What follows belongs to an exercise in optimizing a design on an open flow for small area, a short achievable clock period and few clock cycles per item; a production flow would make more cautious choices.
Where RTL was checked, it was by simulation tests only, not by an equivalence proof against the original.
Some runs may be left out. An edit can pass the tests and still lose a function that they never use.
Function not checked in runs 2 to 9: the RTL went through the layout flow alone.

<file path="flow/config.mk">
export PLATFORM = sky130hd
export DESIGN_NAME = seg_plan
export DESIGN_NICKNAME = seg_plan
export VERILOG_FILES = /design/flow/design.v
export SDC_FILE = /design/flow/constraint.sdc
export NUM_CORES = 4
export LEC_CHECK = 0
export CAP_MARGIN = 20
export CORE_MARGIN = 2
export CORE_UTILIZATION = 40
export SLEW_MARGIN = 20
</file>
<file path="flow/constraint.sdc">
create_clock -name core_clock -period 100.0 [get_ports {clk}]
set_input_delay 20.0000 -clock core_clock [delete_from_list [all_inputs] [get_ports {clk}]]
set_output_delay 20.0000 -clock core_clock [all_outputs]
set_load 0.01 [all_outputs]
</file>
<file path="flow/design.v">
`timescale 1ns / 1ps
module div_xy(did,      
            div,      
            quo,             
            rem,             
            error            
);
    parameter M=25;                  
  parameter N=10;                  
input [M:0] did;
   input [N:0] div;
       output [M:0] quo;
       output [M:0] rem;
   output error;
   reg [M:0] quo;
   reg [M:0] rem;
   reg error;
   integer i;              
   always @(did or div)                
  begin
  quo=0;
  rem=0;                          
  if(div==0)
     error=1;                     
     else if(did==0)
          begin                     
              rem=div;
              quo=0;
              error=0;
           end
          else
          begin
              error=0;
           for (i=M+1;i>0;i=i-1)  
           begin
             rem={rem[M-1:0],did[i-1]};  
             quo=quo<<1;    
           if(rem>=div)    
     begin
  quo=quo+1;  
    rem=rem-div;   
    end
  end
          end
  end                                 
  endmodule
`timescale 1ns / 1ps
module div_z(did,      
				 div,      
				 quo,             
				 rem,             
				 error            
);
    parameter M=25;                  
  parameter N=8;                  
input [M:0] did;
 input [N:0] div;
     output [M:0] quo;
     output [M:0] rem;
 output error;
 reg [M:0] quo;
 reg [M:0] rem;
 reg error;
 integer i;              
 always @(did or div)                
begin
quo=0;
rem=0;                          
if(div==0)
   error=1;                     
   else if(did==0)
        begin                     
            rem=div;
            quo=0;
            error=0;
         end
        else
        begin
            error=0;
         for (i=M+1;i>0;i=i-1)  
         begin
           rem={rem[M-1:0],did[i-1]};  
           quo=quo<<1;    
         if(rem>=div)    
   begin
quo=quo+1;  
  rem=rem-div;   
  end
end
        end
end                                 
endmodule
`timescale 1ns / 1ps
module seg_plan(clk,rst,start,ox,oy,oz,dx,dy,dz,mod,v_con,n,
                done,dirx,diry,dirz,disx,disy,disz,vx,vy,vz);
parameter xy_limit=11,
z_limit=9,
vxy_limit=26,
vz_limit=26;
input clk;
input rst;
input start;
input [xy_limit-1:0] ox,oy,dx,dy;
input [z_limit-1:0] oz,dz;
input mod;
input [3:0] v_con;
input [3:0] n;
output reg done;
output reg dirx,diry,dirz;
output reg [xy_limit-1:0] disx,disy;
output reg [z_limit-1:0] disz;
output reg [vxy_limit-1:0] vx,vy;
output reg [vz_limit-1:0] vz;
reg [xy_limit-1:0] ox_r,oy_r,dx_r,dy_r;
reg [z_limit-1:0] oz_r,dz_r;
reg mod_r;
reg [3:0] v_con_r,n_r;
reg busy;
wire dirx_t,diry_t,dirz_t;
wire [xy_limit-1:0] disx_t,disy_t;
wire [z_limit-1:0] disz_t;
wire stab_x,stab_y,stab_z,stab_vz;
wire big_x,big_y;
wire [xy_limit-1:0] max_xy;
wire [xy_limit-1:0] divr_xy;
wire [z_limit-1:0] divr_z;
wire [vxy_limit-1:0] mul_xy;
wire [vz_limit-1:0] mul_z;
wire [vxy_limit-1:0] quo_xy,res_xy;
wire [vz_limit-1:0] quo_z,res_z;
wire error_xy,error_z;
wire [vxy_limit-1:0] vx_t,vy_t;
wire [vz_limit-1:0] vz_t;
reg [vxy_limit-1:0] vv;
assign dirx_t=(dx_r>ox_r)?1:0;
assign diry_t=(dy_r>oy_r)?1:0;
assign dirz_t=(dz_r>oz_r)?1:0;
assign disx_t=(dirx_t==1)?(dx_r-ox_r):(ox_r-dx_r);
assign disy_t=(diry_t==1)?(dy_r-oy_r):(oy_r-dy_r);
assign disz_t=(dirz_t==1)?(dz_r-oz_r):(oz_r-dz_r);
assign stab_x=(ox_r==dx_r)?1:0;
assign stab_y=(oy_r==dy_r)?1:0;
assign stab_z=(oz_r==dz_r)?1:0;
assign stab_vz=stab_z||(stab_x&&stab_y);
assign big_x=(disx_t>=disy_t)?1:0;
assign big_y=(disy_t>=disx_t)?1:0;
assign max_xy=(big_x==1)?disx_t:disy_t;
assign mul_xy=(big_x==1)?vv*disx_t:vv*disy_t;
assign divr_xy=(big_y==1)?disx_t:disy_t;
assign mul_z=vv*max_xy;
assign divr_z=disz_t;
assign vx_t=(stab_x==1)?vv:((big_x==1)?vv:quo_xy+1);
assign vy_t=(stab_y==1)?vv:((big_y==1)?vv:quo_xy+1);
assign vz_t=(stab_vz==1)?10000:quo_z+1;
always @(*)
begin
    if(mod_r==0)
    begin
        case(v_con_r)
        4'd1:vv=25000;
        4'd2:vv=21000;
        4'd3:vv=18000;
        4'd4:vv=15000;
        4'd5:vv=12000;
        4'd6:vv=10000;
        4'd7:vv=9000;
        4'd8:vv=8000;
        4'd9:vv=7000;
        4'd10:vv=6000;
        4'd11:vv=5000;
        4'd12:vv=4500;
        4'd13:vv=4000;
        4'd14:vv=3500;
        4'd15:vv=3000;
        default:vv=30000;
        endcase
    end
    else
    begin
        case(n_r)
        4'd1:vv=5000;
        4'd2:vv=10000;
        4'd3:vv=15000;
        4'd4:vv=20000;
        4'd5:vv=25000;
        4'd6:vv=30000;
        4'd7:vv=35000;
        4'd8:vv=40000;
        4'd9:vv=45000;
        4'd10:vv=50000;
        4'd11:vv=55000;
        4'd12:vv=60000;
        4'd13:vv=65000;
        4'd14:vv=70000;
        4'd15:vv=75000;
        default:vv=80000;
        endcase
    end
end
div_xy u_div_xy(
.did(mul_xy),
.div(divr_xy),
.quo(quo_xy),
.rem(res_xy),
.error(error_xy)
);
div_z u_div_z(
.did(mul_z),
.div(divr_z),
.quo(quo_z),
.rem(res_z),
.error(error_z)
);
always @(posedge clk)
begin
    if(start)
    begin
        ox_r<=ox;
        oy_r<=oy;
        oz_r<=oz;
        dx_r<=dx;
        dy_r<=dy;
        dz_r<=dz;
        mod_r<=mod;
        v_con_r<=v_con;
        n_r<=n;
    end
    dirx<=dirx_t;
    diry<=diry_t;
    dirz<=dirz_t;
    disx<=disx_t;
    disy<=disy_t;
    disz<=disz_t;
    vx<=vx_t;
    vy<=vy_t;
    vz<=vz_t;
end
always @(posedge clk)
begin
    if(rst)
    begin
        busy<=0;
        done<=0;
    end
    else
    begin
        busy<=start;
        done<=busy;
    end
end
endmodule
</file>
<file path="flow/run.sh">
#!/bin/bash
# synth_recipe.tcl (not shown) runs the flow's synth.tcl, then flattens the netlist and writes it again
# the make line also repeats each setting of config.mk as NAME=value (left out here)
make -C /OpenROAD-flow-scripts/flow DESIGN_CONFIG=/design/flow/config.mk WORK_HOME=/design/flow/orfs CLKGATE_MAP_FILE= SYNTH_SCRIPT=/design/flow/synth_recipe.tcl finish
</file>
==> impl_metrics.py, run 1 <==
metrics = {
    "placement": {
        "dpl.cell_count": 13290,
        "io_buffer_count": 186,
        "hpwl_mm": 224.2,
        "globalplace.congestion": 0.9562,
    },
    "route": {
        "wl_per_cell_um": 20.98,
        "routed_wl_mm": 281.1,
        "drtPass1Iterations": 6,
        "drc": 0,
        "vias": 81600,
        "ant_nets": 0,
        "drt-initial-drc-count": 6816,
        "vias_per_cell": 6.091,
    },
    "status": {
        "status": "no timing/DRC/antenna violations",
    },
    "worst_setup_path": {
        "worstReg2RegStart": "oy_r[1]$_DFFE_PP_",
        "crit_path_start": "oy_r[1]$_DFFE_PP_",
        "reg2regPathDepth": 413,
        "critPathMaxFanout": 64,
        "crit_path_start_kind": "flip-flop",
        "cp.arrival_ns": 93.66,
        "cp-end-kind": "flip-flop",
        "reg2reg_setup_slack_ns": 6.87,
        "r2r_end": "vz[20]$_SDFF_PP0_",
        "crit_buf_inv": 21,
        "path_common_cell": "a21o_1",
        "worst-setup-path-type": "flip-flop to flip-flop",
        "critPathRequiredTime_ns": 100.53,
        "crit_family": "compound AO/OA/AOI/OAI gates",
        "critical_path.max_stage_delay_ns": 0.60,
        "cp_slowest_cell": "or3_4",
    },
    "floorplan": {
        "core.rowCount": 164,
        "ioPinCount": 187,
        "dieArea_mm2": 0.2033,
        "dieWidth_um": 450.9,
        "die_y_um": 450.9,
    },
    "logic_synthesis": {
        "syn_avg_cell_area_um2": 7.481,
        "synthFlopType": "dfxtp_1",
        "async_flop_share_pct": 0,
        "syn_nets": 11910,
        "yosysMostFrequentCell": "nand2_1",
        "synth_common_cells": "nand2_1, nor2_1, inv_1",
        "syn_area_mm2": 0.07989,
        "seq_area_frac_synth_pct": 6.202,
        "synth.distinct_cells": 180,
        "synth.top_cell.area_share_pct": 11.81,
        "synth_area_leaders": "ha_1, fa_1, xnor2_1",
        "ys_warn_count": 3,
        "synth_edf_count": 71,
        "ys_ff_latch": 212,
        "yosys.area.top_type": "ha_1",
        "synthCells": 10680,
    },
    "global_route": {
        "grt_max_degree": 68,
        "grt_first_pass_wirelength_mm": 443.1,
        "grt_pass1_vias": 79110,
        "antenna_found_initial": 5,
        "grt_remaining_overflow": 0,
        "grt_usage_pct": 26.49,
    },
    "cells_and_area": {
        "flow.area_growth_from_synthesis_pct": 8.357,
        "fin_cells": 13400,
        "nFillCells": 20250,
        "mostFrequentLayoutCell": "nand2_1",
        "drive_gt1_share_pct": 8.232,
        "seq_area_mm2": 0.004955,
        "multi_input_comb_area_mm2": 0.07096,
        "mostFrequentLayoutCells": "nand2_1, nor2_1, inv_1",
        "fin_nets": 11940,
    },
    "sta": {
        "hold_violations": 0,
        "fmax_mhz": 10.74,
        "slew_headroom_pct": 18.26,
        "final-setup-viol-count": 0,
        "tightest_slew_ns": 1.202,
        "drv_slew": 0,
        "tns_ns": 0,
        "min_period_over_period_pct": 93.13,
        "holdWs_ns": 0.4362,
        "period_minus_slack_ns": 93.13,
    },
    "min_path": {
        "holdPathStages": 1,
        "hp-class": "flip-flop to flip-flop",
        "min_from": "busy$_SDFF_PP0_",
        "min_to": "done$_SDFF_PP0_",
    },
    "cts": {
        "max-clock-path-buffers": 3,
        "cts_tree": "yes",
        "ctsHoldBuffers": 0,
        "clk_pin_slew_ns": 0.06,
    },
    "run": {
        "max_cap_viol_count": 0,
    },
}
Testbench counts for the RTL of run 1, summed over its fixed seeds: cycles 9,608, items 4,800.
run 1: cell families (layout without fill, tap and decap cells):
logic type / Yosys count / in the layout / synth area share, %
flops: 212 / 212 / 6.202
buf+inv: 1160 / 1215 / 5.917
mux: 312 / 312 / 4.189
xor+xnor: 811 / 811 / 9.093
other cells: 0 / 3 / 0
fa+ha+maj: 1154 / 1154 / 21.82
simple gates: 4005 / 4008 / 26.16
compound gates: 3026 / 3027 / 26.62
run 1: per-stage QoR:
stage          cell area, um^2  setup WS, ns
6_report                 86570         6.869
5_1_grt                  86570       -0.1093
4_1_cts                  85780       0.08986
3_5_place_dp             84570        -2.639
3_3_place_gp             84560        -1.876
2_1_floorplan            79890         12.82
run 1: layer usage:
metal	global-route usage (%)	part of all wire [%]
met1	34.32	43
met5	0	0.0092
met2	45.19	47
met3	2.664	5.8
met4	10.02	4.1
run 1: how the worst max path moves through the flow:
stage,end,cells after the start
after CTS,vz[20]$_SDFF_PP0_,405
after detailed placement,vz[20]$_SDFF_PP0_,400
after global routing,vz[22]$_SDFF_PP0_,415
final,vz[20]$_SDFF_PP0_,413
after floorplan,vz[20]$_SDFF_PP0_,458
after global placement,vz[20]$_SDFF_PP0_,399
run 1: timing repair:
item                                    4_1_cts  5_1_grt
setup buffers                                 2       43
gates resized for setup                      17       97
endpoints found under the setup margin       26       78
gates cloned                                  0        4
pin swaps                                     1       12
run 1: final cells by class:
class / instances / area share (%)
Antenna cell: 3 / 0.008672
Clock buffer: 38 / 1.010
Clock inverter: 20 / 0.2804
Inverter: 796 / 3.460
Multi-Input combinational cell: 9312 / 81.97
Sequential cell: 212 / 5.723
Tap cell: 2656 / 3.839
Timing Repair Buffer: 361 / 3.706
run_1/clock_nets.png
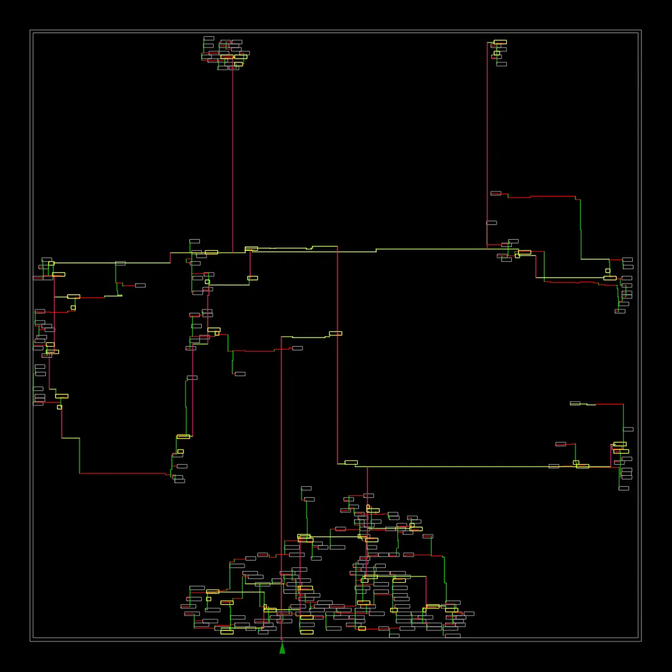
CTS Buf Count: 31
final setup skew: 0.08249 ns
clk sinks: 212
Worst-Skew Late Latency: 0.72 ns

run_1/util_map.png
The bar under the picture is 100 um long. The die is cut into 23 by 23 equal tiles; white is low, dark blue is high, 0 to 100% covered.
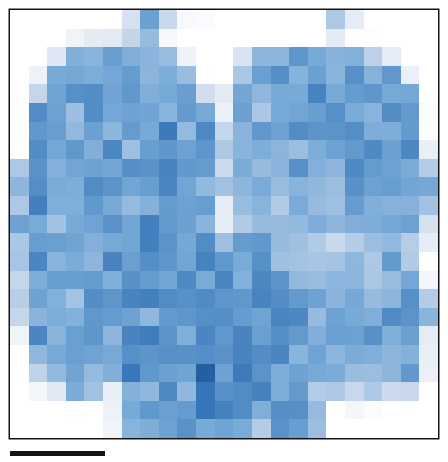
mean over tiles: 41%
nearly empty tiles: 14%
tiles over 75% full: 0.20%
fullest tile: 81%
densest ninth of the die: south
core area: 0.1990 mm^2
Starting Density: 40.14%
Core Util, Final: 43.49%

run_1/cts.png
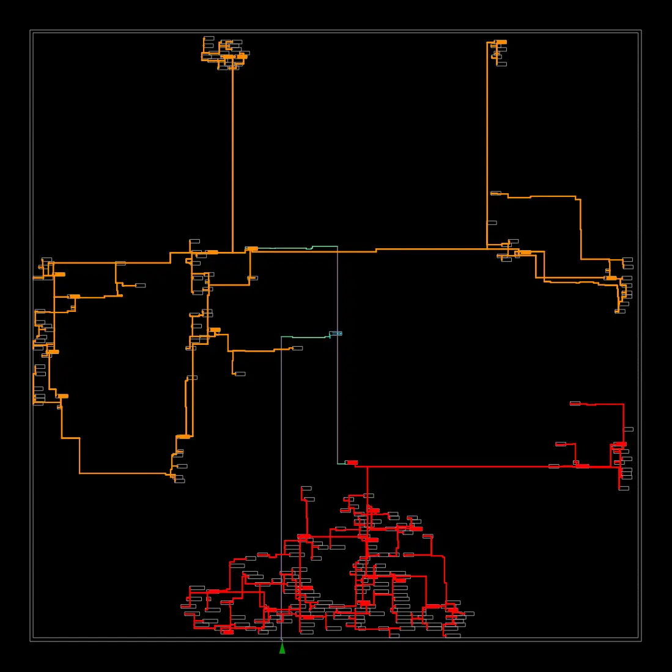
CTS H-tree depth: 1
Root Buffer: clkbuf_16
FF+latch count: 212

run_1/port_trees.png
The bar under the picture is 100 um long.
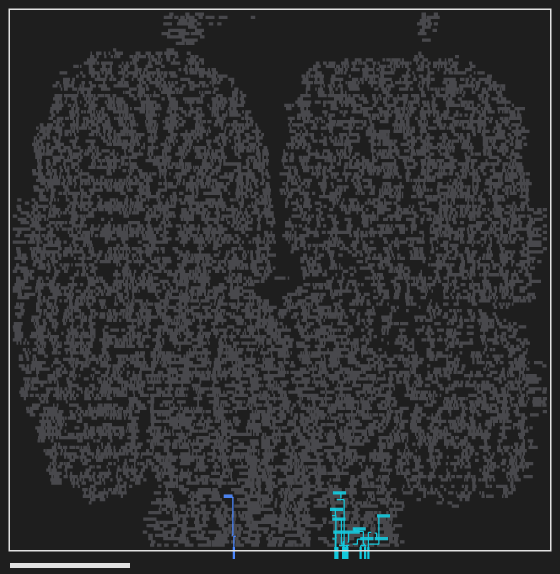
legend:
  cyan:
    port: `dz`
    bits: 9
    direction: input
    edge: south
    end_cells: 9
    buffers: 9
    wire: 278 um
  blue:
    port: `dirx`
    bits: 1
    direction: output
    edge: south
    end_cells: 1
    buffers: 1
    wire: 45.4 um

run_1/pinout.png
The bar under the picture is 100 um long. Pins as bars across the die edge, other pins in grey.
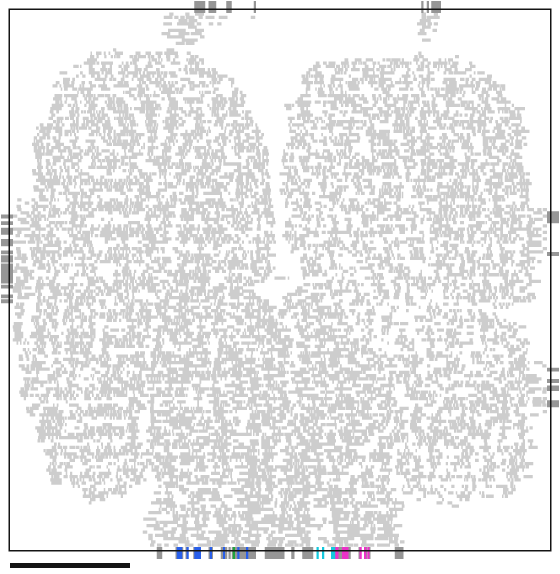

## Run 2: files that changed since run 1, shown whole
==> flow/design.v <==
`timescale 1ns / 1ps
module seg_plan(clk,rst,start,ox,oy,oz,dx,dy,dz,mod,v_con,n,
                done,dirx,diry,dirz,disx,disy,disz,vx,vy,vz);
parameter S = 7;                   
localparam K = (26 + S - 1) / S;   
parameter KMIN = K - 1;            
input clk;
input rst;
input start;
input [10:0] ox,oy,dx,dy;
input [8:0] oz,dz;
input mod;
input [3:0] v_con;
input [3:0] n;
output reg done;
output reg dirx,diry,dirz;
output [10:0] disx,disy;
output [8:0] disz;
output [25:0] vx,vy,vz;
reg [10:0] ax,ay,bx,by;
reg [8:0] az,bz;
reg m_r;
reg [3:0] s_r;
reg [25:0] qxy,qz;       
reg minx,miny,needz_r;
reg setup;
reg [2:0] cnt;
assign disx=ax;
assign disy=ay;
assign disz=az;
reg [16:0] vv;
reg [7:0] c;
always @(*)
begin
    if(m_r==0)
    begin
        case(s_r)
        4'd1:c=50;
        4'd2:c=42;
        4'd3:c=36;
        4'd4:c=30;
        4'd5:c=24;
        4'd6:c=20;
        4'd7:c=18;
        4'd8:c=16;
        4'd9:c=14;
        4'd10:c=12;
        4'd11:c=10;
        4'd12:c=9;
        4'd13:c=8;
        4'd14:c=7;
        4'd15:c=6;
        default:c=60;
        endcase
    end
    else
    begin
        if(s_r==0) c=160;
        else c=s_r*10;
    end
end
always @(*)
begin
    if(m_r==0)
    begin
        case(s_r)
        4'd1:vv=25000;
        4'd2:vv=21000;
        4'd3:vv=18000;
        4'd4:vv=15000;
        4'd5:vv=12000;
        4'd6:vv=10000;
        4'd7:vv=9000;
        4'd8:vv=8000;
        4'd9:vv=7000;
        4'd10:vv=6000;
        4'd11:vv=5000;
        4'd12:vv=4500;
        4'd13:vv=4000;
        4'd14:vv=3500;
        4'd15:vv=3000;
        default:vv=30000;
        endcase
    end
    else
    begin
        if(s_r==0) vv=80000;
        else vv=s_r*5000;
    end
end
assign vx=minx?qxy:{9'd0,vv};
assign vy=miny?qxy:{9'd0,vv};
assign vz=needz_r?qz:26'd10000;
wire [11:0] ux={1'b0,ax}-{1'b0,bx};
wire [11:0] uy={1'b0,ay}-{1'b0,by};
wire [9:0] uz={1'b0,az}-{1'b0,bz};
wire dirx_t=ux[11];
wire diry_t=uy[11];
wire dirz_t=uz[9];
wire [10:0] disx_t=(ux[10:0]^{11{dirx_t}})+dirx_t;
wire [10:0] disy_t=(uy[10:0]^{11{diry_t}})+diry_t;
wire [8:0] disz_t=(uz[8:0]^{9{dirz_t}})+dirz_t;
wire bigx=(disx_t>=disy_t);
wire [10:0] mx=bigx?disx_t:disy_t;
wire [10:0] mn=bigx?disy_t:disx_t;
wire [18:0] cm=c*mx;
wire [23:0] p_hi=(cm<<7)-(cm<<1)-cm;
wire [25:0] P={p_hi,2'b00};
wire needx=(mn!=0)&&(disx_t!=disy_t);
wire needz=(disz_t!=0)&&!((disx_t==0)&&(disy_t==0));
reg [2:0] k_t;
reg [25:0] d0;
reg [10:0] r0xy;
reg [8:0] r0z;
integer k,j;
always @(*)
begin
    k_t=K;
    d0=P>>(S*K-26);
    r0xy=0;
    r0z=0;
    for(k=K-1;k>=KMIN;k=k-1)
    begin
        j=26-S*k;
        if((!needx||((P>>(26-j))<mn))&&(!needz||((P>>(26-j))<disz_t)))
        begin
            k_t=k;
            d0=P<<j;
            r0xy=P>>(26-j);
            r0z=P>>(26-j);
        end
    end
end
function [11:0] rstep;    
    input [10:0] r;
    input b;
    input [10:0] d;
    reg [11:0] t;
    reg [12:0] bo;
    reg q;
    integer m;
    begin
        t={r,b};
        bo[0]=1'b0;
        for(m=0;m<11;m=m+1)
            bo[m+1]=(~t[m]&d[m])|(~t[m]&bo[m])|(d[m]&bo[m]);
        bo[12]=~t[11]&bo[11];
        q=~bo[12];
        for(m=0;m<11;m=m+1)
            rstep[m]=t[m]^(q&(d[m]^bo[m]));
        rstep[11]=q;
    end
endfunction
function [9:0] rstepz;    
    input [8:0] r;
    input b;
    input [8:0] d;
    reg [9:0] t;
    reg [10:0] bo;
    reg q;
    integer m;
    begin
        t={r,b};
        bo[0]=1'b0;
        for(m=0;m<9;m=m+1)
            bo[m+1]=(~t[m]&d[m])|(~t[m]&bo[m])|(d[m]&bo[m]);
        bo[10]=~t[9]&bo[9];
        q=~bo[10];
        for(m=0;m<9;m=m+1)
            rstepz[m]=t[m]^(q&(d[m]^bo[m]));
        rstepz[9]=q;
    end
endfunction
reg [10:0] rxy_n;
reg [8:0] rz_n;
reg [25:0] qxy_n,qz_n;
reg [11:0] sxy;
reg [9:0] sz;
integer i;
always @(*)
begin
    rxy_n=bx;
    qxy_n=qxy;
    rz_n=bz;
    qz_n=qz;
    for(i=0;i<S;i=i+1)
    begin
        sxy=rstep(rxy_n,qxy_n[25],by);
        rxy_n=sxy[10:0];
        qxy_n={qxy_n[24:0],sxy[11]};
        sz=rstepz(rz_n,qz_n[25],az);
        rz_n=sz[8:0];
        qz_n={qz_n[24:0],sz[9]};
    end
    qxy_n=qxy_n+(cnt==1);
    qz_n=qz_n+(cnt==1);
end
always @(posedge clk)
begin
    if(start)
    begin
        ax<=ox;
        ay<=oy;
        az<=oz;
        bx<=dx;
        by<=dy;
        bz<=dz;
        m_r<=mod;
        s_r<=mod?n:v_con;
    end
    else if(setup)
    begin
        dirx<=dirx_t;
        diry<=diry_t;
        dirz<=dirz_t;
        ax<=disx_t;
        ay<=disy_t;
        az<=disz_t;
        by<=mn;
        bx<=r0xy;
        bz<=r0z;
        minx<=needx&&!bigx;
        miny<=needx&&bigx;
        needz_r<=needz;
    end
    else
    begin
        bx<=rxy_n;
        bz<=rz_n;
    end
    if(setup)
    begin
        qxy<=d0;
        qz<=d0;
    end
    else
    begin
        qxy<=qxy_n;
        qz<=qz_n;
    end
end
always @(posedge clk)
begin
    if(rst)
    begin
        setup<=0;
        cnt<=0;
        done<=0;
    end
    else
    begin
        setup<=start;
        done<=0;
        if(setup)
        begin
            if(needx||needz)
                cnt<=k_t;
            else
                done<=1;
        end
        else if(cnt!=0)
        begin
            cnt<=cnt-1;
            if(cnt==1)
                done<=1;
        end
    end
end
endmodule
run_2/pinout.png
The bar under the picture is 100 um long. Pins as bars across the die edge, other pins in grey.
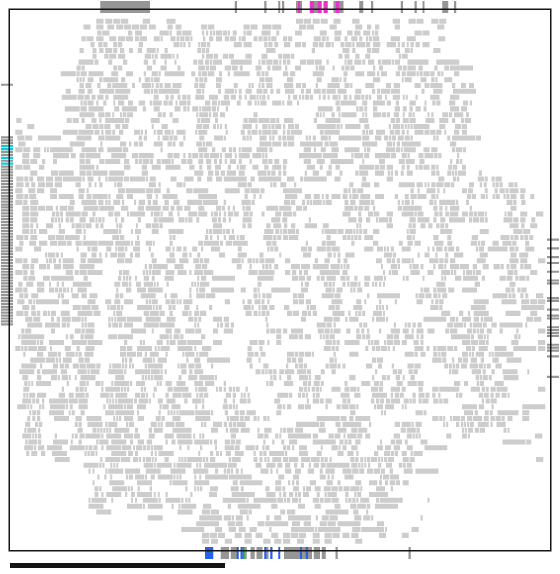
legend:
  cyan:
    port: `v_con`
    pins: 4
    direction: input
    edge: west
  green:
    port: `dirx`
    pins: 1
    direction: output
    edge: south
  magenta:
    port: `dz`
    pins: 9
    direction: input
    edge: north
  blue:
    port: `ox`
    pins: 11
    direction: input
    edge: south

run_2/port_trees.png
The bar under the picture is 100 um long.
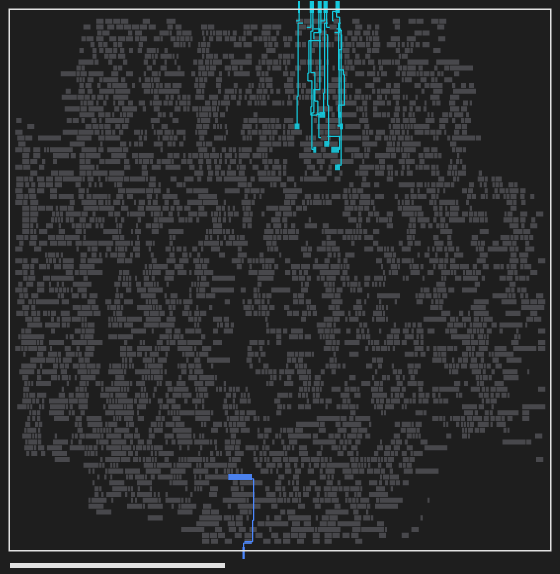
legend:
  cyan:
    port: `dz`
    bits: 9
    direction: input
    edge: north
    end_cells: 9
    buffers: 9
    wire: 579 um
  blue:
    port: `dirx`
    bits: 1
    direction: output
    edge: south
    end_cells: 1
    buffers: 1
    wire: 41.1 um
# port buffers: 186
I/O pin count: 187

==> run 2 against run 1 <==
  * Design area shrank 68%
  * Register-to-register slack improved by 44 ns
  * Setup slack improved by 44 ns
  * Hold slack better by 0.069 ns
  * Critical path depth fell by 199
  * Area after synthesis shrank 69%
  * Still clean on timing, DRC and antenna
==> impl_metrics.py, run 2 <==
metrics = {
    "worst_setup_path": {
        "worstReg2RegStart": "by[0]$_DFFE_PP_",
        "path_common_cell": "ha_1",
        "crit_path_start_kind": "flip-flop",
        "endpoint": "qxy[22]$_DFF_P_",
        "cp.arrival_ns": 49.69,
        "critPathRequiredTime_ns": 100.43,
        "cp_slowest_cell": "nor2_1",
    },
    "cells_and_area": {
        "mostFrequentLayoutCell": "nand2_1",
        "fin_area_mm2": 0.02769,
        "fin_nets": 3660,
        "multi_input_comb_area_mm2": 0.01971,
        "flow.area_growth_from_synthesis_pct": 13.10,
        "finish.utilization_pct": 45.79,
        "fin_cells": 4030,
    },
    "sta": {
        "period_minus_slack_ns": 49.26,
        "slew_headroom_pct": 22.79,
        "drv_slew": 0,
        "layout_setup_ws_ns": 50.74,
        "fin_skew_ns": 0.02337,
        "final-setup-viol-count": 0,
    },
    "route": {
        "vias_per_cell": 6.042,
        "ant_nets": 0,
    },
    "cts": {
        "cts_tree": "yes",
        "cts.sinks": 146,
        "cts_setup_buffers": 0,
        "worst_skew_pair.late_latency_ns": 0.52,
        "htreeDepth": 4,
        "cts_resized": 0,
    },
    "placement": {
        "dpl-instance-area_mm2": 0.02705,
    },
    "status": {
        "status": "no timing/DRC/antenna violations",
    },
    "logic_synthesis": {
        "synthCells": 3107,
        "seq_area_frac_synth_pct": 14.11,
        "ys_ff_latch": 146,
        "synth_area_leaders": "ha_1, dfxtp_1, edfxtp_1",
    },
    "global_route": {
        "antenna_found_initial": 2,
        "top_usage_layer": "met2",
        "use_met2_pct": 45.69,
        "grt_remaining_overflow": 0,
        "grtUsageMet3_pct": 4.494,
    },
}
-- run 2: cell types whose count changed in the layout (fill, tap and decap cells not counted), moves of 365 or more --
cell | before | now
nor2_1 | 978 | 260
nand2_1 | 1001 | 305
a21oi_1 | 734 | 141
inv_1 | 781 | 217
ha_1 | 751 | 279
xnor2_1 | 514 | 149
-- run 2: how the worst min path moves through the flow --
stage	to	slack [ns]	depth (start not counted)
global route	cnt[1]$_SDFFE_PP0P_	0.56	2
global placement	cnt[1]$_SDFFE_PP0P_	0.48	2
floorplan	cnt[1]$_SDFFE_PP0P_	0.47	2
detailed placement	cnt[1]$_SDFFE_PP0P_	0.48	2
finish	cnt[1]$_SDFFE_PP0P_	0.51	2
CTS	cnt[1]$_SDFFE_PP0P_	0.49	2
-- run 2: area by class of cell --
cell class                      count  share of cell area [%]
Timing Repair Buffer              217                   7.610
Tap cell                          782                   3.534
Clock buffer                       17                   1.536
Multi-Input combinational cell   2630                   71.18
Clock inverter                     15                  0.6462
Inverter                          222                   3.009
Antenna cell                        1                0.009037
Sequential cell                   146                   12.48
-- run 2: kinds of logic (layout without fill, tap and decap cells) --
family / Yosys count / count (layout) / synth area share, %
and+or+nand+nor: 1162 / 1162 / 24.14
AOI/OAI and AO/OA: 792 / 792 / 23.61
buffers and inverters: 331 / 471 / 5.438
muxes: 84 / 84 / 3.639
xor gates and xnor gates: 240 / 240 / 8.832
other: 0 / 1 / 0
DFF: 146 / 146 / 14.11
adders and majority gates: 352 / 352 / 20.23
-- run 2: routing by layer --
| layer | vias to the layer above | share of wire, % |
|---|---|---|
| li1 | 11430 | - |
| met1 | 11780 | 45 |
| met2 | 976 | 45 |
| met3 | 161 | 7.1 |
| met4 | 0 | 3.2 |
| met5 | - | 0 |
-- run 2: worst register-to-register path: cells and delay by family, from the launching register on --
kind	cells	cell delay (ns)
mux	2	0.38
compound gates	62	12.33
flops	1	0.61
xor+xnor	3	0.77
fa+ha+maj	49	10.67
simple gates	96	24.31
buf+inv	2	0.14
==> run 3, diff against run 2 <==
--- a/flow/design.v
+++ b/flow/design.v
@@ -25,6 +25,7 @@
 reg minx,miny,needz_r;
 reg setup;
 reg [2:0] cnt;
+reg [16:0] vv_r;         
 assign disx=ax;
 assign disy=ay;
 assign disz=az;
@@ -88,8 +89,8 @@
         else vv=s_r*5000;
     end
 end
-assign vx=minx?qxy:{9'd0,vv};
-assign vy=miny?qxy:{9'd0,vv};
+assign vx=minx?qxy:{9'd0,vv_r};
+assign vy=miny?qxy:{9'd0,vv_r};
 assign vz=needz_r?qz:26'd10000;
 wire [11:0] ux={1'b0,ax}-{1'b0,bx};
 wire [11:0] uy={1'b0,ay}-{1'b0,by};
@@ -136,19 +137,10 @@
     input b;
     input [10:0] d;
     reg [11:0] t;
-    reg [12:0] bo;
-    reg q;
-    integer m;
     begin
         t={r,b};
-        bo[0]=1'b0;
-        for(m=0;m<11;m=m+1)
-            bo[m+1]=(~t[m]&d[m])|(~t[m]&bo[m])|(d[m]&bo[m]);
-        bo[12]=~t[11]&bo[11];
-        q=~bo[12];
-        for(m=0;m<11;m=m+1)
-            rstep[m]=t[m]^(q&(d[m]^bo[m]));
-        rstep[11]=q;
+        rstep[11]=(t>={1'b0,d});
+        rstep[10:0]=rstep[11]?(t-d):t[10:0];
     end
 endfunction
 function [9:0] rstepz;    
@@ -156,19 +148,10 @@
     input b;
     input [8:0] d;
     reg [9:0] t;
-    reg [10:0] bo;
-    reg q;
-    integer m;
     begin
         t={r,b};
-        bo[0]=1'b0;
-        for(m=0;m<9;m=m+1)
-            bo[m+1]=(~t[m]&d[m])|(~t[m]&bo[m])|(d[m]&bo[m]);
-        bo[10]=~t[9]&bo[9];
-        q=~bo[10];
-        for(m=0;m<9;m=m+1)
-            rstepz[m]=t[m]^(q&(d[m]^bo[m]));
-        rstepz[9]=q;
+        rstepz[9]=(t>={1'b0,d});
+        rstepz[8:0]=rstepz[9]?(t-d):t[8:0];
     end
 endfunction
 reg [10:0] rxy_n;
@@ -195,9 +178,11 @@
     qxy_n=qxy_n+(cnt==1);
     qz_n=qz_n+(cnt==1);
 end
+wire busy=setup||(cnt!=0);
 always @(posedge clk)
 begin
-    if(start)
+    vv_r<=vv;
+    if(!busy)
     begin
         ax<=ox;
         ay<=oy;
run_3/port_trees.png
The bar under the picture is 50 um long.
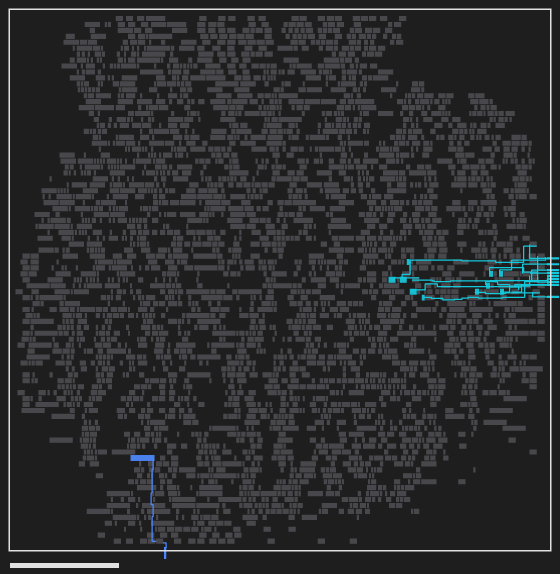
legend:
  blue:
    port: `dirx`
    bits: 1
    direction: output
    edge: south
    end_cells: 1
    buffers: 1
    wire: 46.5 um
  cyan:
    port: `dz`
    bits: 9
    direction: input
    edge: east
    end_cells: 10
    buffers: 9
    wire: 524 um

==> run 3 against run 2 <==
  * Clock skew is 0.0083 ns lower
  * Synthesized cell count decreased by 4.2%
  * Highest routed layer unchanged
  * Critical path depth down 212
  * Utilization grew 0.089 points
==> impl_metrics.py, run 3 <==
metrics = {
    "status": {
        "status": "no timing/DRC/antenna violations",
    },
    "sta": {
        "fmax_mhz": 44.43,
        "period_minus_slack_ns": 22.51,
        "final-setup-viol-count": 0,
        "min_period_over_period_pct": 22.51,
        "hold_violations": 0,
        "drv_slew": 0,
        "slew_headroom_pct": 27.34,
        "tns_ns": 0,
        "tightest_slew_ns": 1.090,
    },
    "floorplan": {
        "ioPinCount": 187,
        "start_util_pct": 40.29,
        "core.rowCount": 89,
        "die_y_um": 247.4,
        "dieArea_mm2": 0.06118,
        "dieWidth_um": 247.4,
    },
    "worst_setup_path": {
        "worstReg2RegStart": "by[8]$_DFFE_PP_",
        "cp.arrival_ns": 2.51,
        "r2r_end": "qxy[20]$_DFF_P_",
        "cp-end-kind": "output port",
        "worst-setup-path-type": "flip-flop to output port",
        "critPathMaxFanout": 26,
        "critPathRequiredTime_ns": 80.00,
        "reg2regPathDepth": 79,
        "crit_path_start": "miny$_DFFE_PP_",
        "reg2reg_setup_slack_ns": 78.22,
    },
    "logic_synthesis": {
        "yosysMostFrequentCell": "ha_1",
        "synthFlopType": "dfxtp_1",
        "synth.distinct_cells": 112,
        "seq_area_frac_synth_pct": 15.85,
        "synth_common_cells": "ha_1, nor2_1, inv_1",
        "syn_nets": 3430,
        "ys_warn_count": 1,
        "syn_area_mm2": 0.02369,
        "ys_ff_latch": 161,
        "synth_area_leaders": "ha_1, dfxtp_1, fa_1",
        "synth_edf_count": 53,
        "synthCells": 2977,
        "synth.top_cell.area_share_pct": 15.42,
    },
    "cells_and_area": {
        "mostFrequentLayoutCells": "ha_1, nor2_1, inv_1",
        "finish.utilization_pct": 45.88,
        "flow.area_growth_from_synthesis_pct": 13.87,
        "mostFrequentLayoutCell": "ha_1",
        "drive_gt1_share_pct": 6.070,
        "reg_top3": "qxy (26), qz (26), vv_r (15)",
        "fin_area_mm2": 0.02697,
        "antenna_cells": 0,
        "fin_cells": 3903,
        "fin_nets": 3570,
    },
    "cts": {
        "cts_root_buffer": "clkbuf_16",
        "cts_setup_buffers": 0,
        "htreeDepth": 4,
        "worst_skew_pair.late_latency_ns": 0.50,
        "ctsHoldBuffers": 0,
        "cts_tree": "yes",
        "cts_resized": 0,
        "cts.sinks": 161,
        "cts_buffers": 17,
        "max-clock-path-buffers": 2,
        "clk_pin_slew_ns": 0.07,
    },
    "route": {
        "vias_per_cell": 5.757,
        "drtPass1Iterations": 5,
        "ant_nets": 0,
        "routed_wl_mm": 79.59,
        "drc": 0,
        "vias": 22470,
        "drt-initial-drc-count": 1524,
    },
    "run": {
        "max_cap_viol_count": 0,
    },
    "placement": {
        "dpl.cell_count": 3871,
        "globalplace.congestion": 0.9303,
        "hpwl_mm": 64.03,
        "io_buffer_count": 186,
    },
    "min_path": {
        "holdPathStages": 2,
        "min_to": "vv_r[6]$_DFF_P_",
        "hp-class": "flip-flop to flip-flop",
    },
    "global_route": {
        "grt_pass1_vias": 21950,
        "grt_first_pass_wirelength_mm": 122.0,
        "antenna_found_initial": 0,
        "grt_max_degree": 87,
        "grt_usage_pct": 25.73,
    },
}
run_3/pinout.png
The bar under the picture is 50 um long. Pins as bars across the die edge, other pins in grey.
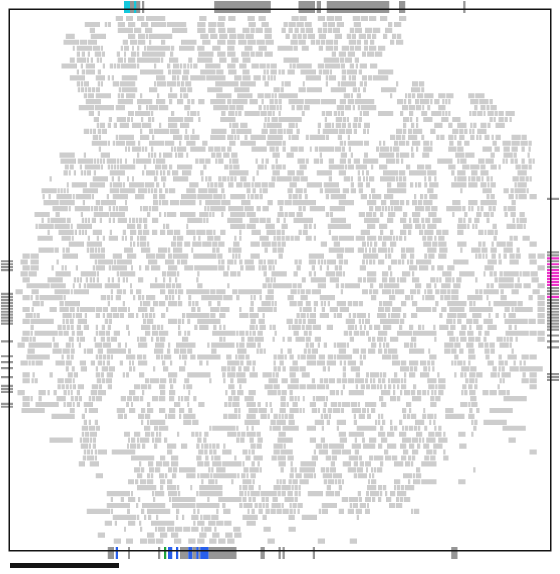
legend:
  cyan:
    port: `v_con`
    pins: 4
    direction: input
    edge: north
  green:
    port: `dirx`
    pins: 1
    direction: output
    edge: south
  magenta:
    port: `dz`
    pins: 9
    direction: input
    edge: east
  blue:
    port: `ox`
    pins: 11
    direction: input
    edge: south

run 3: kinds of logic after synthesis:
| family | synth area share [%] |
|---|---|
| fa+ha+maj | 22.78 |
| xor+xnor | 8.541 |
| simple gates | 19.56 |
| mux | 5.836 |
| buf+inv | 5.900 |
| flops | 15.85 |
| compound gates | 21.54 |
run 3: worst max-delay path, cell delays in order, from the launching register on:
cell	delay [ns]
edfxtp_1	1.07
mux2_2	0.43
clkdlybuf4s50_1	0.50
run 3: through the flow:
| step | setup slack [ns] | hold slack, ns |
|---|---|---|
| 5_1_grt | 76.48 | 0.4896 |
| 4_1_cts | 77.46 | 0.4748 |
| 2_1_floorplan | 78.40 | 0.4154 |
| 3_5_place_dp | 77.70 | 0.4653 |
| 3_3_place_gp | 77.79 | 0.4564 |
| 6_report | 77.49 | 0.4719 |
run 3: final cells by class:
type	instances	area (um^2)
Clock inverter	13	187.7
Multi-Input combinational cell	2459	18550
Fill cell	5796	31820
Clock buffer	19	464.2
Inverter	268	1006
Sequential cell	161	3757
Timing Repair Buffer	210	2042
Tap cell	773	967.2
run 3: worst max-delay path by stage:
stage                      endpoint  slack [ns]  cells past startpoint
floorplan                 flip-flop       78.40                      8
global placement          flip-flop       77.79                      7
detailed placement        flip-flop       77.70                      7
CTS                          vy[12]       77.46                      2
global route        qxy[20]$_DFF_P_       76.48                     80
finish                       vy[12]       77.49                      2
run 3: layer usage:
layer	track usage [%]	up-vias	part of all wire, %
met1	32.37	10750	43
met5	0	-	0
met3	3.330	145	5.1
li1	-	10870	-
met2	44.14	705	48
met4	10.94	0	3.8
==> run 4, diff against run 3 <==
--- a/flow/design.v
+++ b/flow/design.v
@@ -16,16 +16,14 @@
 output reg dirx,diry,dirz;
 output [10:0] disx,disy;
 output [8:0] disz;
-output [25:0] vx,vy,vz;
+output reg [25:0] vx,vy,vz;
 reg [10:0] ax,ay,bx,by;
 reg [8:0] az,bz;
 reg m_r;
 reg [3:0] s_r;
-reg [25:0] qxy,qz;       
 reg minx,miny,needz_r;
 reg setup;
 reg [2:0] cnt;
-reg [16:0] vv_r;         
 assign disx=ax;
 assign disy=ay;
 assign disz=az;
@@ -89,9 +87,6 @@
         else vv=s_r*5000;
     end
 end
-assign vx=minx?qxy:{9'd0,vv_r};
-assign vy=miny?qxy:{9'd0,vv_r};
-assign vz=needz_r?qz:26'd10000;
 wire [11:0] ux={1'b0,ax}-{1'b0,bx};
 wire [11:0] uy={1'b0,ay}-{1'b0,by};
 wire [9:0] uz={1'b0,az}-{1'b0,bz};
@@ -154,34 +149,41 @@
         rstepz[8:0]=rstepz[9]?(t-d):t[8:0];
     end
 endfunction
+wire last=(cnt==1);
+wire [25:0] qxy=minx?vx:vy;
 reg [10:0] rxy_n;
 reg [8:0] rz_n;
-reg [25:0] qxy_n,qz_n;
+reg [S-1:0] qlo_xy,qlo_z;
 reg [11:0] sxy;
 reg [9:0] sz;
 integer i;
 always @(*)
 begin
     rxy_n=bx;
-    qxy_n=qxy;
     rz_n=bz;
-    qz_n=qz;
     for(i=0;i<S;i=i+1)
     begin
-        sxy=rstep(rxy_n,qxy_n[25],by);
+        sxy=rstep(rxy_n,qxy[25-i],by);
         rxy_n=sxy[10:0];
-        qxy_n={qxy_n[24:0],sxy[11]};
-        sz=rstepz(rz_n,qz_n[25],az);
+        qlo_xy[S-1-i]=sxy[11];
+        sz=rstepz(rz_n,vz[25-i],az);
         rz_n=sz[8:0];
-        qz_n={qz_n[24:0],sz[9]};
-    end
-    qxy_n=qxy_n+(cnt==1);
-    qz_n=qz_n+(cnt==1);
-end
+        qlo_z[S-1-i]=sz[9];
+    end
+end
+wire [25-S:0] hxy=qxy[25-S:0];
+wire [25-S:0] hz=vz[25-S:0];
+wire [25-S:0] hxy_inc=hxy+1;
+wire [25-S:0] hz_inc=hz+1;
+wire [S-1:0] lxy_inc=qlo_xy+last;
+wire [S-1:0] lz_inc=qlo_z+last;
+wire cxy=last&&(&qlo_xy);
+wire cz=last&&(&qlo_z);
+wire [25:0] qxy_n={cxy?hxy_inc:hxy,lxy_inc};
+wire [25:0] qz_n={cz?hz_inc:hz,lz_inc};
 wire busy=setup||(cnt!=0);
 always @(posedge clk)
 begin
-    vv_r<=vv;
     if(!busy)
     begin
         ax<=ox;
@@ -215,13 +217,15 @@
     end
     if(setup)
     begin
-        qxy<=d0;
-        qz<=d0;
-    end
-    else
-    begin
-        qxy<=qxy_n;
-        qz<=qz_n;
+        vx<=(needx&&!bigx)?d0:{9'd0,vv};
+        vy<=(needx&&bigx)?d0:{9'd0,vv};
+        vz<=needz?d0:26'd10000;
+    end
+    else
+    begin
+        vx<=minx?qxy_n:{9'd0,vv};
+        vy<=miny?qxy_n:{9'd0,vv};
+        vz<=needz_r?qz_n:26'd10000;
     end
 end
 always @(posedge clk)
--- a/flow/config.mk
+++ b/flow/config.mk
@@ -7,5 +7,5 @@
 export LEC_CHECK = 0
 export CAP_MARGIN = 20
 export CORE_MARGIN = 2
-export CORE_UTILIZATION = 40
+export CORE_UTILIZATION = 70
 export SLEW_MARGIN = 20
run_4/pinout.png
The bar under the picture is 50 um long. Pins as bars across the die edge, other pins in grey.
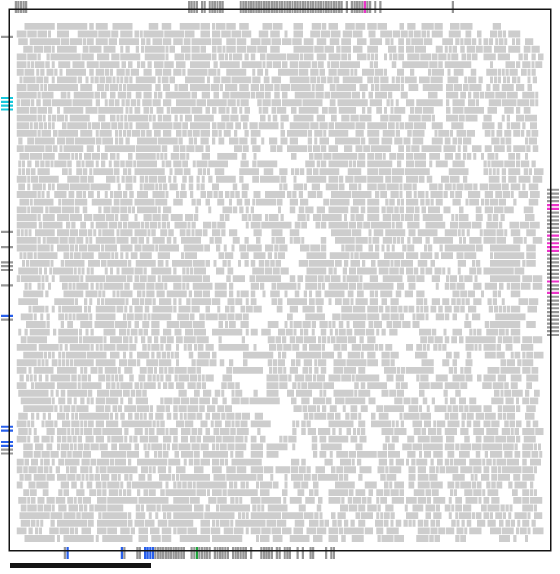
legend:
  cyan:
    port: `v_con`
    pins: 4
    direction: input
    edge: west
  magenta:
    port: `dz`
    pins: 9
    direction: input
    edge: 8 east, 1 north
  green:
    port: `dirx`
    pins: 1
    direction: output
    edge: south
  blue:
    port: `ox`
    pins: 11
    direction: input
    edge: 6 south, 5 west
Die X: 192.1 um
die height: 192.1 um

==> run 4 against run 3 <==
  * Hold slack improved by 0.062 ns
  * Clock skew up 0.0018 ns
  * Sequential cell count grew 11
  * First-iteration DRC count up 83%
  * Still clean on timing, DRC and antenna
  * Global-route usage grew 20 points
  * Critical path type is now input pin to flip-flop
  * Via count increased by 14%
  * Fmax increased by 2.9%
  * Final cell count down 5.3%
  * Critical path depth increased by 5
  * Setup slack improved by 0.64 ns
==> impl_metrics.py, run 4 <==
metrics = {
    "status": {
        "status": "no timing/DRC/antenna violations",
    },
    "global_route": {
        "grt_usage_pct": 45.45,
        "grt_remaining_overflow": 0,
        "grt_first_pass_wirelength_mm": 131.4,
        "grt_pass1_vias": 24620,
    },
    "sta": {
        "hold_violations": 0,
        "drv_slew": 0,
        "fin_skew_ns": 0.01692,
        "period_minus_slack_ns": 21.87,
        "min_period_over_period_pct": 21.87,
        "final-setup-viol-count": 0,
    },
    "cells_and_area": {
        "fin_nets": 3682,
        "antenna_cells": 0,
        "fin_cells": 3695,
        "mostFrequentLayoutCell": "ha_1",
        "reg_top3": "vx (26), vy (26), vz (26)",
        "nFillCells": 2449,
        "fin_area_mm2": 0.02752,
    },
    "logic_synthesis": {
        "synthCells": 3107,
        "yosysMostFrequentCell": "ha_1",
        "synthFlopType": "dfxtp_1",
        "ys_ff_latch": 172,
        "async_flop_share_pct": 0,
        "seq_area_frac_synth_pct": 16.04,
        "syn_nets": 3562,
        "syn_area_mm2": 0.02478,
        "synth.distinct_cells": 111,
    },
    "route": {
        "vias_per_cell": 6.929,
        "vias": 25600,
        "drtPass1Iterations": 12,
        "drt-initial-drc-count": 2790,
        "wl_per_cell_um": 22.99,
        "routed_wl_mm": 84.94,
        "drc": 0,
    },
    "worst_setup_path": {
        "worst-setup-path-type": "input pin to flip-flop",
        "worstReg2RegStart": "minx$_DFFE_PP_",
        "critPathMaxFanout": 18,
    },
    "cts": {
        "clk_pin_slew_ns": 0.08,
        "worst_skew_pair.late_latency_ns": 0.47,
        "cts_root_buffer": "clkbuf_16",
        "cts.sinks": 172,
        "cts_tree": "yes",
        "cts_buffers": 17,
    },
    "run": {
        "max_cap_viol_count": 0,
    },
    "placement": {
        "dpl.cell_count": 3663,
        "dpl-instance-area_mm2": 0.02691,
        "globalplace.congestion": 1.038,
        "io_buffer_count": 186,
        "hpwl_mm": 66.05,
    },
    "floorplan": {
        "dieArea_mm2": 0.03692,
        "core.rowCount": 68,
    },
    "min_path": {
        "min_from": "cnt[0]$_SDFFE_PP0P_",
    },
}
run_4/ff_map.png
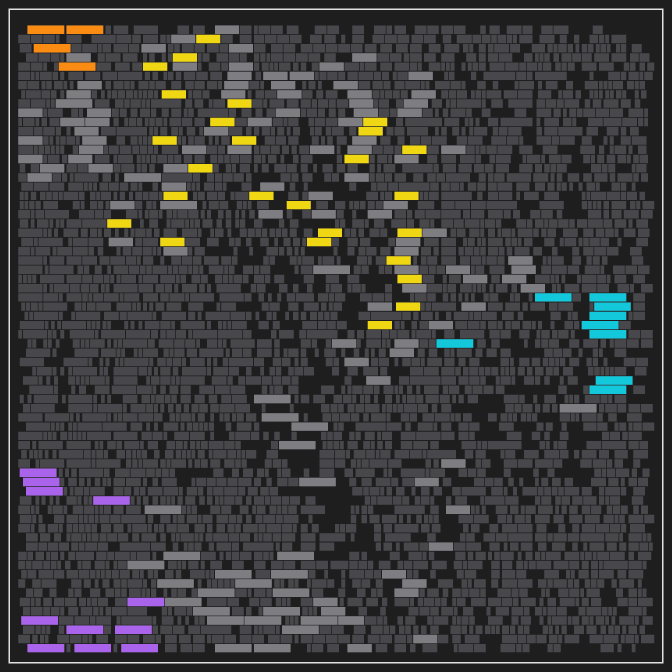
legend:
  purple:
    name_in_the_netlist: `ax`
    flops: 11
    where: south-west
  cyan:
    name_in_the_netlist: `az`
    flops: 9
    where: east
  yellow:
    name_in_the_netlist: `vx`
    flops: 26
  orange:
    name_in_the_netlist: `s_r`
    flops: 4
    where: north-west
total area of sequential cells: 0.003975 mm^2
Seq/total area: 14.44%

run 4: worst paths after layout:
| path | end | slack, ns | depth (start not counted) |
|---|---|---|---|
| worst max-delay path | flip-flop | 78.13 | 7 |
| worst min-delay path | cnt[0]$_SDFFE_PP0P_ | 0.53 | 1 |
| worst max register to register | vy[19]$_DFF_P_ | 78.18 | 68 |
| worst min register to register | cnt[0]$_SDFFE_PP0P_ | 0.53 | 1 |
run 4: worst max-delay path: stages:
cell and delay, ns:
clkdlybuf4s50_1 0.62, mux2i_1 0.28, a21o_1 0.51, inv_1 0.22, nor2_1 0.24, nor3_1 0.07, a221o_1 0.27
run 4: cells by family after synthesis:
family / Yosys count / share of synthesized area, %
simple gates: 947 / 18.62
compound gates: 888 / 24.14
mux: 132 / 5.661
fa+ha+maj: 381 / 21.88
flops: 172 / 16.04
buf+inv: 360 / 5.636
xor+xnor: 227 / 8.024
run 4: final cells by class:
type,count,area (um^2),area share [%]
inverter,261,979.7,3.560
sequential,172,3975,14.44
multi-input combinational,2575,19420,70.56
tap,455,569.3,2.068
timing repair buffer,200,1967,7.146
clock inverter,14,173.9,0.6319
clock buffer,18,439.2,1.596
run 4: stage by stage:
step | util, % | hold WS (ns) | setup WS, ns
global route | 79.29 | 0.5532 | 77.18
finish | 79.29 | 0.5343 | 78.13
global placement | 77.51 | 0.4855 | 77.86
detailed placement | 77.51 | 0.5113 | 77.70
floorplan | - | 0.4712 | 78.40
CTS | 79.27 | 0.5290 | 78.15
run 4: routing by layer:
metal / track usage, % / vias up / wire (um)
met5: 0 / - / 13
met4: 26.57 / 2 / 5684
met3: 12.15 / 458 / 10040
met2: 72.95 / 1773 / 37660
met1: 54.75 / 11890 / 31530
li1: - / 11480 / -
run_4/util_map.png
The bar under the picture is 50 um long. The die is cut into 19 by 19 equal tiles; white is low, dark blue is high, 0 to 100% covered.
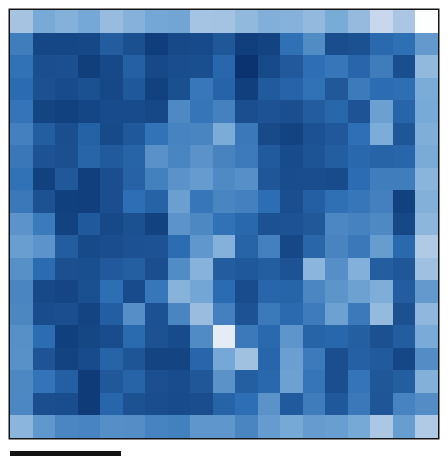

==> run 5, diff against run 4 <==
--- a/flow/config.mk
+++ b/flow/config.mk
@@ -7,5 +7,5 @@
 export LEC_CHECK = 0
 export CAP_MARGIN = 20
 export CORE_MARGIN = 2
-export CORE_UTILIZATION = 70
+export CORE_UTILIZATION = 40
 export SLEW_MARGIN = 20
run_5/util_map.png
The bar under the picture is 100 um long. The die is cut into 25 by 25 equal tiles; white is low, dark blue is high, 0 to 100% covered.
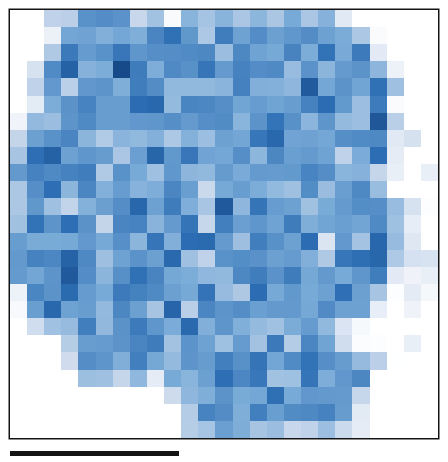
mean over tiles: 42%
fullest tile: 90%
nearly empty tiles: 17%
Core Util, Final: 45.52%
core area: 0.06148 mm^2
Starting Density: 40.30%

==> run 5 against run 4 <==
  * Largest cell class unchanged
  * Clock-buffer cell count is the same
  * Final cell count grew 9.3%
  * Utilization shrank 34 points
  * Setup slack gained 0.0028 ns
  * Synthesized cell count is the same
  * Register-to-register slack gained 0.73 ns
  * Fmax is essentially flat
  * Die area grew 73%
  * Still clean on timing, DRC and antenna
  * Highest routed layer unchanged
  * Critical path depth shrank 6
==> impl_metrics.py, run 5 <==
metrics = {
    "route": {
        "ant_nets": 0,
        "drt-initial-drc-count": 1993,
        "routed_wl_mm": 85.89,
        "vias": 23730,
    },
    "logic_synthesis": {
        "synth.distinct_cells": 111,
        "yosys.area.top_type": "ha_1",
        "synth_area_leaders": "ha_1, dfxtp_1, fa_1",
        "synth_common_cells": "ha_1, nand2_1, nor2_1",
        "syn_nets": 3562,
        "seq_area_frac_synth_pct": 16.04,
        "synthCells": 3107,
        "synth.top_cell.area_share_pct": 14.85,
        "ys_ff_latch": 172,
    },
    "worst_setup_path": {
        "cp-end-kind": "output port",
        "cp.arrival_ns": 1.87,
        "worst-setup-path-type": "flip-flop to output port",
        "crit_buf_inv": 1,
        "critical_path.max_stage_delay_ns": 0.72,
        "crit_family": "flip-flops",
        "crit_path_start": "az[0]$_DFFE_PP_",
        "critPathRequiredTime_ns": 80.00,
        "crit_path_cell_trace": "clkdlybuf4s50_1",
    },
    "placement": {
        "io_buffer_count": 186,
    },
    "cts": {
        "clk_pin_slew_ns": 0.08,
        "htreeDepth": 4,
        "ctsHoldBuffers": 0,
        "cts_buffers": 17,
        "max-clock-path-buffers": 2,
        "worst_skew_pair.late_latency_ns": 0.51,
    },
    "sta": {
        "tightest_slew_ns": 1.039,
        "fin_skew_ns": 0.02036,
        "final-setup-viol-count": 0,
        "fmax_mhz": 45.73,
        "period_minus_slack_ns": 21.87,
    },
    "cells_and_area": {
        "mostFrequentLayoutCell": "ha_1",
        "drive_gt1_share_pct": 6.006,
    },
    "min_path": {
        "holdPathStages": 2,
        "min_from": "cnt[1]$_SDFFE_PP0P_",
    },
    "global_route": {
        "grt_first_pass_wirelength_mm": 130.8,
        "antenna_found_initial": 4,
    },
    "status": {
        "status": "no timing/DRC/antenna violations",
    },
}
run_5/port_trees.png
The bar under the picture is 100 um long.
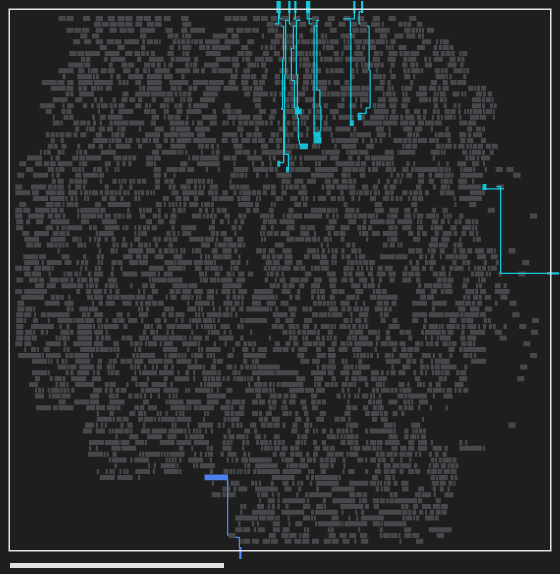
legend:
  blue:
    port: `dirx`
    bits: 1
    direction: output
    edge: south
    end_cells: 1
    buffers: 1
    wire: 34.8 um
  cyan:
    port: `dz`
    bits: 9
    direction: input
    edge: 8 north, 1 east
    end_cells: 9
    buffers: 9
    wire: 602 um

## run 5: routing by layer
layer	global-route usage, %	up-vias	share of wire [%]
li1	-	11510	-
met1	36.30	11210	45
met2	41.70	850	44
met3	4.821	161	7.4
met4	10.55	4	3.8
met5	0	-	0.034
## run 5: cell families after synthesis
family | share of synthesized area (%)
multiplexers | 5.661
buffers and inverters | 5.636
flip-flops | 16.04
XOR/XNOR | 8.024
AO/OA/AOI/OAI | 24.14
AND/OR/NAND/NOR | 18.62
adder cells (fa/ha/maj) | 21.88
## run 5: worst max path at each step
| stage | depth (start not counted) | slack (ns) | endpoint |
|---|---|---|---|
| after CTS | 1 | 78.12 | disz[0] |
| final | 1 | 78.13 | disz[0] |
| after detailed placement | 7 | 77.78 | flip-flop |
| after global routing | 72 | 77.51 | vx[20]$_DFF_P_ |
| after floorplan | 8 | 78.40 | flip-flop |
| after global placement | 7 | 77.76 | flip-flop |
## run 5: cell type report
type,count,area [um^2]
inverters,261,979.7
flip-flops and latches,172,3975
multi-input cells,2575,19420
repair buffers,207,2019
well taps,790,988.4
diodes,1,2.502
clock inverters,14,167.7
fillers,6234,33490
clock buffers,18,439.2
## run 5: through the flow
step | std cells | utilization (%) | hold slack, ns | setup WS, ns
3_3_place_gp | 4005 | 44.53 | 0.4925 | 77.76
4_1_cts | 4037 | 45.52 | 0.5013 | 78.12
5_1_grt | 4038 | 45.52 | 0.5197 | 77.51
6_report | 4038 | 45.52 | 0.4988 | 78.13
3_5_place_dp | 4005 | 44.53 | 0.4947 | 77.78
2_1_floorplan | 3107 | - | 0.4712 | 78.40
==> run 6, diff against run 5 <==
--- a/flow/design.v
+++ b/flow/design.v
@@ -28,35 +28,44 @@
 assign disy=ay;
 assign disz=az;
 reg [16:0] vv;
-reg [7:0] c;
-always @(*)
-begin
-    if(m_r==0)
-    begin
-        case(s_r)
-        4'd1:c=50;
-        4'd2:c=42;
-        4'd3:c=36;
-        4'd4:c=30;
-        4'd5:c=24;
-        4'd6:c=20;
-        4'd7:c=18;
-        4'd8:c=16;
-        4'd9:c=14;
-        4'd10:c=12;
-        4'd11:c=10;
-        4'd12:c=9;
-        4'd13:c=8;
-        4'd14:c=7;
-        4'd15:c=6;
-        default:c=60;
-        endcase
-    end
-    else
-    begin
-        if(s_r==0) c=160;
-        else c=s_r*10;
-    end
+reg [11:0] bd;
+always @(*)
+begin
+    case({m_r,s_r})
+        5'd0: bd=12'b001000101000;  
+        5'd1: bd=12'b001101000010;  
+        5'd2: bd=12'b000010010010;  
+        5'd3: bd=12'b000010001000;  
+        5'd4: bd=12'b000010000110;  
+        5'd5: bd=12'b000001010000;  
+        5'd6: bd=12'b000001001000;  
+        5'd7: bd=12'b000001000010;  
+        5'd8: bd=12'b000001000000;  
+        5'd9: bd=12'b000001000110;  
+        5'd10: bd=12'b000001101000;  
+        5'd11: bd=12'b000000010010;  
+        5'd12: bd=12'b000000010001;  
+        5'd13: bd=12'b000000010000;  
+        5'd14: bd=12'b000000010101;  
+        5'd15: bd=12'b000000001010;  
+        5'd16: bd=12'b010010000000;  
+        5'd17: bd=12'b000000010010;  
+        5'd18: bd=12'b000001001000;  
+        5'd19: bd=12'b000010000110;  
+        5'd20: bd=12'b000010010000;  
+        5'd21: bd=12'b001101000010;  
+        5'd22: bd=12'b001000101000;  
+        5'd23: bd=12'b001000001010;  
+        5'd24: bd=12'b001001000000;  
+        5'd25: bd=12'b001001010010;  
+        5'd26: bd=12'b001010001000;  
+        5'd27: bd=12'b010101000110;  
+        5'd28: bd=12'b010000110000;  
+        5'd29: bd=12'b010000000010;  
+        5'd30: bd=12'b010001101000;  
+        5'd31: bd=12'b010001001010;  
+        default: bd=12'b0;
+    endcase
 end
 always @(*)
 begin
@@ -99,8 +108,19 @@
 wire bigx=(disx_t>=disy_t);
 wire [10:0] mx=bigx?disx_t:disy_t;
 wire [10:0] mn=bigx?disy_t:disx_t;
-wire [18:0] cm=c*mx;
-wire [23:0] p_hi=(cm<<7)-(cm<<1)-cm;
+function [19:0] brow;
+    input [2:0] dg;
+    input [10:0] m;
+    input integer sh;
+    reg [11:0] mk;
+    begin
+        mk=dg[1]?{m,1'b0}:(dg[0]?{1'b0,m}:12'd0);
+        brow=({8'd0,mk}<<sh)^{20{dg[2]}};
+    end
+endfunction
+wire [19:0] cm_c={19'd0,bd[2]}+{19'd0,bd[5]}+{19'd0,bd[8]}+{19'd0,bd[11]};
+wire [19:0] cm=brow(bd[2:0],mx,0)+brow(bd[5:3],mx,2)+brow(bd[8:6],mx,4)+brow(bd[11:9],mx,6)+cm_c;
+wire [23:0] p_hi=({4'd0,cm}<<7)-({4'd0,cm}<<1)-{4'd0,cm};
 wire [25:0] P={p_hi,2'b00};
 wire needx=(mn!=0)&&(disx_t!=disy_t);
 wire needz=(disz_t!=0)&&!((disx_t==0)&&(disy_t==0));
@@ -171,16 +191,30 @@
         qlo_z[S-1-i]=sz[9];
     end
 end
-wire [25-S:0] hxy=qxy[25-S:0];
-wire [25-S:0] hz=vz[25-S:0];
-wire [25-S:0] hxy_inc=hxy+1;
-wire [25-S:0] hz_inc=hz+1;
-wire [S-1:0] lxy_inc=qlo_xy+last;
-wire [S-1:0] lz_inc=qlo_z+last;
-wire cxy=last&&(&qlo_xy);
-wire cz=last&&(&qlo_z);
-wire [25:0] qxy_n={cxy?hxy_inc:hxy,lxy_inc};
-wire [25:0] qz_n={cz?hz_inc:hz,lz_inc};
+function [25:0] incq;
+    input [25-S:0] h;
+    input [S-1:0] l;
+    input cin;
+    reg [S-1:0] ml;
+    reg [25-S:0] mh;
+    reg ch;
+    integer m;
+    begin
+        for(m=0;m<S;m=m+1)
+        begin
+            ml=(1<<m)-1;
+            incq[m]=l[m]^(cin&(&(l|~ml)));
+        end
+        ch=cin&(&l);
+        for(m=0;m<=25-S;m=m+1)
+        begin
+            mh=(1<<m)-1;
+            incq[S+m]=h[m]^(ch&(&(h|~mh)));
+        end
+    end
+endfunction
+wire [25:0] qxy_n=incq(qxy[25-S:0],qlo_xy,last);
+wire [25:0] qz_n=incq(vz[25-S:0],qlo_z,last);
 wire busy=setup||(cnt!=0);
 always @(posedge clk)
 begin
==> flow/flow/run.sh (new file) <==
#!/bin/bash
# The standard layout, with the port buffers made from buf_1 cells
# (ORFS's default picks clkdlybuf4s50_1, a larger and slower delay cell).
export BUFFER_PORTS_ARGS="-buffer_cell sky130_fd_sc_hd__buf_1"
bash standard.sh > standard.log 2>&1
==> flow/standard.sh (new file) <==
#!/bin/bash
# synth_recipe.tcl (not shown) runs the flow's synth.tcl, then flattens the netlist and writes it again
# the make line also repeats each setting of config.mk as NAME=value (left out here)
make -C /OpenROAD-flow-scripts/flow DESIGN_CONFIG=/design/flow/config.mk WORK_HOME=/design/flow/orfs CLKGATE_MAP_FILE= SYNTH_SCRIPT=/design/flow/synth_recipe.tcl "${@:-finish}"
removed: flow/run.sh
run_6/clock_nets.png
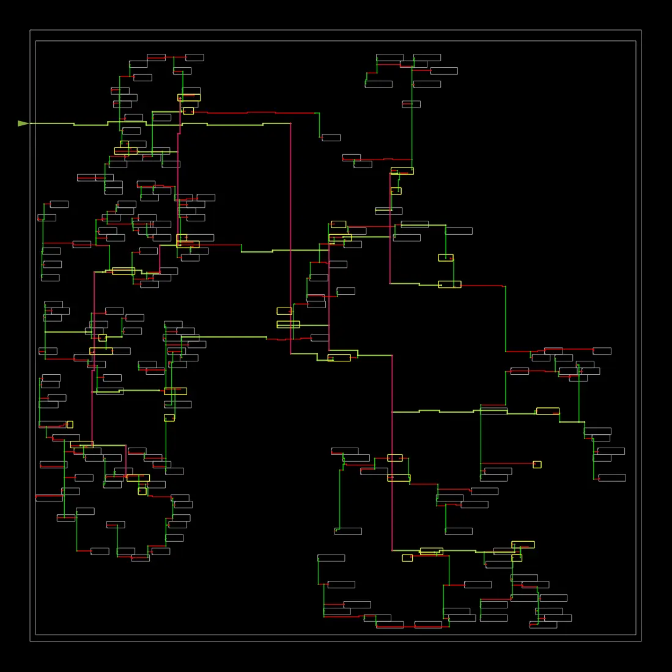
CTS Buf Count: 17
FF+latch count: 180

==> run 6 against run 5 <==
  * Critical path type is now input pin to flip-flop
  * Setup slack lost 0.14 ns
  * Hold slack gained 0.0069 ns
  * Wire length shrank 6.1%
  * Still clean on timing, DRC and antenna
  * Clock skew grew 0.0046 ns
  * Register-to-register slack gained 0.62 ns
  * Largest cell class unchanged
==> impl_metrics.py, run 6 <==
metrics = {
    "sta": {
        "layout_setup_ws_ns": 77.99,
        "drv_slew": 0,
        "tightest_slew_ns": 1.052,
    },
    "placement": {
        "io_buffer_count": 186,
        "pre_cts_slack_ns": 77.48,
        "globalplace.congestion": 0.9262,
    },
    "worst_setup_path": {
        "crit_path_start_kind": "input pin",
        "r2r_end": "vy[23]$_DFF_P_",
        "crit_path_start": "mod",
        "reg2reg_setup_slack_ns": 79.53,
        "cp-end-kind": "flip-flop",
        "worst-path-stages": 8,
        "cp.arrival_ns": 22.40,
        "critical_path.max_stage_delay_ns": 0.64,
        "crit_buf_inv": 3,
        "critPathMaxFanout": 22,
    },
    "route": {
        "vias": 23140,
        "ant_nets": 0,
        "routed_wl_mm": 80.61,
    },
    "cts": {
        "cts_tree": "yes",
        "worst_skew_pair.late_latency_ns": 0.52,
        "clk_pin_slew_ns": 0.08,
        "cts_setup_buffers": 0,
        "htreeDepth": 4,
        "cts.sinks": 180,
    },
    "logic_synthesis": {
        "yosysMostFrequentCell": "ha_1",
        "ys_warn_count": 1,
        "ys_ff_latch": 180,
        "synth.top_cell.area_share_pct": 14.30,
        "yosys.area.top_type": "ha_1",
        "syn_avg_cell_area_um2": 7.938,
        "async_flop_share_pct": 0,
        "syn_area_mm2": 0.02406,
        "synth_area_leaders": "ha_1, dfxtp_1, xnor2_1",
        "synth_edf_count": 53,
        "synthFlopType": "dfxtp_1",
    },
    "floorplan": {
        "ioPinCount": 187,
        "core_mm2": 0.05924,
        "dieWidth_um": 249.3,
    },
    "global_route": {
        "grt_pass1_vias": 21550,
        "antenna_found_initial": 3,
        "grt_max_degree": 60,
    },
    "cells_and_area": {
        "multi_input_comb_area_mm2": 0.01870,
        "seq_area_mm2": 0.004135,
        "mostFrequentLayoutCell": "ha_1",
        "antenna_cells": 0,
        "nFillCells": 6148,
        "fin_nets": 3567,
    },
    "status": {
        "status": "no timing/DRC/antenna violations",
    },
    "min_path": {
        "min_to": "cnt[1]$_SDFFE_PP0P_",
        "hp-class": "flip-flop to flip-flop",
    },
}
run_6/ff_map.png
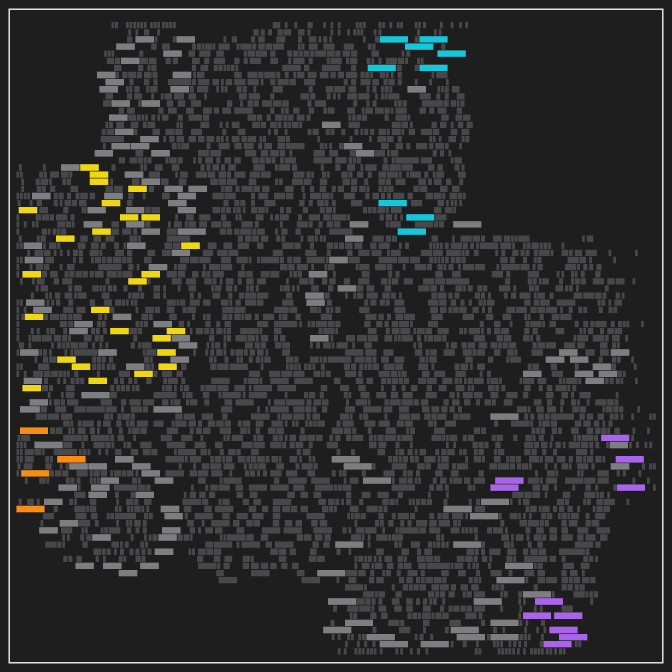
legend:
  yellow:
    name_in_the_netlist: `vx`
    flops: 26
    where: west
  cyan:
    name_in_the_netlist: `az`
    flops: 9
  purple:
    name_in_the_netlist: `ax`
    flops: 11
    where: south-east
  orange:
    name_in_the_netlist: `s_r`
    flops: 4
not coloured: 130

## run 6: stage by stage
stage | instances | utilization, %
floorplan | 3031 | -
global placement | 3912 | 43.06
detailed placement | 3912 | 43.06
CTS | 3944 | 44.07
global route | 3944 | 44.07
finish | 3944 | 44.07
## run 6: cells by family after synthesis
group | count (synthesis)
XOR/XNOR | 250
adder cells (fa/ha/maj) | 335
AO/OA/AOI/OAI | 923
buffers and inverters | 322
flip-flops | 180
AND/OR/NAND/NOR | 879
multiplexers | 142
## run 6: layer usage
| layer | share of wire, % | vias to the layer above | GRT usage, % | routed length, um |
|---|---|---|---|---|
| li1 | - | 11320 | - | - |
| met1 | 46 | 10900 | 35.45 | 37270 |
| met2 | 44 | 795 | 40.35 | 35700 |
| met3 | 6.9 | 111 | 3.918 | 5545 |
| met4 | 2.6 | 6 | 8.090 | 2060 |
| met5 | 0.042 | - | 0 | 34 |
## run 6: final cells by class
type	instances	share of cell area (%)
Multi-Input combinational cell	2529	71.61
Sequential cell	180	15.84
Tap cell	773	3.704
Timing Repair Buffer	212	3.422
Inverter	218	3.134
Clock buffer	17	1.629
Clock inverter	15	0.6661
## run 6: tightest hold or removal path, cell delays in order, from the launching register on
cell and delay (ns):
dfxtp_1 0.35, a21oi_1 0.05, nor2_1 0.08
## run 6: worst max-delay path by stage
stage	end	slack (ns)
after detailed placement	bd[1]$_DFF_P_	77.48
after global placement	bd[1]$_DFF_P_	77.45
after global routing	bd[1]$_DFF_P_	77.65
after floorplan	bd[4]$_DFF_P_	77.92
final	bd[1]$_DFF_P_	77.99
after CTS	bd[1]$_DFF_P_	78.02
==> run 7, diff against run 6 <==
==> flow/run.sh (new file) <==
#!/bin/bash
# synth_recipe.tcl (not shown) runs the flow's synth.tcl, then flattens the netlist and writes it again
# the make line also repeats each setting of config.mk as NAME=value (left out here)
make -C /OpenROAD-flow-scripts/flow DESIGN_CONFIG=/design/flow/config.mk WORK_HOME=/design/flow/orfs CLKGATE_MAP_FILE= SYNTH_SCRIPT=/design/flow/synth_recipe.tcl finish
removed: flow/flow/run.sh
removed: flow/standard.sh
==> run 7 against run 6 <==
  * Fmax down 1.8%
  * Clock skew is 0.0050 ns lower
  * Utilization increased by 2.1 points
  * First-iteration DRC count grew 1.1%
  * Die area is the same
  * Critical path depth unchanged
  * Still clean
  * Final cell count grew 0.18%
  * Via count grew 2.4%
  * Sequential share of layout area decreased by 0.73 points
  * Design area grew 4.8%
==> impl_metrics.py, run 7 <==
metrics = {
    "status": {
        "status": "no timing/DRC/antenna violations",
    },
    "logic_synthesis": {
        "async_flop_share_pct": 0,
        "yosys.area.top_type": "ha_1",
        "ys_warn_count": 1,
        "syn_avg_cell_area_um2": 7.938,
        "synth.distinct_cells": 99,
        "seq_area_frac_synth_pct": 17.18,
        "synthFlopType": "dfxtp_1",
        "syn_nets": 3440,
        "syn_area_mm2": 0.02406,
        "synth_area_leaders": "ha_1, dfxtp_1, xnor2_1",
        "synth_common_cells": "ha_1, nor2_1, a21oi_1",
        "ys_ff_latch": 180,
        "synthCells": 3031,
        "synth.top_cell.area_share_pct": 14.30,
    },
    "sta": {
        "period_minus_slack_ns": 22.41,
        "final-setup-viol-count": 0,
        "tns_ns": 0,
        "tightest_slew_ns": 1.020,
        "slew_headroom_pct": 30.07,
        "hold_violations": 0,
        "min_period_over_period_pct": 22.41,
        "fmax_mhz": 44.63,
        "drv_slew": 0,
    },
    "route": {
        "vias_per_cell": 5.999,
        "drtPass1Iterations": 6,
        "ant_nets": 0,
        "drt-initial-drc-count": 2010,
        "routed_wl_mm": 85.98,
        "vias": 23700,
        "drc": 0,
        "wl_per_cell_um": 21.76,
    },
    "worst_setup_path": {
        "critPathMaxFanout": 22,
        "crit_buf_inv": 3,
        "crit_path_cell_trace": "clkdlybuf4s50_1 -> mux2i_1 -> a21o_1 -> inv_1 -> nor2_1 -> inv_1 -> o22ai_1 -> a22oi_1",
        "worst-setup-path-type": "input pin to flip-flop",
        "path_common_cell": "inv_1",
        "cp-end-kind": "flip-flop",
        "critical_path.max_stage_delay_ns": 0.63,
        "critPathRequiredTime_ns": 100.39,
        "crit_family": "buffers and inverters",
    },
    "global_route": {
        "grt_pass1_vias": 23010,
        "antenna_found_initial": 3,
        "grt_first_pass_wirelength_mm": 131.7,
        "grt_remaining_overflow": 0,
    },
    "cells_and_area": {
        "flow.area_growth_from_synthesis_pct": 13.73,
        "seq_area_mm2": 0.004135,
        "multi_input_comb_area_mm2": 0.01869,
        "mostFrequentLayoutCells": "ha_1, nor2_1, a21oi_1",
        "fin_nets": 3574,
        "reg_top3": "vx (26), vy (26), vz (26)",
        "antenna_cells": 0,
        "nFillCells": 5852,
    },
    "floorplan": {
        "dieWidth_um": 249.3,
        "dieArea_mm2": 0.06213,
        "ioPinCount": 187,
        "core_mm2": 0.05924,
        "die_y_um": 249.3,
    },
    "placement": {
        "io_buffer_count": 186,
        "hpwl_mm": 68.33,
        "globalplace.congestion": 0.9408,
    },
    "cts": {
        "cts_setup_buffers": 0,
        "cts.sinks": 180,
        "max-clock-path-buffers": 2,
        "cts_resized": 0,
        "cts_tree": "yes",
        "htreeDepth": 4,
        "cts_root_buffer": "clkbuf_16",
        "worst_skew_pair.late_latency_ns": 0.52,
        "ctsHoldBuffers": 0,
        "cts_buffers": 17,
    },
    "run": {
        "max_cap_viol_count": 0,
    },
    "min_path": {
        "hp-class": "flip-flop to flip-flop",
    },
}
[run 7: layer usage]
layer	wire [um]	vias up	track usage, %
met5	18	-	0
met1	38720	11360	36.33
met4	2915	4	9.897
met2	38710	859	43.79
li1	-	11310	-
met3	5607	167	3.929
[run 7: cell families after synthesis]
kind of cell / after synthesis / share of synthesized area, %
DFF: 180 / 17.18
muxes: 142 / 6.292
and+or+nand+nor: 879 / 17.78
buffers and inverters: 322 / 5.200
xor gates and xnor gates: 250 / 9.236
adders and majority gates: 335 / 19.29
AOI/OAI and AO/OA: 923 / 25.02
[run 7: worst register-to-register path: cells and delay by family (launching register included)]
family / cells / cell delay (ns)
multiplexers: 7 / 3.64
AO/OA/AOI/OAI: 32 / 8.97
buffers and inverters: 3 / 0.57
flip-flops: 1 / 0.50
AND/OR/NAND/NOR: 16 / 3.96
adder cells (fa/ha/maj): 8 / 2.80
[run 7: final timing paths]
kind                               to  cells after the start                start  slack [ns]
setup / recovery        bd[1]$_DFF_P_                      8                  mod       77.59
hold reg to reg   cnt[1]$_SDFFE_PP0P_                      2  cnt[1]$_SDFFE_PP0P_        0.53
hold / removal    cnt[1]$_SDFFE_PP0P_                      2  cnt[1]$_SDFFE_PP0P_        0.53
setup reg to reg       vx[23]$_DFF_P_                     66       minx$_DFFE_PP_       79.41
[run 7: area by class of cell]
class | instances | share of cell area, %
well taps | 773 | 3.534
repair buffers | 219 | 7.709
clock inverters | 14 | 0.6950
flip-flops and latches | 180 | 15.11
clock buffers | 18 | 1.646
inverters | 218 | 2.990
multi-input cells | 2529 | 68.31
[run 7: metrics by stage]
stage	std cells	instance area [um^2]	hold slack [ns]	setup WS, ns
finish	3951	27370	0.5337	77.59
detailed placement	3919	26720	0.5158	77.08
floorplan	3031	24060	0.4367	77.92
global placement	3919	26720	0.4574	77.18
CTS	3951	27360	0.5357	77.61
global route	3951	27370	0.5901	77.33
run_7/clock_nets.png
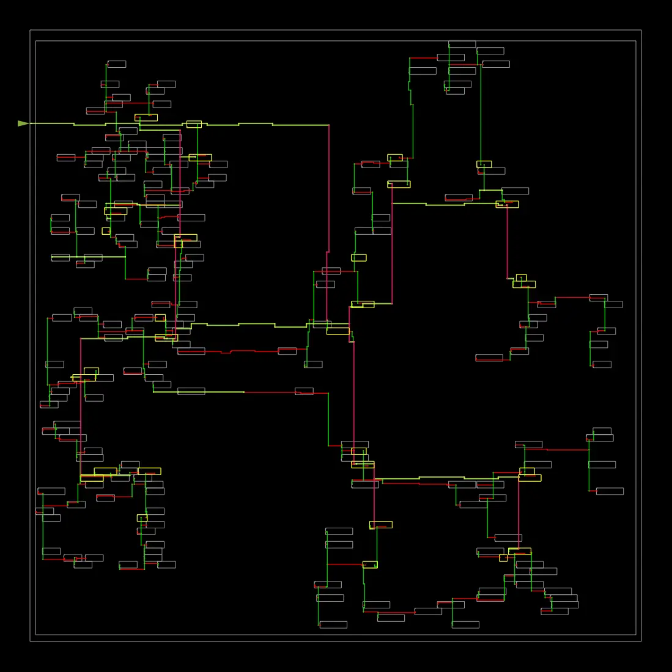
final setup skew: 0.01996 ns
CLK BUF: 18

run_7/pinout.png
The bar under the picture is 50 um long. Pins as bars across the die edge, other pins in grey.
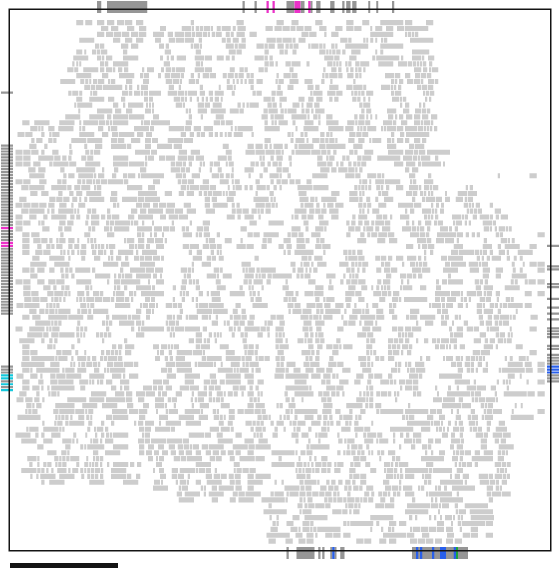
legend:
  magenta:
    port: `dz`
    pins: 9
    direction: input
    edge: 6 north, 3 west
  green:
    port: `dirx`
    pins: 1
    direction: output
    edge: south
  cyan:
    port: `v_con`
    pins: 4
    direction: input
    edge: west
  blue:
    port: `ox`
    pins: 11
    direction: input
    edge: 8 south, 3 east
all pins by edge: 68 west, 49 north, 45 south, 25 east

==> run 8, diff against run 7 <==
--- a/flow/design.v
+++ b/flow/design.v
@@ -28,45 +28,20 @@
 assign disy=ay;
 assign disz=az;
 reg [16:0] vv;
-reg [11:0] bd;
-always @(*)
-begin
-    case({m_r,s_r})
-        5'd0: bd=12'b001000101000;  
-        5'd1: bd=12'b001101000010;  
-        5'd2: bd=12'b000010010010;  
-        5'd3: bd=12'b000010001000;  
-        5'd4: bd=12'b000010000110;  
-        5'd5: bd=12'b000001010000;  
-        5'd6: bd=12'b000001001000;  
-        5'd7: bd=12'b000001000010;  
-        5'd8: bd=12'b000001000000;  
-        5'd9: bd=12'b000001000110;  
-        5'd10: bd=12'b000001101000;  
-        5'd11: bd=12'b000000010010;  
-        5'd12: bd=12'b000000010001;  
-        5'd13: bd=12'b000000010000;  
-        5'd14: bd=12'b000000010101;  
-        5'd15: bd=12'b000000001010;  
-        5'd16: bd=12'b010010000000;  
-        5'd17: bd=12'b000000010010;  
-        5'd18: bd=12'b000001001000;  
-        5'd19: bd=12'b000010000110;  
-        5'd20: bd=12'b000010010000;  
-        5'd21: bd=12'b001101000010;  
-        5'd22: bd=12'b001000101000;  
-        5'd23: bd=12'b001000001010;  
-        5'd24: bd=12'b001001000000;  
-        5'd25: bd=12'b001001010010;  
-        5'd26: bd=12'b001010001000;  
-        5'd27: bd=12'b010101000110;  
-        5'd28: bd=12'b010000110000;  
-        5'd29: bd=12'b010000000010;  
-        5'd30: bd=12'b010001101000;  
-        5'd31: bd=12'b010001001010;  
-        default: bd=12'b0;
-    endcase
-end
+wire [4:0] sel={m_r,s_r};
+wire [11:0] bd;
+assign bd[0]=(sel==5'd12)|(sel==5'd14);
+assign bd[1]=(sel==5'd1)|(sel==5'd2)|(sel==5'd4)|(sel==5'd7)|(sel==5'd9)|(sel==5'd11)|(sel==5'd15)|(sel==5'd17)|(sel==5'd19)|(sel==5'd21)|(sel==5'd23)|(sel==5'd25)|(sel==5'd27)|(sel==5'd29)|(sel==5'd31);
+assign bd[2]=(sel==5'd4)|(sel==5'd9)|(sel==5'd14)|(sel==5'd19)|(sel==5'd27);
+assign bd[3]=(sel==5'd0)|(sel==5'd3)|(sel==5'd6)|(sel==5'd10)|(sel==5'd15)|(sel==5'd18)|(sel==5'd22)|(sel==5'd23)|(sel==5'd26)|(sel==5'd30)|(sel==5'd31);
+assign bd[4]=(sel==5'd2)|(sel==5'd5)|(sel==5'd11)|(sel==5'd12)|(sel==5'd13)|(sel==5'd14)|(sel==5'd17)|(sel==5'd20)|(sel==5'd25)|(sel==5'd28);
+assign bd[5]=(sel==5'd0)|(sel==5'd10)|(sel==5'd22)|(sel==5'd28)|(sel==5'd30);
+assign bd[6]=(sel==5'd1)|(sel==5'd5)|(sel==5'd6)|(sel==5'd7)|(sel==5'd8)|(sel==5'd9)|(sel==5'd10)|(sel==5'd18)|(sel==5'd21)|(sel==5'd24)|(sel==5'd25)|(sel==5'd27)|(sel==5'd30)|(sel==5'd31);
+assign bd[7]=(sel==5'd2)|(sel==5'd3)|(sel==5'd4)|(sel==5'd16)|(sel==5'd19)|(sel==5'd20)|(sel==5'd26);
+assign bd[8]=(sel==5'd1)|(sel==5'd21)|(sel==5'd27);
+assign bd[9]=(sel==5'd0)|(sel==5'd1)|(sel==5'd21)|(sel==5'd22)|(sel==5'd23)|(sel==5'd24)|(sel==5'd25)|(sel==5'd26);
+assign bd[10]=(sel==5'd16)|(sel==5'd27)|(sel==5'd28)|(sel==5'd29)|(sel==5'd30)|(sel==5'd31);
+assign bd[11]=1'b0;
 always @(*)
 begin
     if(m_r==0)
@@ -170,7 +145,7 @@
     end
 endfunction
 wire last=(cnt==1);
-wire [25:0] qxy=minx?vx:vy;
+wire [25:0] qxy=vx;
 reg [10:0] rxy_n;
 reg [8:0] rz_n;
 reg [S-1:0] qlo_xy,qlo_z;
@@ -251,14 +226,14 @@
     end
     if(setup)
     begin
-        vx<=(needx&&!bigx)?d0:{9'd0,vv};
-        vy<=(needx&&bigx)?d0:{9'd0,vv};
+        vx<=needx?d0:{9'd0,vv};
+        vy<={9'd0,vv};
         vz<=needz?d0:26'd10000;
     end
     else
     begin
-        vx<=minx?qxy_n:{9'd0,vv};
-        vy<=miny?qxy_n:{9'd0,vv};
+        vx<=(last?minx:(minx||miny))?qxy_n:{9'd0,vv};
+        vy<=(last&&miny)?qxy_n:{9'd0,vv};
         vz<=needz_r?qz_n:26'd10000;
     end
 end
==> flow/flow/run.sh (new file) <==
#!/bin/bash
# The standard layout, with the port buffers made from buf_1 cells
# (ORFS's default picks clkdlybuf4s50_1, a larger and slower delay cell).
export BUFFER_PORTS_ARGS="-buffer_cell sky130_fd_sc_hd__buf_1"
bash standard.sh > standard.log 2>&1
==> flow/standard.sh (new file) <==
#!/bin/bash
# synth_recipe.tcl (not shown) runs the flow's synth.tcl, then flattens the netlist and writes it again
# the make line also repeats each setting of config.mk as NAME=value (left out here)
make -C /OpenROAD-flow-scripts/flow DESIGN_CONFIG=/design/flow/config.mk WORK_HOME=/design/flow/orfs CLKGATE_MAP_FILE= SYNTH_SCRIPT=/design/flow/synth_recipe.tcl "${@:-finish}"
removed: flow/run.sh
==> run 8 against run 7 <==
  * Design area down 4.7%
  * Register-to-register slack worse by 0.30 ns
  * Synthesized cell count down 0.33%
  * Critical path depth fell by 7
  * Wire length hardly changed
  * Sequential cell count fell by 11
  * First-iteration DRC count is 4.8% higher
  * Critical path type is now flip-flop to output port
  * Critical endpoint is now disz[0]
  * Highest routed layer is now met4
==> impl_metrics.py, run 8 <==
metrics = {
    "sta": {
        "drv_slew": 0,
        "layout_setup_ws_ns": 78.61,
        "holdWs_ns": 0.5411,
        "fin_skew_ns": 0.02086,
        "min_period_over_period_pct": 21.39,
        "slew_headroom_pct": 24.22,
        "tightest_slew_ns": 1.134,
        "final-setup-viol-count": 0,
        "period_minus_slack_ns": 21.39,
        "hold_violations": 0,
        "tns_ns": 0,
        "fmax_mhz": 46.76,
    },
    "logic_synthesis": {
        "async_flop_share_pct": 0,
        "ys_warn_count": 1,
        "syn_avg_cell_area_um2": 7.934,
        "synth_common_cells": "ha_1, nor2_1, inv_1",
        "synth_edf_count": 53,
        "synth.distinct_cells": 110,
        "synth_area_leaders": "ha_1, dfxtp_1, edfxtp_1",
        "ys_ff_latch": 169,
        "synth.top_cell.area_share_pct": 14.41,
        "syn_area_mm2": 0.02397,
        "synthFlopType": "dfxtp_1",
        "yosys.area.top_type": "ha_1",
        "yosysMostFrequentCell": "ha_1",
        "syn_nets": 3431,
        "synthCells": 3021,
        "seq_area_frac_synth_pct": 16.33,
    },
    "cts": {
        "cts_tree": "yes",
        "cts_root_buffer": "clkbuf_16",
        "cts_buffers": 17,
        "ctsHoldBuffers": 0,
        "htreeDepth": 4,
        "max-clock-path-buffers": 2,
        "cts_resized": 0,
        "cts.sinks": 169,
        "cts_setup_buffers": 0,
        "worst_skew_pair.late_latency_ns": 0.50,
    },
    "route": {
        "routed_wl_mm": 85.92,
        "drc": 0,
        "ant_nets": 0,
        "routedLengthMet1_mm": 37.71,
        "route.met2.wl_mm": 38.87,
        "drtPass1Iterations": 8,
        "wl_per_cell_um": 21.74,
        "drt-initial-drc-count": 2107,
        "vias": 23710,
        "highest_layer": "met4",
        "vias_per_cell": 6.001,
        "wl_met3_mm": 6.311,
    },
    "placement": {
        "globalplace.congestion": 0.9725,
        "hpwl_mm": 69.29,
        "io_buffer_count": 186,
        "pre_cts_slack_ns": 78.23,
    },
    "global_route": {
        "grt_use_met1_pct": 35.91,
        "grt_pass1_vias": 22090,
        "grt_remaining_overflow": 0,
        "use_met2_pct": 44.23,
        "grt_first_pass_wirelength_mm": 131.0,
        "antenna_found_initial": 1,
        "grt_max_degree": 55,
        "top_usage_layer": "met2",
        "grt_usage_pct": 27.09,
        "grtUsageMet3_pct": 4.671,
    },
    "floorplan": {
        "ioPinCount": 187,
        "dieArea_mm2": 0.06189,
        "core.rowCount": 89,
    },
    "cells_and_area": {
        "mostFrequentLayoutCell": "ha_1",
        "nFillCells": 6105,
        "reg_top3": "vx (26), vy (26), vz (26)",
        "mostFrequentLayoutCells": "ha_1, nor2_1, inv_1",
        "flow.area_growth_from_synthesis_pct": 8.859,
        "fin_nets": 3576,
        "antenna_cells": 0,
        "drive_gt1_share_pct": 6.040,
    },
    "worst_setup_path": {
        "crit_path_cell_trace": "buf_1",
        "crit_path_start_kind": "flip-flop",
        "cp_slowest_cell": "edfxtp_1",
        "critPathMaxFanout": 9,
        "critical_path.max_stage_delay_ns": 0.69,
        "critPathRequiredTime_ns": 80.00,
        "cp.arrival_ns": 1.39,
        "crit_family": "flip-flops",
        "cp-end-kind": "output port",
        "worst-setup-path-type": "flip-flop to output port",
        "crit_buf_inv": 1,
    },
    "run": {
        "max_cap_viol_count": 0,
    },
    "min_path": {
        "hp-class": "flip-flop to flip-flop",
    },
    "status": {
        "status": "no timing/DRC/antenna violations",
    },
}
## run 8: cell types whose count changed after synthesis, sizes merged, moves of 15 or more
| cell | previous run | this run |
|---|---|---|
| a31oi | 27 | 43 |
| mux2i | 77 | 43 |
| a22o | 27 | 5 |
| inv | 214 | 239 |
| a21o | 62 | 86 |
| o21ai | 201 | 166 |
| nand4 | 35 | 50 |
| nor4 | 31 | 16 |
| a21oi | 249 | 212 |
| nand3 | 52 | 72 |
| mux2 | 64 | 49 |
## run 8: final cells by class
| type | count | area (um^2) | share of cell area (%) |
|---|---|---|---|
| inverter | 240 | 900.9 | 3.453 |
| tap | 773 | 967.2 | 3.707 |
| clock buffer | 19 | 444.2 | 1.702 |
| sequential | 169 | 3915 | 15.01 |
| timing repair buffer | 228 | 1026 | 3.932 |
| clock inverter | 13 | 140.1 | 0.5371 |
| multi-input combinational | 2510 | 18700 | 71.66 |
## run 8: path summary, 6_finish.rpt
check / from / slack (ns) / cells after the start / endpoint
max: az[0]$_DFFE_PP_ / 78.61 / 1 / disz[0]
min: cnt[2]$_SDFFE_PP0P_ / 0.54 / 2 / cnt[2]$_SDFFE_PP0P_
max reg2reg: by[2]$_DFFE_PP_ / 79.11 / 72 / vy[1]$_SDFF_PP0_
min reg2reg: cnt[2]$_SDFFE_PP0P_ / 0.54 / 2 / cnt[2]$_SDFFE_PP0P_
## run 8: kinds of logic (layout without fill, tap and decap cells)
family	Yosys count	count (layout)	share of synthesized area, %
mux	92	92	4.098
flops	169	169	16.33
simple gates	893	893	18.49
xor+xnor	247	247	9.026
fa+ha+maj	336	336	19.42
buf+inv	342	500	5.669
compound gates	942	942	26.97
## run 8: metrics by stage
stage	cell area [um^2]	cells
6_report	26090	3952
5_1_grt	26090	3952
4_1_cts	26060	3950
3_5_place_dp	25480	3918
3_3_place_gp	25480	3918
2_1_floorplan	23970	3021
run_8/util_map.png
The bar under the picture is 50 um long. The die is cut into 25 by 25 equal tiles; white is low, dark blue is high, 0 to 100% covered.
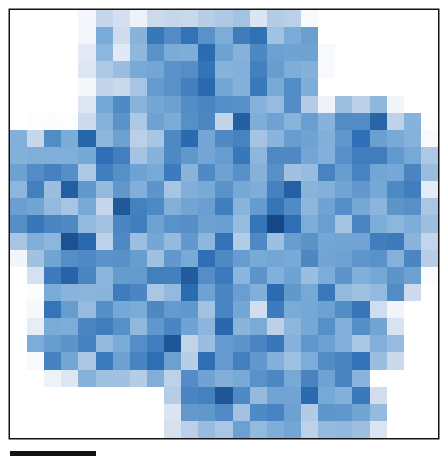
tiles over 75% full: 3.4%
fullest tile: 90%
nearly empty tiles: 20%
mean over tiles: 41%
Starting Density: 40.53%
core area: 0.05913 mm^2
Core Util, Final: 44.12%

run_8/pinout.png
The bar under the picture is 50 um long. Pins as bars across the die edge, other pins in grey.
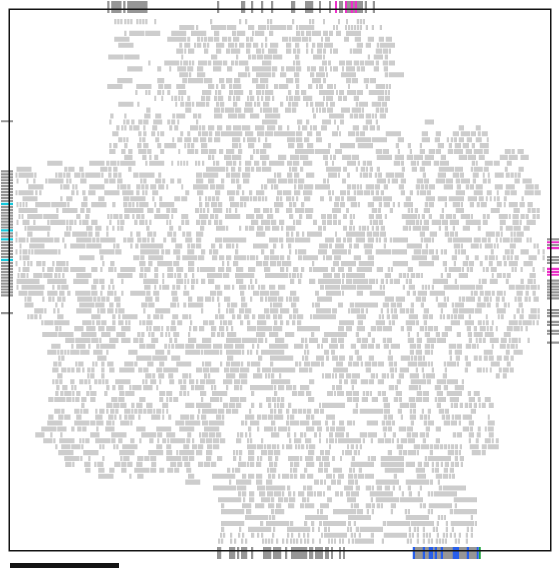
legend:
  cyan:
    port: `v_con`
    pins: 4
    direction: input
    edge: west
  green:
    port: `dirx`
    pins: 1
    direction: output
    edge: south
  magenta:
    port: `dz`
    pins: 9
    direction: input
    edge: 5 east, 4 north
  blue:
    port: `ox`
    pins: 11
    direction: input
    edge: south
all pins by edge: 72 south, 45 west, 45 north, 25 east
Die X: 248.8 um
die height: 248.8 um

run_8/clock_nets.png
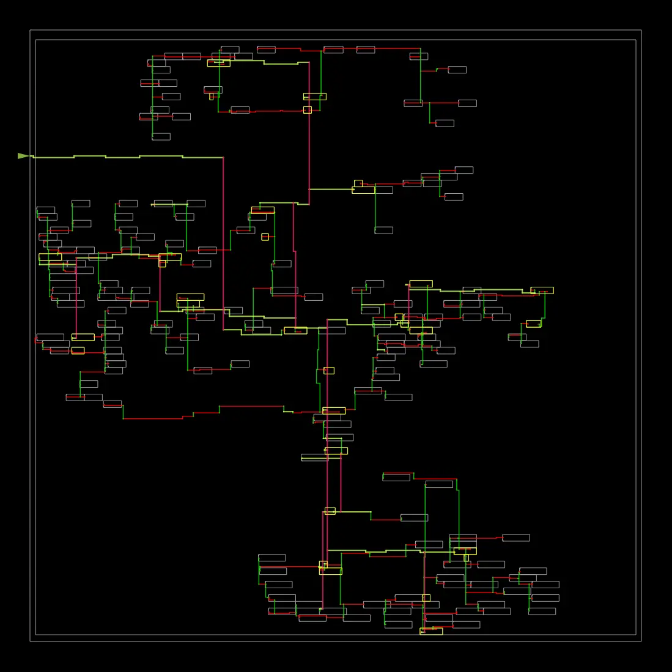

==> run 9, diff against run 8 <==
--- a/flow/design.v
+++ b/flow/design.v
@@ -27,7 +27,7 @@
 assign disx=ax;
 assign disy=ay;
 assign disz=az;
-reg [16:0] vv;
+wire [16:0] vv;
 wire [4:0] sel={m_r,s_r};
 wire [11:0] bd;
 assign bd[0]=(sel==5'd12)|(sel==5'd14);
@@ -42,35 +42,23 @@
 assign bd[9]=(sel==5'd0)|(sel==5'd1)|(sel==5'd21)|(sel==5'd22)|(sel==5'd23)|(sel==5'd24)|(sel==5'd25)|(sel==5'd26);
 assign bd[10]=(sel==5'd16)|(sel==5'd27)|(sel==5'd28)|(sel==5'd29)|(sel==5'd30)|(sel==5'd31);
 assign bd[11]=1'b0;
-always @(*)
-begin
-    if(m_r==0)
-    begin
-        case(s_r)
-        4'd1:vv=25000;
-        4'd2:vv=21000;
-        4'd3:vv=18000;
-        4'd4:vv=15000;
-        4'd5:vv=12000;
-        4'd6:vv=10000;
-        4'd7:vv=9000;
-        4'd8:vv=8000;
-        4'd9:vv=7000;
-        4'd10:vv=6000;
-        4'd11:vv=5000;
-        4'd12:vv=4500;
-        4'd13:vv=4000;
-        4'd14:vv=3500;
-        4'd15:vv=3000;
-        default:vv=30000;
-        endcase
-    end
-    else
-    begin
-        if(s_r==0) vv=80000;
-        else vv=s_r*5000;
-    end
-end
+assign vv[0]=1'b0;
+assign vv[1]=1'b0;
+assign vv[2]=(sel==5'd12)|(sel==5'd14);
+assign vv[3]=(sel==5'd1)|(sel==5'd2)|(sel==5'd4)|(sel==5'd7)|(sel==5'd9)|(sel==5'd11)|(sel==5'd14)|(sel==5'd15)|(sel==5'd17)|(sel==5'd19)|(sel==5'd21)|(sel==5'd23)|(sel==5'd25)|(sel==5'd27)|(sel==5'd29)|(sel==5'd31);
+assign vv[4]=(sel==5'd0)|(sel==5'd3)|(sel==5'd4)|(sel==5'd6)|(sel==5'd9)|(sel==5'd10)|(sel==5'd12)|(sel==5'd15)|(sel==5'd18)|(sel==5'd19)|(sel==5'd22)|(sel==5'd23)|(sel==5'd26)|(sel==5'd27)|(sel==5'd30)|(sel==5'd31);
+assign vv[5]=(sel==5'd0)|(sel==5'd1)|(sel==5'd5)|(sel==5'd7)|(sel==5'd10)|(sel==5'd13)|(sel==5'd14)|(sel==5'd15)|(sel==5'd20)|(sel==5'd21)|(sel==5'd22)|(sel==5'd23)|(sel==5'd28)|(sel==5'd29)|(sel==5'd30)|(sel==5'd31);
+assign vv[6]=(sel==5'd3)|(sel==5'd5)|(sel==5'd8)|(sel==5'd9)|(sel==5'd10)|(sel==5'd24)|(sel==5'd25)|(sel==5'd26)|(sel==5'd27)|(sel==5'd28)|(sel==5'd29)|(sel==5'd30)|(sel==5'd31);
+assign vv[7]=(sel==5'd1)|(sel==5'd4)|(sel==5'd5)|(sel==5'd11)|(sel==5'd12)|(sel==5'd13)|(sel==5'd14)|(sel==5'd15)|(sel==5'd16)|(sel==5'd17)|(sel==5'd19)|(sel==5'd21)|(sel==5'd23)|(sel==5'd25)|(sel==5'd27)|(sel==5'd29)|(sel==5'd31);
+assign vv[8]=(sel==5'd0)|(sel==5'd1)|(sel==5'd6)|(sel==5'd7)|(sel==5'd8)|(sel==5'd9)|(sel==5'd10)|(sel==5'd11)|(sel==5'd12)|(sel==5'd13)|(sel==5'd14)|(sel==5'd15)|(sel==5'd17)|(sel==5'd18)|(sel==5'd21)|(sel==5'd22)|(sel==5'd25)|(sel==5'd26)|(sel==5'd29)|(sel==5'd30);
+assign vv[9]=(sel==5'd2)|(sel==5'd3)|(sel==5'd4)|(sel==5'd5)|(sel==5'd6)|(sel==5'd7)|(sel==5'd8)|(sel==5'd9)|(sel==5'd10)|(sel==5'd11)|(sel==5'd13)|(sel==5'd15)|(sel==5'd17)|(sel==5'd18)|(sel==5'd19)|(sel==5'd20)|(sel==5'd25)|(sel==5'd26)|(sel==5'd27)|(sel==5'd28);
+assign vv[10]=(sel==5'd0)|(sel==5'd3)|(sel==5'd5)|(sel==5'd6)|(sel==5'd8)|(sel==5'd10)|(sel==5'd13)|(sel==5'd14)|(sel==5'd18)|(sel==5'd20)|(sel==5'd22)|(sel==5'd24)|(sel==5'd25)|(sel==5'd27)|(sel==5'd29)|(sel==5'd31);
+assign vv[11]=(sel==5'd4)|(sel==5'd5)|(sel==5'd8)|(sel==5'd9)|(sel==5'd13)|(sel==5'd14)|(sel==5'd15)|(sel==5'd16)|(sel==5'd19)|(sel==5'd20)|(sel==5'd23)|(sel==5'd24)|(sel==5'd25)|(sel==5'd28)|(sel==5'd29);
+assign vv[12]=(sel==5'd0)|(sel==5'd2)|(sel==5'd4)|(sel==5'd8)|(sel==5'd9)|(sel==5'd10)|(sel==5'd11)|(sel==5'd12)|(sel==5'd16)|(sel==5'd17)|(sel==5'd19)|(sel==5'd22)|(sel==5'd24)|(sel==5'd27)|(sel==5'd29)|(sel==5'd30);
+assign vv[13]=(sel==5'd0)|(sel==5'd1)|(sel==5'd4)|(sel==5'd5)|(sel==5'd6)|(sel==5'd7)|(sel==5'd16)|(sel==5'd18)|(sel==5'd19)|(sel==5'd21)|(sel==5'd22)|(sel==5'd25)|(sel==5'd28)|(sel==5'd29)|(sel==5'd31);
+assign vv[14]=(sel==5'd0)|(sel==5'd1)|(sel==5'd2)|(sel==5'd3)|(sel==5'd20)|(sel==5'd21)|(sel==5'd22)|(sel==5'd26)|(sel==5'd27)|(sel==5'd28)|(sel==5'd29);
+assign vv[15]=(sel==5'd23)|(sel==5'd24)|(sel==5'd25)|(sel==5'd26)|(sel==5'd27)|(sel==5'd28)|(sel==5'd29);
+assign vv[16]=(sel==5'd16)|(sel==5'd30)|(sel==5'd31);
 wire [11:0] ux={1'b0,ax}-{1'b0,bx};
 wire [11:0] uy={1'b0,ay}-{1'b0,by};
 wire [9:0] uz={1'b0,az}-{1'b0,bz};
run_9/clock_nets.png
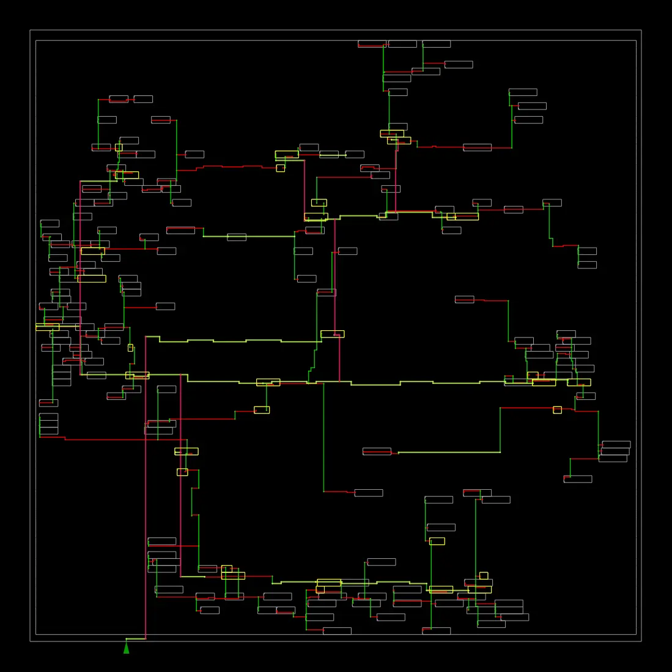
FF+latch count: 156
Worst-Skew Late Latency: 0.51 ns

run_9/port_trees.png
The bar under the picture is 50 um long.
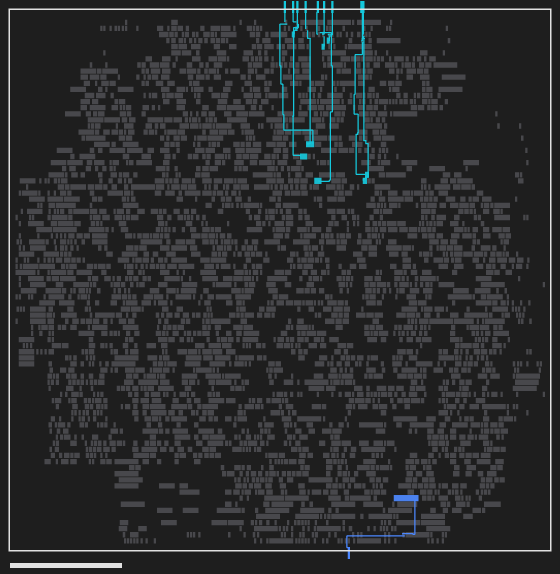
legend:
  cyan:
    port: `dz`
    bits: 9
    direction: input
    edge: north
    end_cells: 9
    buffers: 9
    wire: 505 um
  blue:
    port: `dirx`
    bits: 1
    direction: output
    edge: south
    end_cells: 1
    buffers: 1
    wire: 55.3 um

==> run 9 against run 8 <==
  * Sequential share of layout area barely moved
  * Synthesized cell count is 7.5% lower
  * Fmax barely moved
  * Register-to-register slack got worse by 0.22 ns
==> impl_metrics.py, run 9 <==
metrics = {
    "status": {
        "status": "no timing/DRC/antenna violations",
    },
    "logic_synthesis": {
        "seq_area_frac_synth_pct": 16.29,
        "ys_ff_latch": 156,
        "synth_common_cells": "ha_1, nor2_1, nand2_1",
        "synth_area_leaders": "ha_1, dfxtp_1, edfxtp_1",
        "yosys.area.top_type": "ha_1",
        "synth.top_cell.area_share_pct": 13.95,
        "synth.distinct_cells": 117,
        "synthCells": 2795,
        "ys_warn_count": 1,
        "syn_avg_cell_area_um2": 8.022,
        "syn_nets": 3176,
        "async_flop_share_pct": 0,
        "synth_edf_count": 53,
        "syn_area_mm2": 0.02242,
    },
    "worst_setup_path": {
        "cp-end-kind": "output port",
        "crit_path_start_kind": "flip-flop",
        "crit_family": "flip-flops",
        "worst-setup-path-type": "flip-flop to output port",
        "critical_path.max_stage_delay_ns": 0.70,
        "cp.arrival_ns": 1.41,
        "reg2reg_setup_slack_ns": 78.89,
        "critPathRequiredTime_ns": 80.00,
        "critPathMaxFanout": 7,
        "crit_path_cell_trace": "buf_1",
    },
    "cells_and_area": {
        "finish.utilization_pct": 44.13,
        "nFillCells": 5628,
        "fin_cells": 3687,
        "fin_nets": 3303,
        "fin_area_mm2": 0.02441,
        "mostFrequentLayoutCell": "ha_1",
        "drive_gt1_share_pct": 7.121,
        "mostFrequentLayoutCells": "ha_1, nor2_1, nand2_1",
        "reg_top3": "vx (26), vy (26), vz (26)",
    },
    "route": {
        "wl_per_cell_um": 21.66,
        "drc": 0,
        "vias": 21880,
        "drt-initial-drc-count": 1833,
        "routed_wl_mm": 79.84,
        "ant_nets": 0,
        "drtPass1Iterations": 5,
        "vias_per_cell": 5.934,
    },
    "placement": {
        "dpl.cell_count": 3651,
        "io_buffer_count": 186,
        "pre_cts_slack_ns": 79.10,
        "hpwl_mm": 63.29,
        "dpl-instance-area_mm2": 0.02377,
        "globalplace.congestion": 0.9500,
    },
    "global_route": {
        "grt_usage_pct": 27.26,
        "grt_remaining_overflow": 0,
        "grt_first_pass_wirelength_mm": 120.6,
    },
    "sta": {
        "final-setup-viol-count": 0,
        "slew_headroom_pct": 29.28,
        "period_minus_slack_ns": 21.41,
        "hold_violations": 0,
        "fin_skew_ns": 0.01686,
        "holdWs_ns": 0.5554,
        "tns_ns": 0,
        "fmax_mhz": 46.71,
        "drv_slew": 0,
    },
    "cts": {
        "clk_pin_slew_ns": 0.08,
        "cts_resized": 0,
        "htreeDepth": 4,
        "cts_tree": "yes",
        "max-clock-path-buffers": 2,
        "cts_root_buffer": "clkbuf_16",
    },
    "floorplan": {
        "core_mm2": 0.05531,
        "ioPinCount": 187,
        "start_util_pct": 40.54,
        "die_y_um": 240.8,
        "core.rowCount": 86,
        "dieWidth_um": 240.8,
        "dieArea_mm2": 0.05797,
    },
    "min_path": {
        "hp-class": "flip-flop to flip-flop",
    },
    "run": {
        "max_cap_viol_count": 0,
    },
}
## run 9: cell types whose count changed after synthesis, sizes merged, moves of 13 or more
cell,previous run,this run
mux2,49,74
mux2i,43,68
o22ai,40,71
ha,276,250
a22oi,39,12
dfxtp,116,103
a31oi,43,19
a21o,86,72
inv,239,197
nor3,64,50
nand3,72,57
a211oi,47,25
## run 9: final timing paths
path | end | depth (start not counted) | startpoint
setup / recovery | disz[1] | 1 | az[1]$_DFFE_PP_
hold / removal | cnt[1]$_SDFFE_PP0P_ | 2 | cnt[1]$_SDFFE_PP0P_
setup reg to reg | vx[21]$_DFF_P_ | 69 | by[1]$_DFFE_PP_
hold reg to reg | cnt[1]$_SDFFE_PP0P_ | 2 | cnt[1]$_SDFFE_PP0P_
## run 9: worst reg2reg max path: cells and delay by family (launching register included)
family,cells,cell delay [ns]
AO/OA/AOI/OAI,40,10.98
XOR/XNOR,1,0.14
adder cells (fa/ha/maj),7,2.55
buffers and inverters,2,0.93
flip-flops,1,0.56
multiplexers,4,1.72
AND/OR/NAND/NOR,15,4.10
## run 9: final cells by class
type                            instances  area, um^2  area share, %
Antenna cell                            4       10.01        0.04101
Sequential cell                       156        3654          14.97
Clock buffer                           18       450.4          1.845
Inverter                              199       747.0          3.060
Timing Repair Buffer                  207       855.8          3.506
Tap cell                              748       935.9          3.834
Multi-Input combinational cell       2341       17590          72.05
Clock inverter                         14       168.9         0.6920
## run 9: cells by family after synthesis
| family | share of synthesized area (%) |
|---|---|
| AO/OA/AOI/OAI | 24.10 |
| AND/OR/NAND/NOR | 18.28 |
| XOR/XNOR | 10.11 |
| multiplexers | 6.841 |
| adder cells (fa/ha/maj) | 19.04 |
| buffers and inverters | 5.340 |
| flip-flops | 16.29 |
## run 9: per-layer routing
metal	wire, um	track usage [%]	part of all wire [%]
met2	35570	43.25	45
met3	5685	4.918	7.1
met1	35920	37.14	45
met5	27	0	0.034
met4	2646	9.484	3.3
run_9/util_map.png
The bar under the picture is 50 um long. The die is cut into 24 by 24 equal tiles; white is low, dark blue is high, 0 to 100% covered.
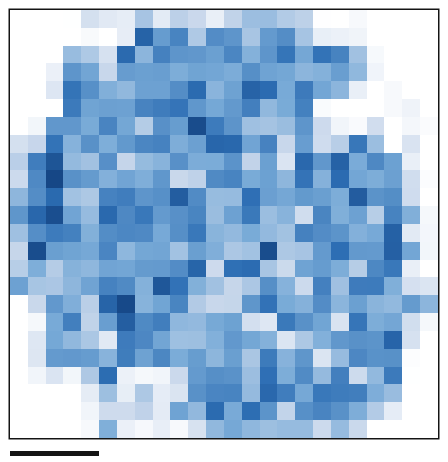

==> run 10, diff against run 9 <==
--- a/flow/design.v
+++ b/flow/design.v
@@ -115,10 +115,12 @@
     input b;
     input [10:0] d;
     reg [11:0] t;
+    reg [12:0] u;
     begin
         t={r,b};
-        rstep[11]=(t>={1'b0,d});
-        rstep[10:0]=rstep[11]?(t-d):t[10:0];
+        u={1'b0,t}-{2'b0,d};
+        rstep[11]=~u[12];
+        rstep[10:0]=u[12]?t[10:0]:u[10:0];
     end
 endfunction
 function [9:0] rstepz;    
@@ -126,10 +128,12 @@
     input b;
     input [8:0] d;
     reg [9:0] t;
+    reg [10:0] u;
     begin
         t={r,b};
-        rstepz[9]=(t>={1'b0,d});
-        rstepz[8:0]=rstepz[9]?(t-d):t[8:0];
+        u={1'b0,t}-{2'b0,d};
+        rstepz[9]=~u[10];
+        rstepz[8:0]=u[10]?t[8:0]:u[8:0];
     end
 endfunction
 wire last=(cnt==1);
run_10/util_map.png
The bar under the picture is 50 um long. The die is cut into 24 by 24 equal tiles; white is low, dark blue is high, 0 to 100% covered.
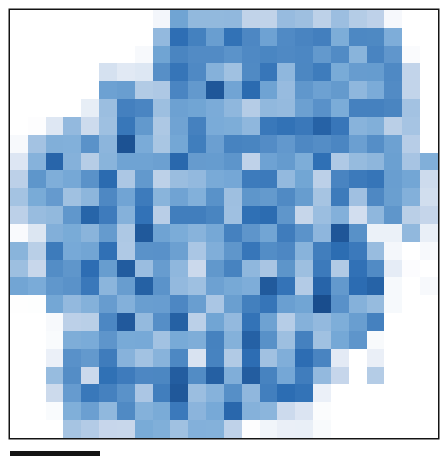
fullest tile: 88%
tiles over 75% full: 5.4%
emptiest ninth of the die: north-west
nearly empty tiles: 18%

==> run 10 against run 9 <==
  * Die area down 3.1%
  * Design area down 3.0%
  * Critical endpoint unchanged
  * Sequential cell count unchanged
  * Critical path depth unchanged
  * Fmax about the same
  * Area after synthesis down 3.1%
  * First-iteration DRC count down 8.1%
  * Wire length down 5.1%
  * Utilization about the same
  * Highest routed layer is now met4
==> impl_metrics.py, run 10 <==
metrics = {
    "worst_setup_path": {
        "reg2regPathDepth": 77,
        "critPathRequiredTime_ns": 80.00,
        "endpoint": "disz[1]",
        "crit_buf_inv": 1,
        "worst-setup-path-type": "flip-flop to output port",
        "cp_slowest_cell": "edfxtp_1",
        "crit_path_start_kind": "flip-flop",
        "critical_path.max_stage_delay_ns": 0.69,
        "crit_path_cell_trace": "buf_1",
        "worst-path-stages": 1,
        "r2r_end": "vx[8]$_DFF_P_",
        "reg2reg_setup_slack_ns": 79.50,
        "worstReg2RegStart": "by[0]$_DFFE_PP_",
        "cp.arrival_ns": 1.40,
        "critPathMaxFanout": 8,
        "crit_family": "flip-flops",
        "cp-end-kind": "output port",
        "crit_path_start": "az[1]$_DFFE_PP_",
    },
    "floorplan": {
        "ioPinCount": 187,
        "die_y_um": 237.1,
        "core_mm2": 0.05371,
        "dieArea_mm2": 0.05619,
        "start_util_pct": 40.45,
        "dieWidth_um": 237.1,
        "core.rowCount": 85,
    },
    "global_route": {
        "antenna_found_initial": 0,
        "top_usage_layer": "met2",
        "grt_usage_pct": 26.66,
        "grtUsageMet3_pct": 4.616,
        "grt_remaining_overflow": 0,
        "use_met2_pct": 43.79,
        "grt_first_pass_wirelength_mm": 116.7,
        "grt_max_degree": 58,
        "grt_pass1_vias": 20570,
        "grt_use_met1_pct": 33.92,
    },
    "logic_synthesis": {
        "seq_area_frac_synth_pct": 16.82,
        "synth.distinct_cells": 101,
        "synth_area_leaders": "ha_1, dfxtp_1, edfxtp_1",
        "syn_area_mm2": 0.02172,
        "synthFlopType": "dfxtp_1",
        "synth_edf_count": 53,
        "synth.top_cell.area_share_pct": 14.40,
        "synthCells": 2730,
        "syn_nets": 3111,
        "syn_avg_cell_area_um2": 7.958,
        "ys_ff_latch": 156,
        "ys_warn_count": 1,
        "async_flop_share_pct": 0,
    },
    "cts": {
        "worst_skew_pair.late_latency_ns": 0.51,
        "max-clock-path-buffers": 2,
        "cts_resized": 0,
        "cts_setup_buffers": 0,
        "cts_root_buffer": "clkbuf_16",
        "cts_buffers": 17,
        "cts_tree": "yes",
        "ctsHoldBuffers": 0,
        "clk_pin_slew_ns": 0.07,
    },
    "cells_and_area": {
        "fin_nets": 3242,
        "fin_cells": 3571,
        "flow.area_growth_from_synthesis_pct": 8.996,
        "mostFrequentLayoutCells": "nor2_1, ha_1, nand2_1",
        "reg_top3": "vx (26), vy (26), vz (26)",
    },
    "placement": {
        "pre_cts_slack_ns": 79.08,
        "globalplace.congestion": 0.9253,
        "dpl.cell_count": 3537,
        "hpwl_mm": 61.25,
        "io_buffer_count": 186,
    },
    "sta": {
        "layout_setup_ws_ns": 78.60,
        "final-setup-viol-count": 0,
        "min_period_over_period_pct": 21.40,
        "tns_ns": 0,
        "drv_slew": 0,
        "hold_violations": 0,
        "fin_skew_ns": 0.02485,
        "tightest_slew_ns": 1.031,
        "slew_headroom_pct": 30.37,
        "fmax_mhz": 46.73,
    },
    "status": {
        "status": "no timing/DRC/antenna violations",
    },
    "route": {
        "highest_layer": "met4",
        "vias": 21270,
        "ant_nets": 0,
        "routedLengthMet1_mm": 32.31,
        "routed_wl_mm": 75.80,
        "wl_per_cell_um": 21.23,
        "drtPass1Iterations": 5,
        "wl_met3_mm": 5.041,
        "vias_per_cell": 5.956,
        "drt-initial-drc-count": 1685,
        "drc": 0,
    },
    "run": {
        "max_cap_viol_count": 0,
    },
    "min_path": {
        "hp-class": "flip-flop to flip-flop",
    },
}
Testbench counts for the RTL of run 10, summed over its fixed seeds: cycles 20,867, items 4,800.
run_10/cts.png
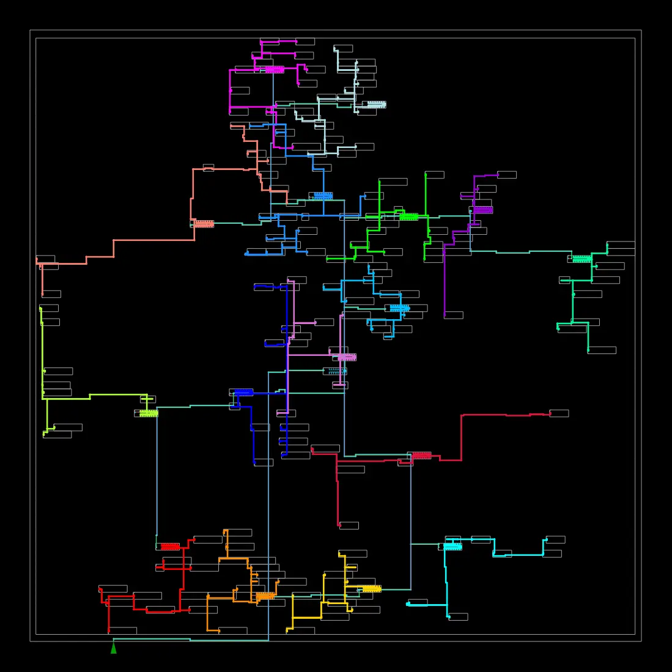
clk sinks: 156
CTS H-tree depth: 4

==> run 10: cell types whose count changed after synthesis, sizes merged, moves of 11 or more <==
cell and change:
nand2b +11, inv -12, a21oi -12, nand4 -21
a21o -12, o21ai -14, nor2 +11
==> run 10: how the worst min path moves through the flow <==
stage                        startpoint                   to  slack [ns]  depth (start not counted)
finish              cnt[2]$_SDFFE_PP0P_  cnt[2]$_SDFFE_PP0P_        0.50                          2
detailed placement  cnt[2]$_SDFFE_PP0P_  cnt[2]$_SDFFE_PP0P_        0.49                          2
global placement    cnt[2]$_SDFFE_PP0P_  cnt[2]$_SDFFE_PP0P_        0.48                          2
CTS                 cnt[2]$_SDFFE_PP0P_  cnt[2]$_SDFFE_PP0P_        0.50                          2
global route        cnt[2]$_SDFFE_PP0P_  cnt[2]$_SDFFE_PP0P_        0.52                          2
floorplan           cnt[2]$_SDFFE_PP0P_  cnt[2]$_SDFFE_PP0P_        0.46                          2
==> run 10: final cells by class <==
| cell class | instances | area, um^2 |
|---|---|---|
| flip-flops and latches | 156 | 3655 |
| clock inverters | 15 | 170.2 |
| clock buffers | 17 | 425.4 |
| repair buffers | 209 | 878.3 |
| well taps | 696 | 870.8 |
| multi-input cells | 2289 | 16970 |
| fillers | 5341 | 30030 |
| diodes | 1 | 2.502 |
| inverters | 188 | 706.9 |
==> run 10: logic make-up (layout without fill, tap and decap cells) <==
kind of cell | count (synthesis) | after routing | synth area share (%)
xor gates and xnor gates | 247 | 247 | 9.958
AOI/OAI and AO/OA | 759 | 759 | 22.58
muxes | 126 | 126 | 6.203
and+or+nand+nor | 850 | 850 | 19.59
DFF | 156 | 156 | 16.82
other | 0 | 1 | 0
buffers and inverters | 285 | 429 | 5.201
adders and majority gates | 307 | 307 | 19.65
==> run 10: metrics by stage <==
step	area [um^2]	utilization [%]	hold WS [ns]
final	23680	44.09	0.5036
after global routing	23680	44.08	0.5217
after CTS	23660	44.04	0.5027
after detailed placement	23060	42.94	0.4921
after global placement	23060	42.94	0.4761
after floorplan	21720	-	0.4596

==> notes/layouts.md <==
Pictures saved along the way, in no particular order.

Placement density heat map.
image #1
The bar under the picture is 100 um long. The die is cut into 25 by 25 equal tiles; white is low, dark blue is high, 0 to 100% covered.
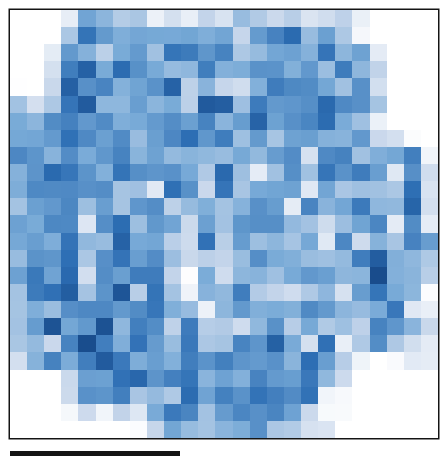
image #2
The bar under the picture is 50 um long. The die is cut into 25 by 25 equal tiles; white is low, dark blue is high, 0 to 100% covered.
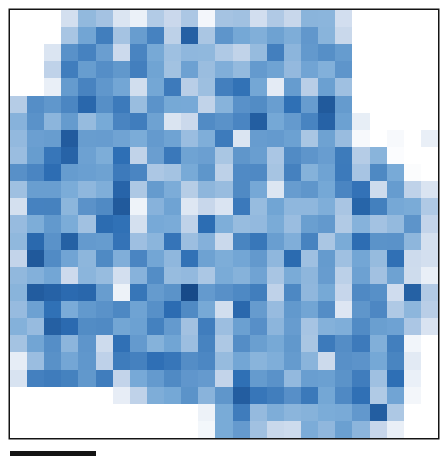
image #3
The bar under the picture is 50 um long. The die is cut into 25 by 25 equal tiles; white is low, dark blue is high, 0 to 100% covered.
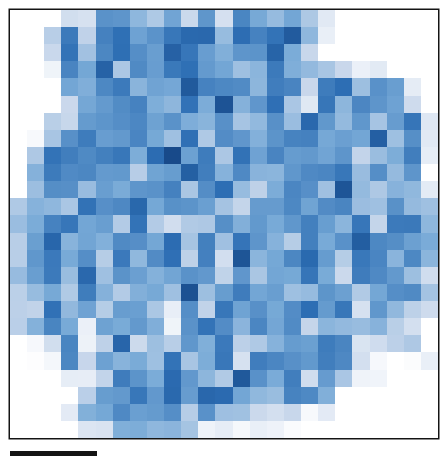
| picture | from |
|---|---|
| image #1 | run 2 |
| image #2 | run 7 |
| image #3 | run 3 |

Key to image #1:
nearly empty tiles: 13%
mean over tiles: 42%
emptiest ninth of the die: south-east
fullest tile: 89%


==> layout pictures side by side <==
The clock network.
(a)
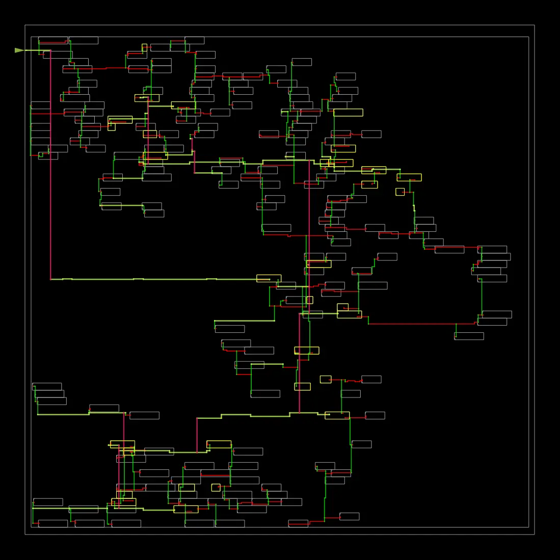
(b)
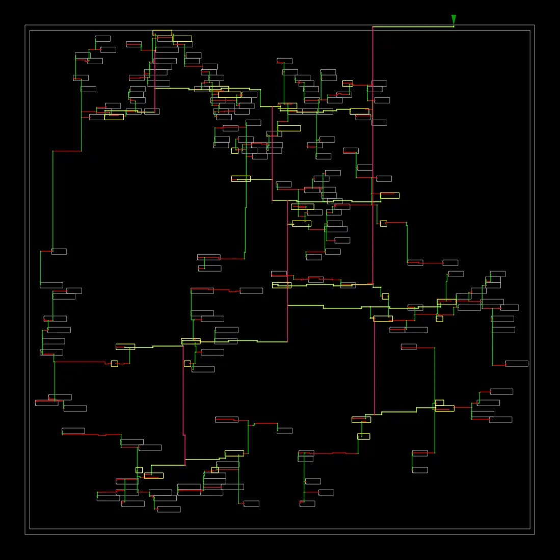
(c)
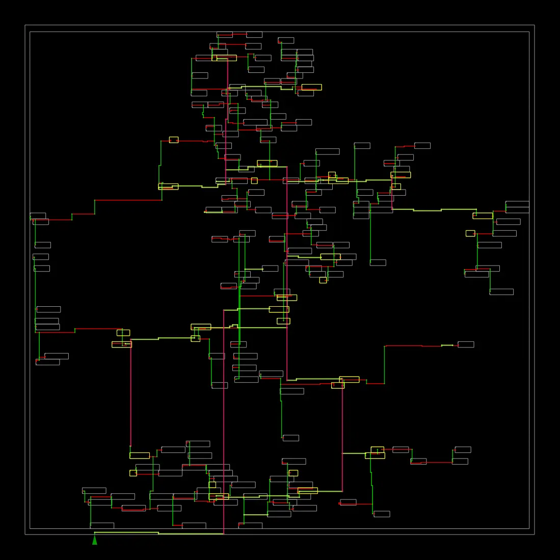
(d)
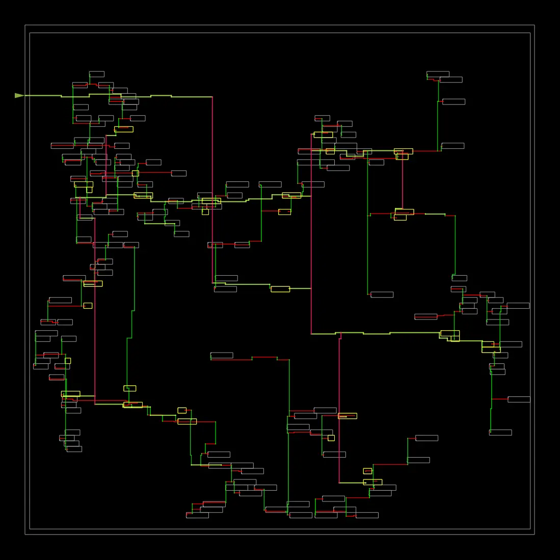
(e)
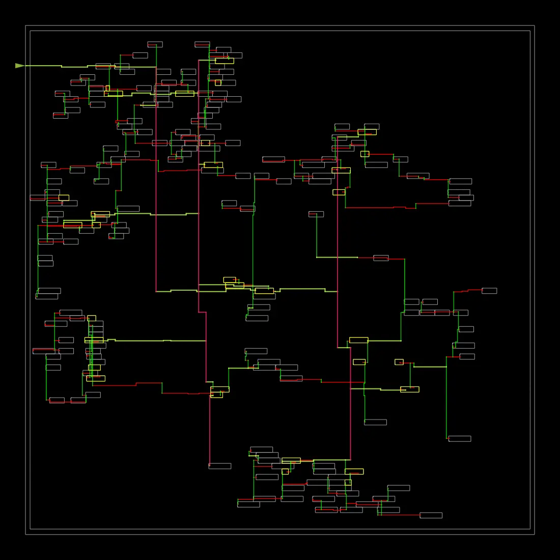
(a) comes from run 4.
(d) comes from run 2.
(b) comes from run 3.
(e) comes from run 5.
(c) comes from run 10.

[what the ideal ports hide]
No port has a modelled driver above. Below, the same layouts with a new extraction and two added sets of constraints.
Step 1: set_driving_cell puts a clkbuf_16 on clk and a buf_2 on each other input, an assumption about the parent block.
Step 2 adds t to the input delays and takes it off the output delays; t is the mean of the earliest and latest rising clock arrival at the registers after step 1. Input paths then give back, and output paths get back, about the clock's delay inside the block.
Three values: ideal ports, drivers, drivers and shift; two values: the first two.
| run | t (ns) | setup WS [ns] | pins driven straight from the clock port |
|---|---|---|---|
| run 1 | 0.755 | 6.869 / 6.869 / 6.869 | 1 |
| run 2 | 0.570 | 50.738 / 50.738 / 50.738 | 1 |
| run 3 | 0.555 | 77.493 / 77.433 / 77.672 | 1 |
| run 4 | 0.524 | 78.130 / 78.112 / 77.637 | 1 |
| run 5 | 0.571 | 78.133 / 78.067 / 77.758 | 1 |
| run 6 | 0.570 | 77.989 / 78.033 / 77.463 | 1 |
| run 7 | 0.568 | 77.592 / 77.627 / 77.059 | 1 |
| run 8 | 0.548 | 78.613 / 78.559 / 78.206 | 1 |
| run 9 | 0.557 | 78.593 / 78.534 / 78.887 | 1 |
| run 10 | 0.550 | 78.602 / 78.548 / 79.055 | 1 |
After both steps every run listed still meets setup and hold. The setup slack of run 7, which loses most, moves by +0.035 ns with the drivers and by -0.533 ns with both steps.
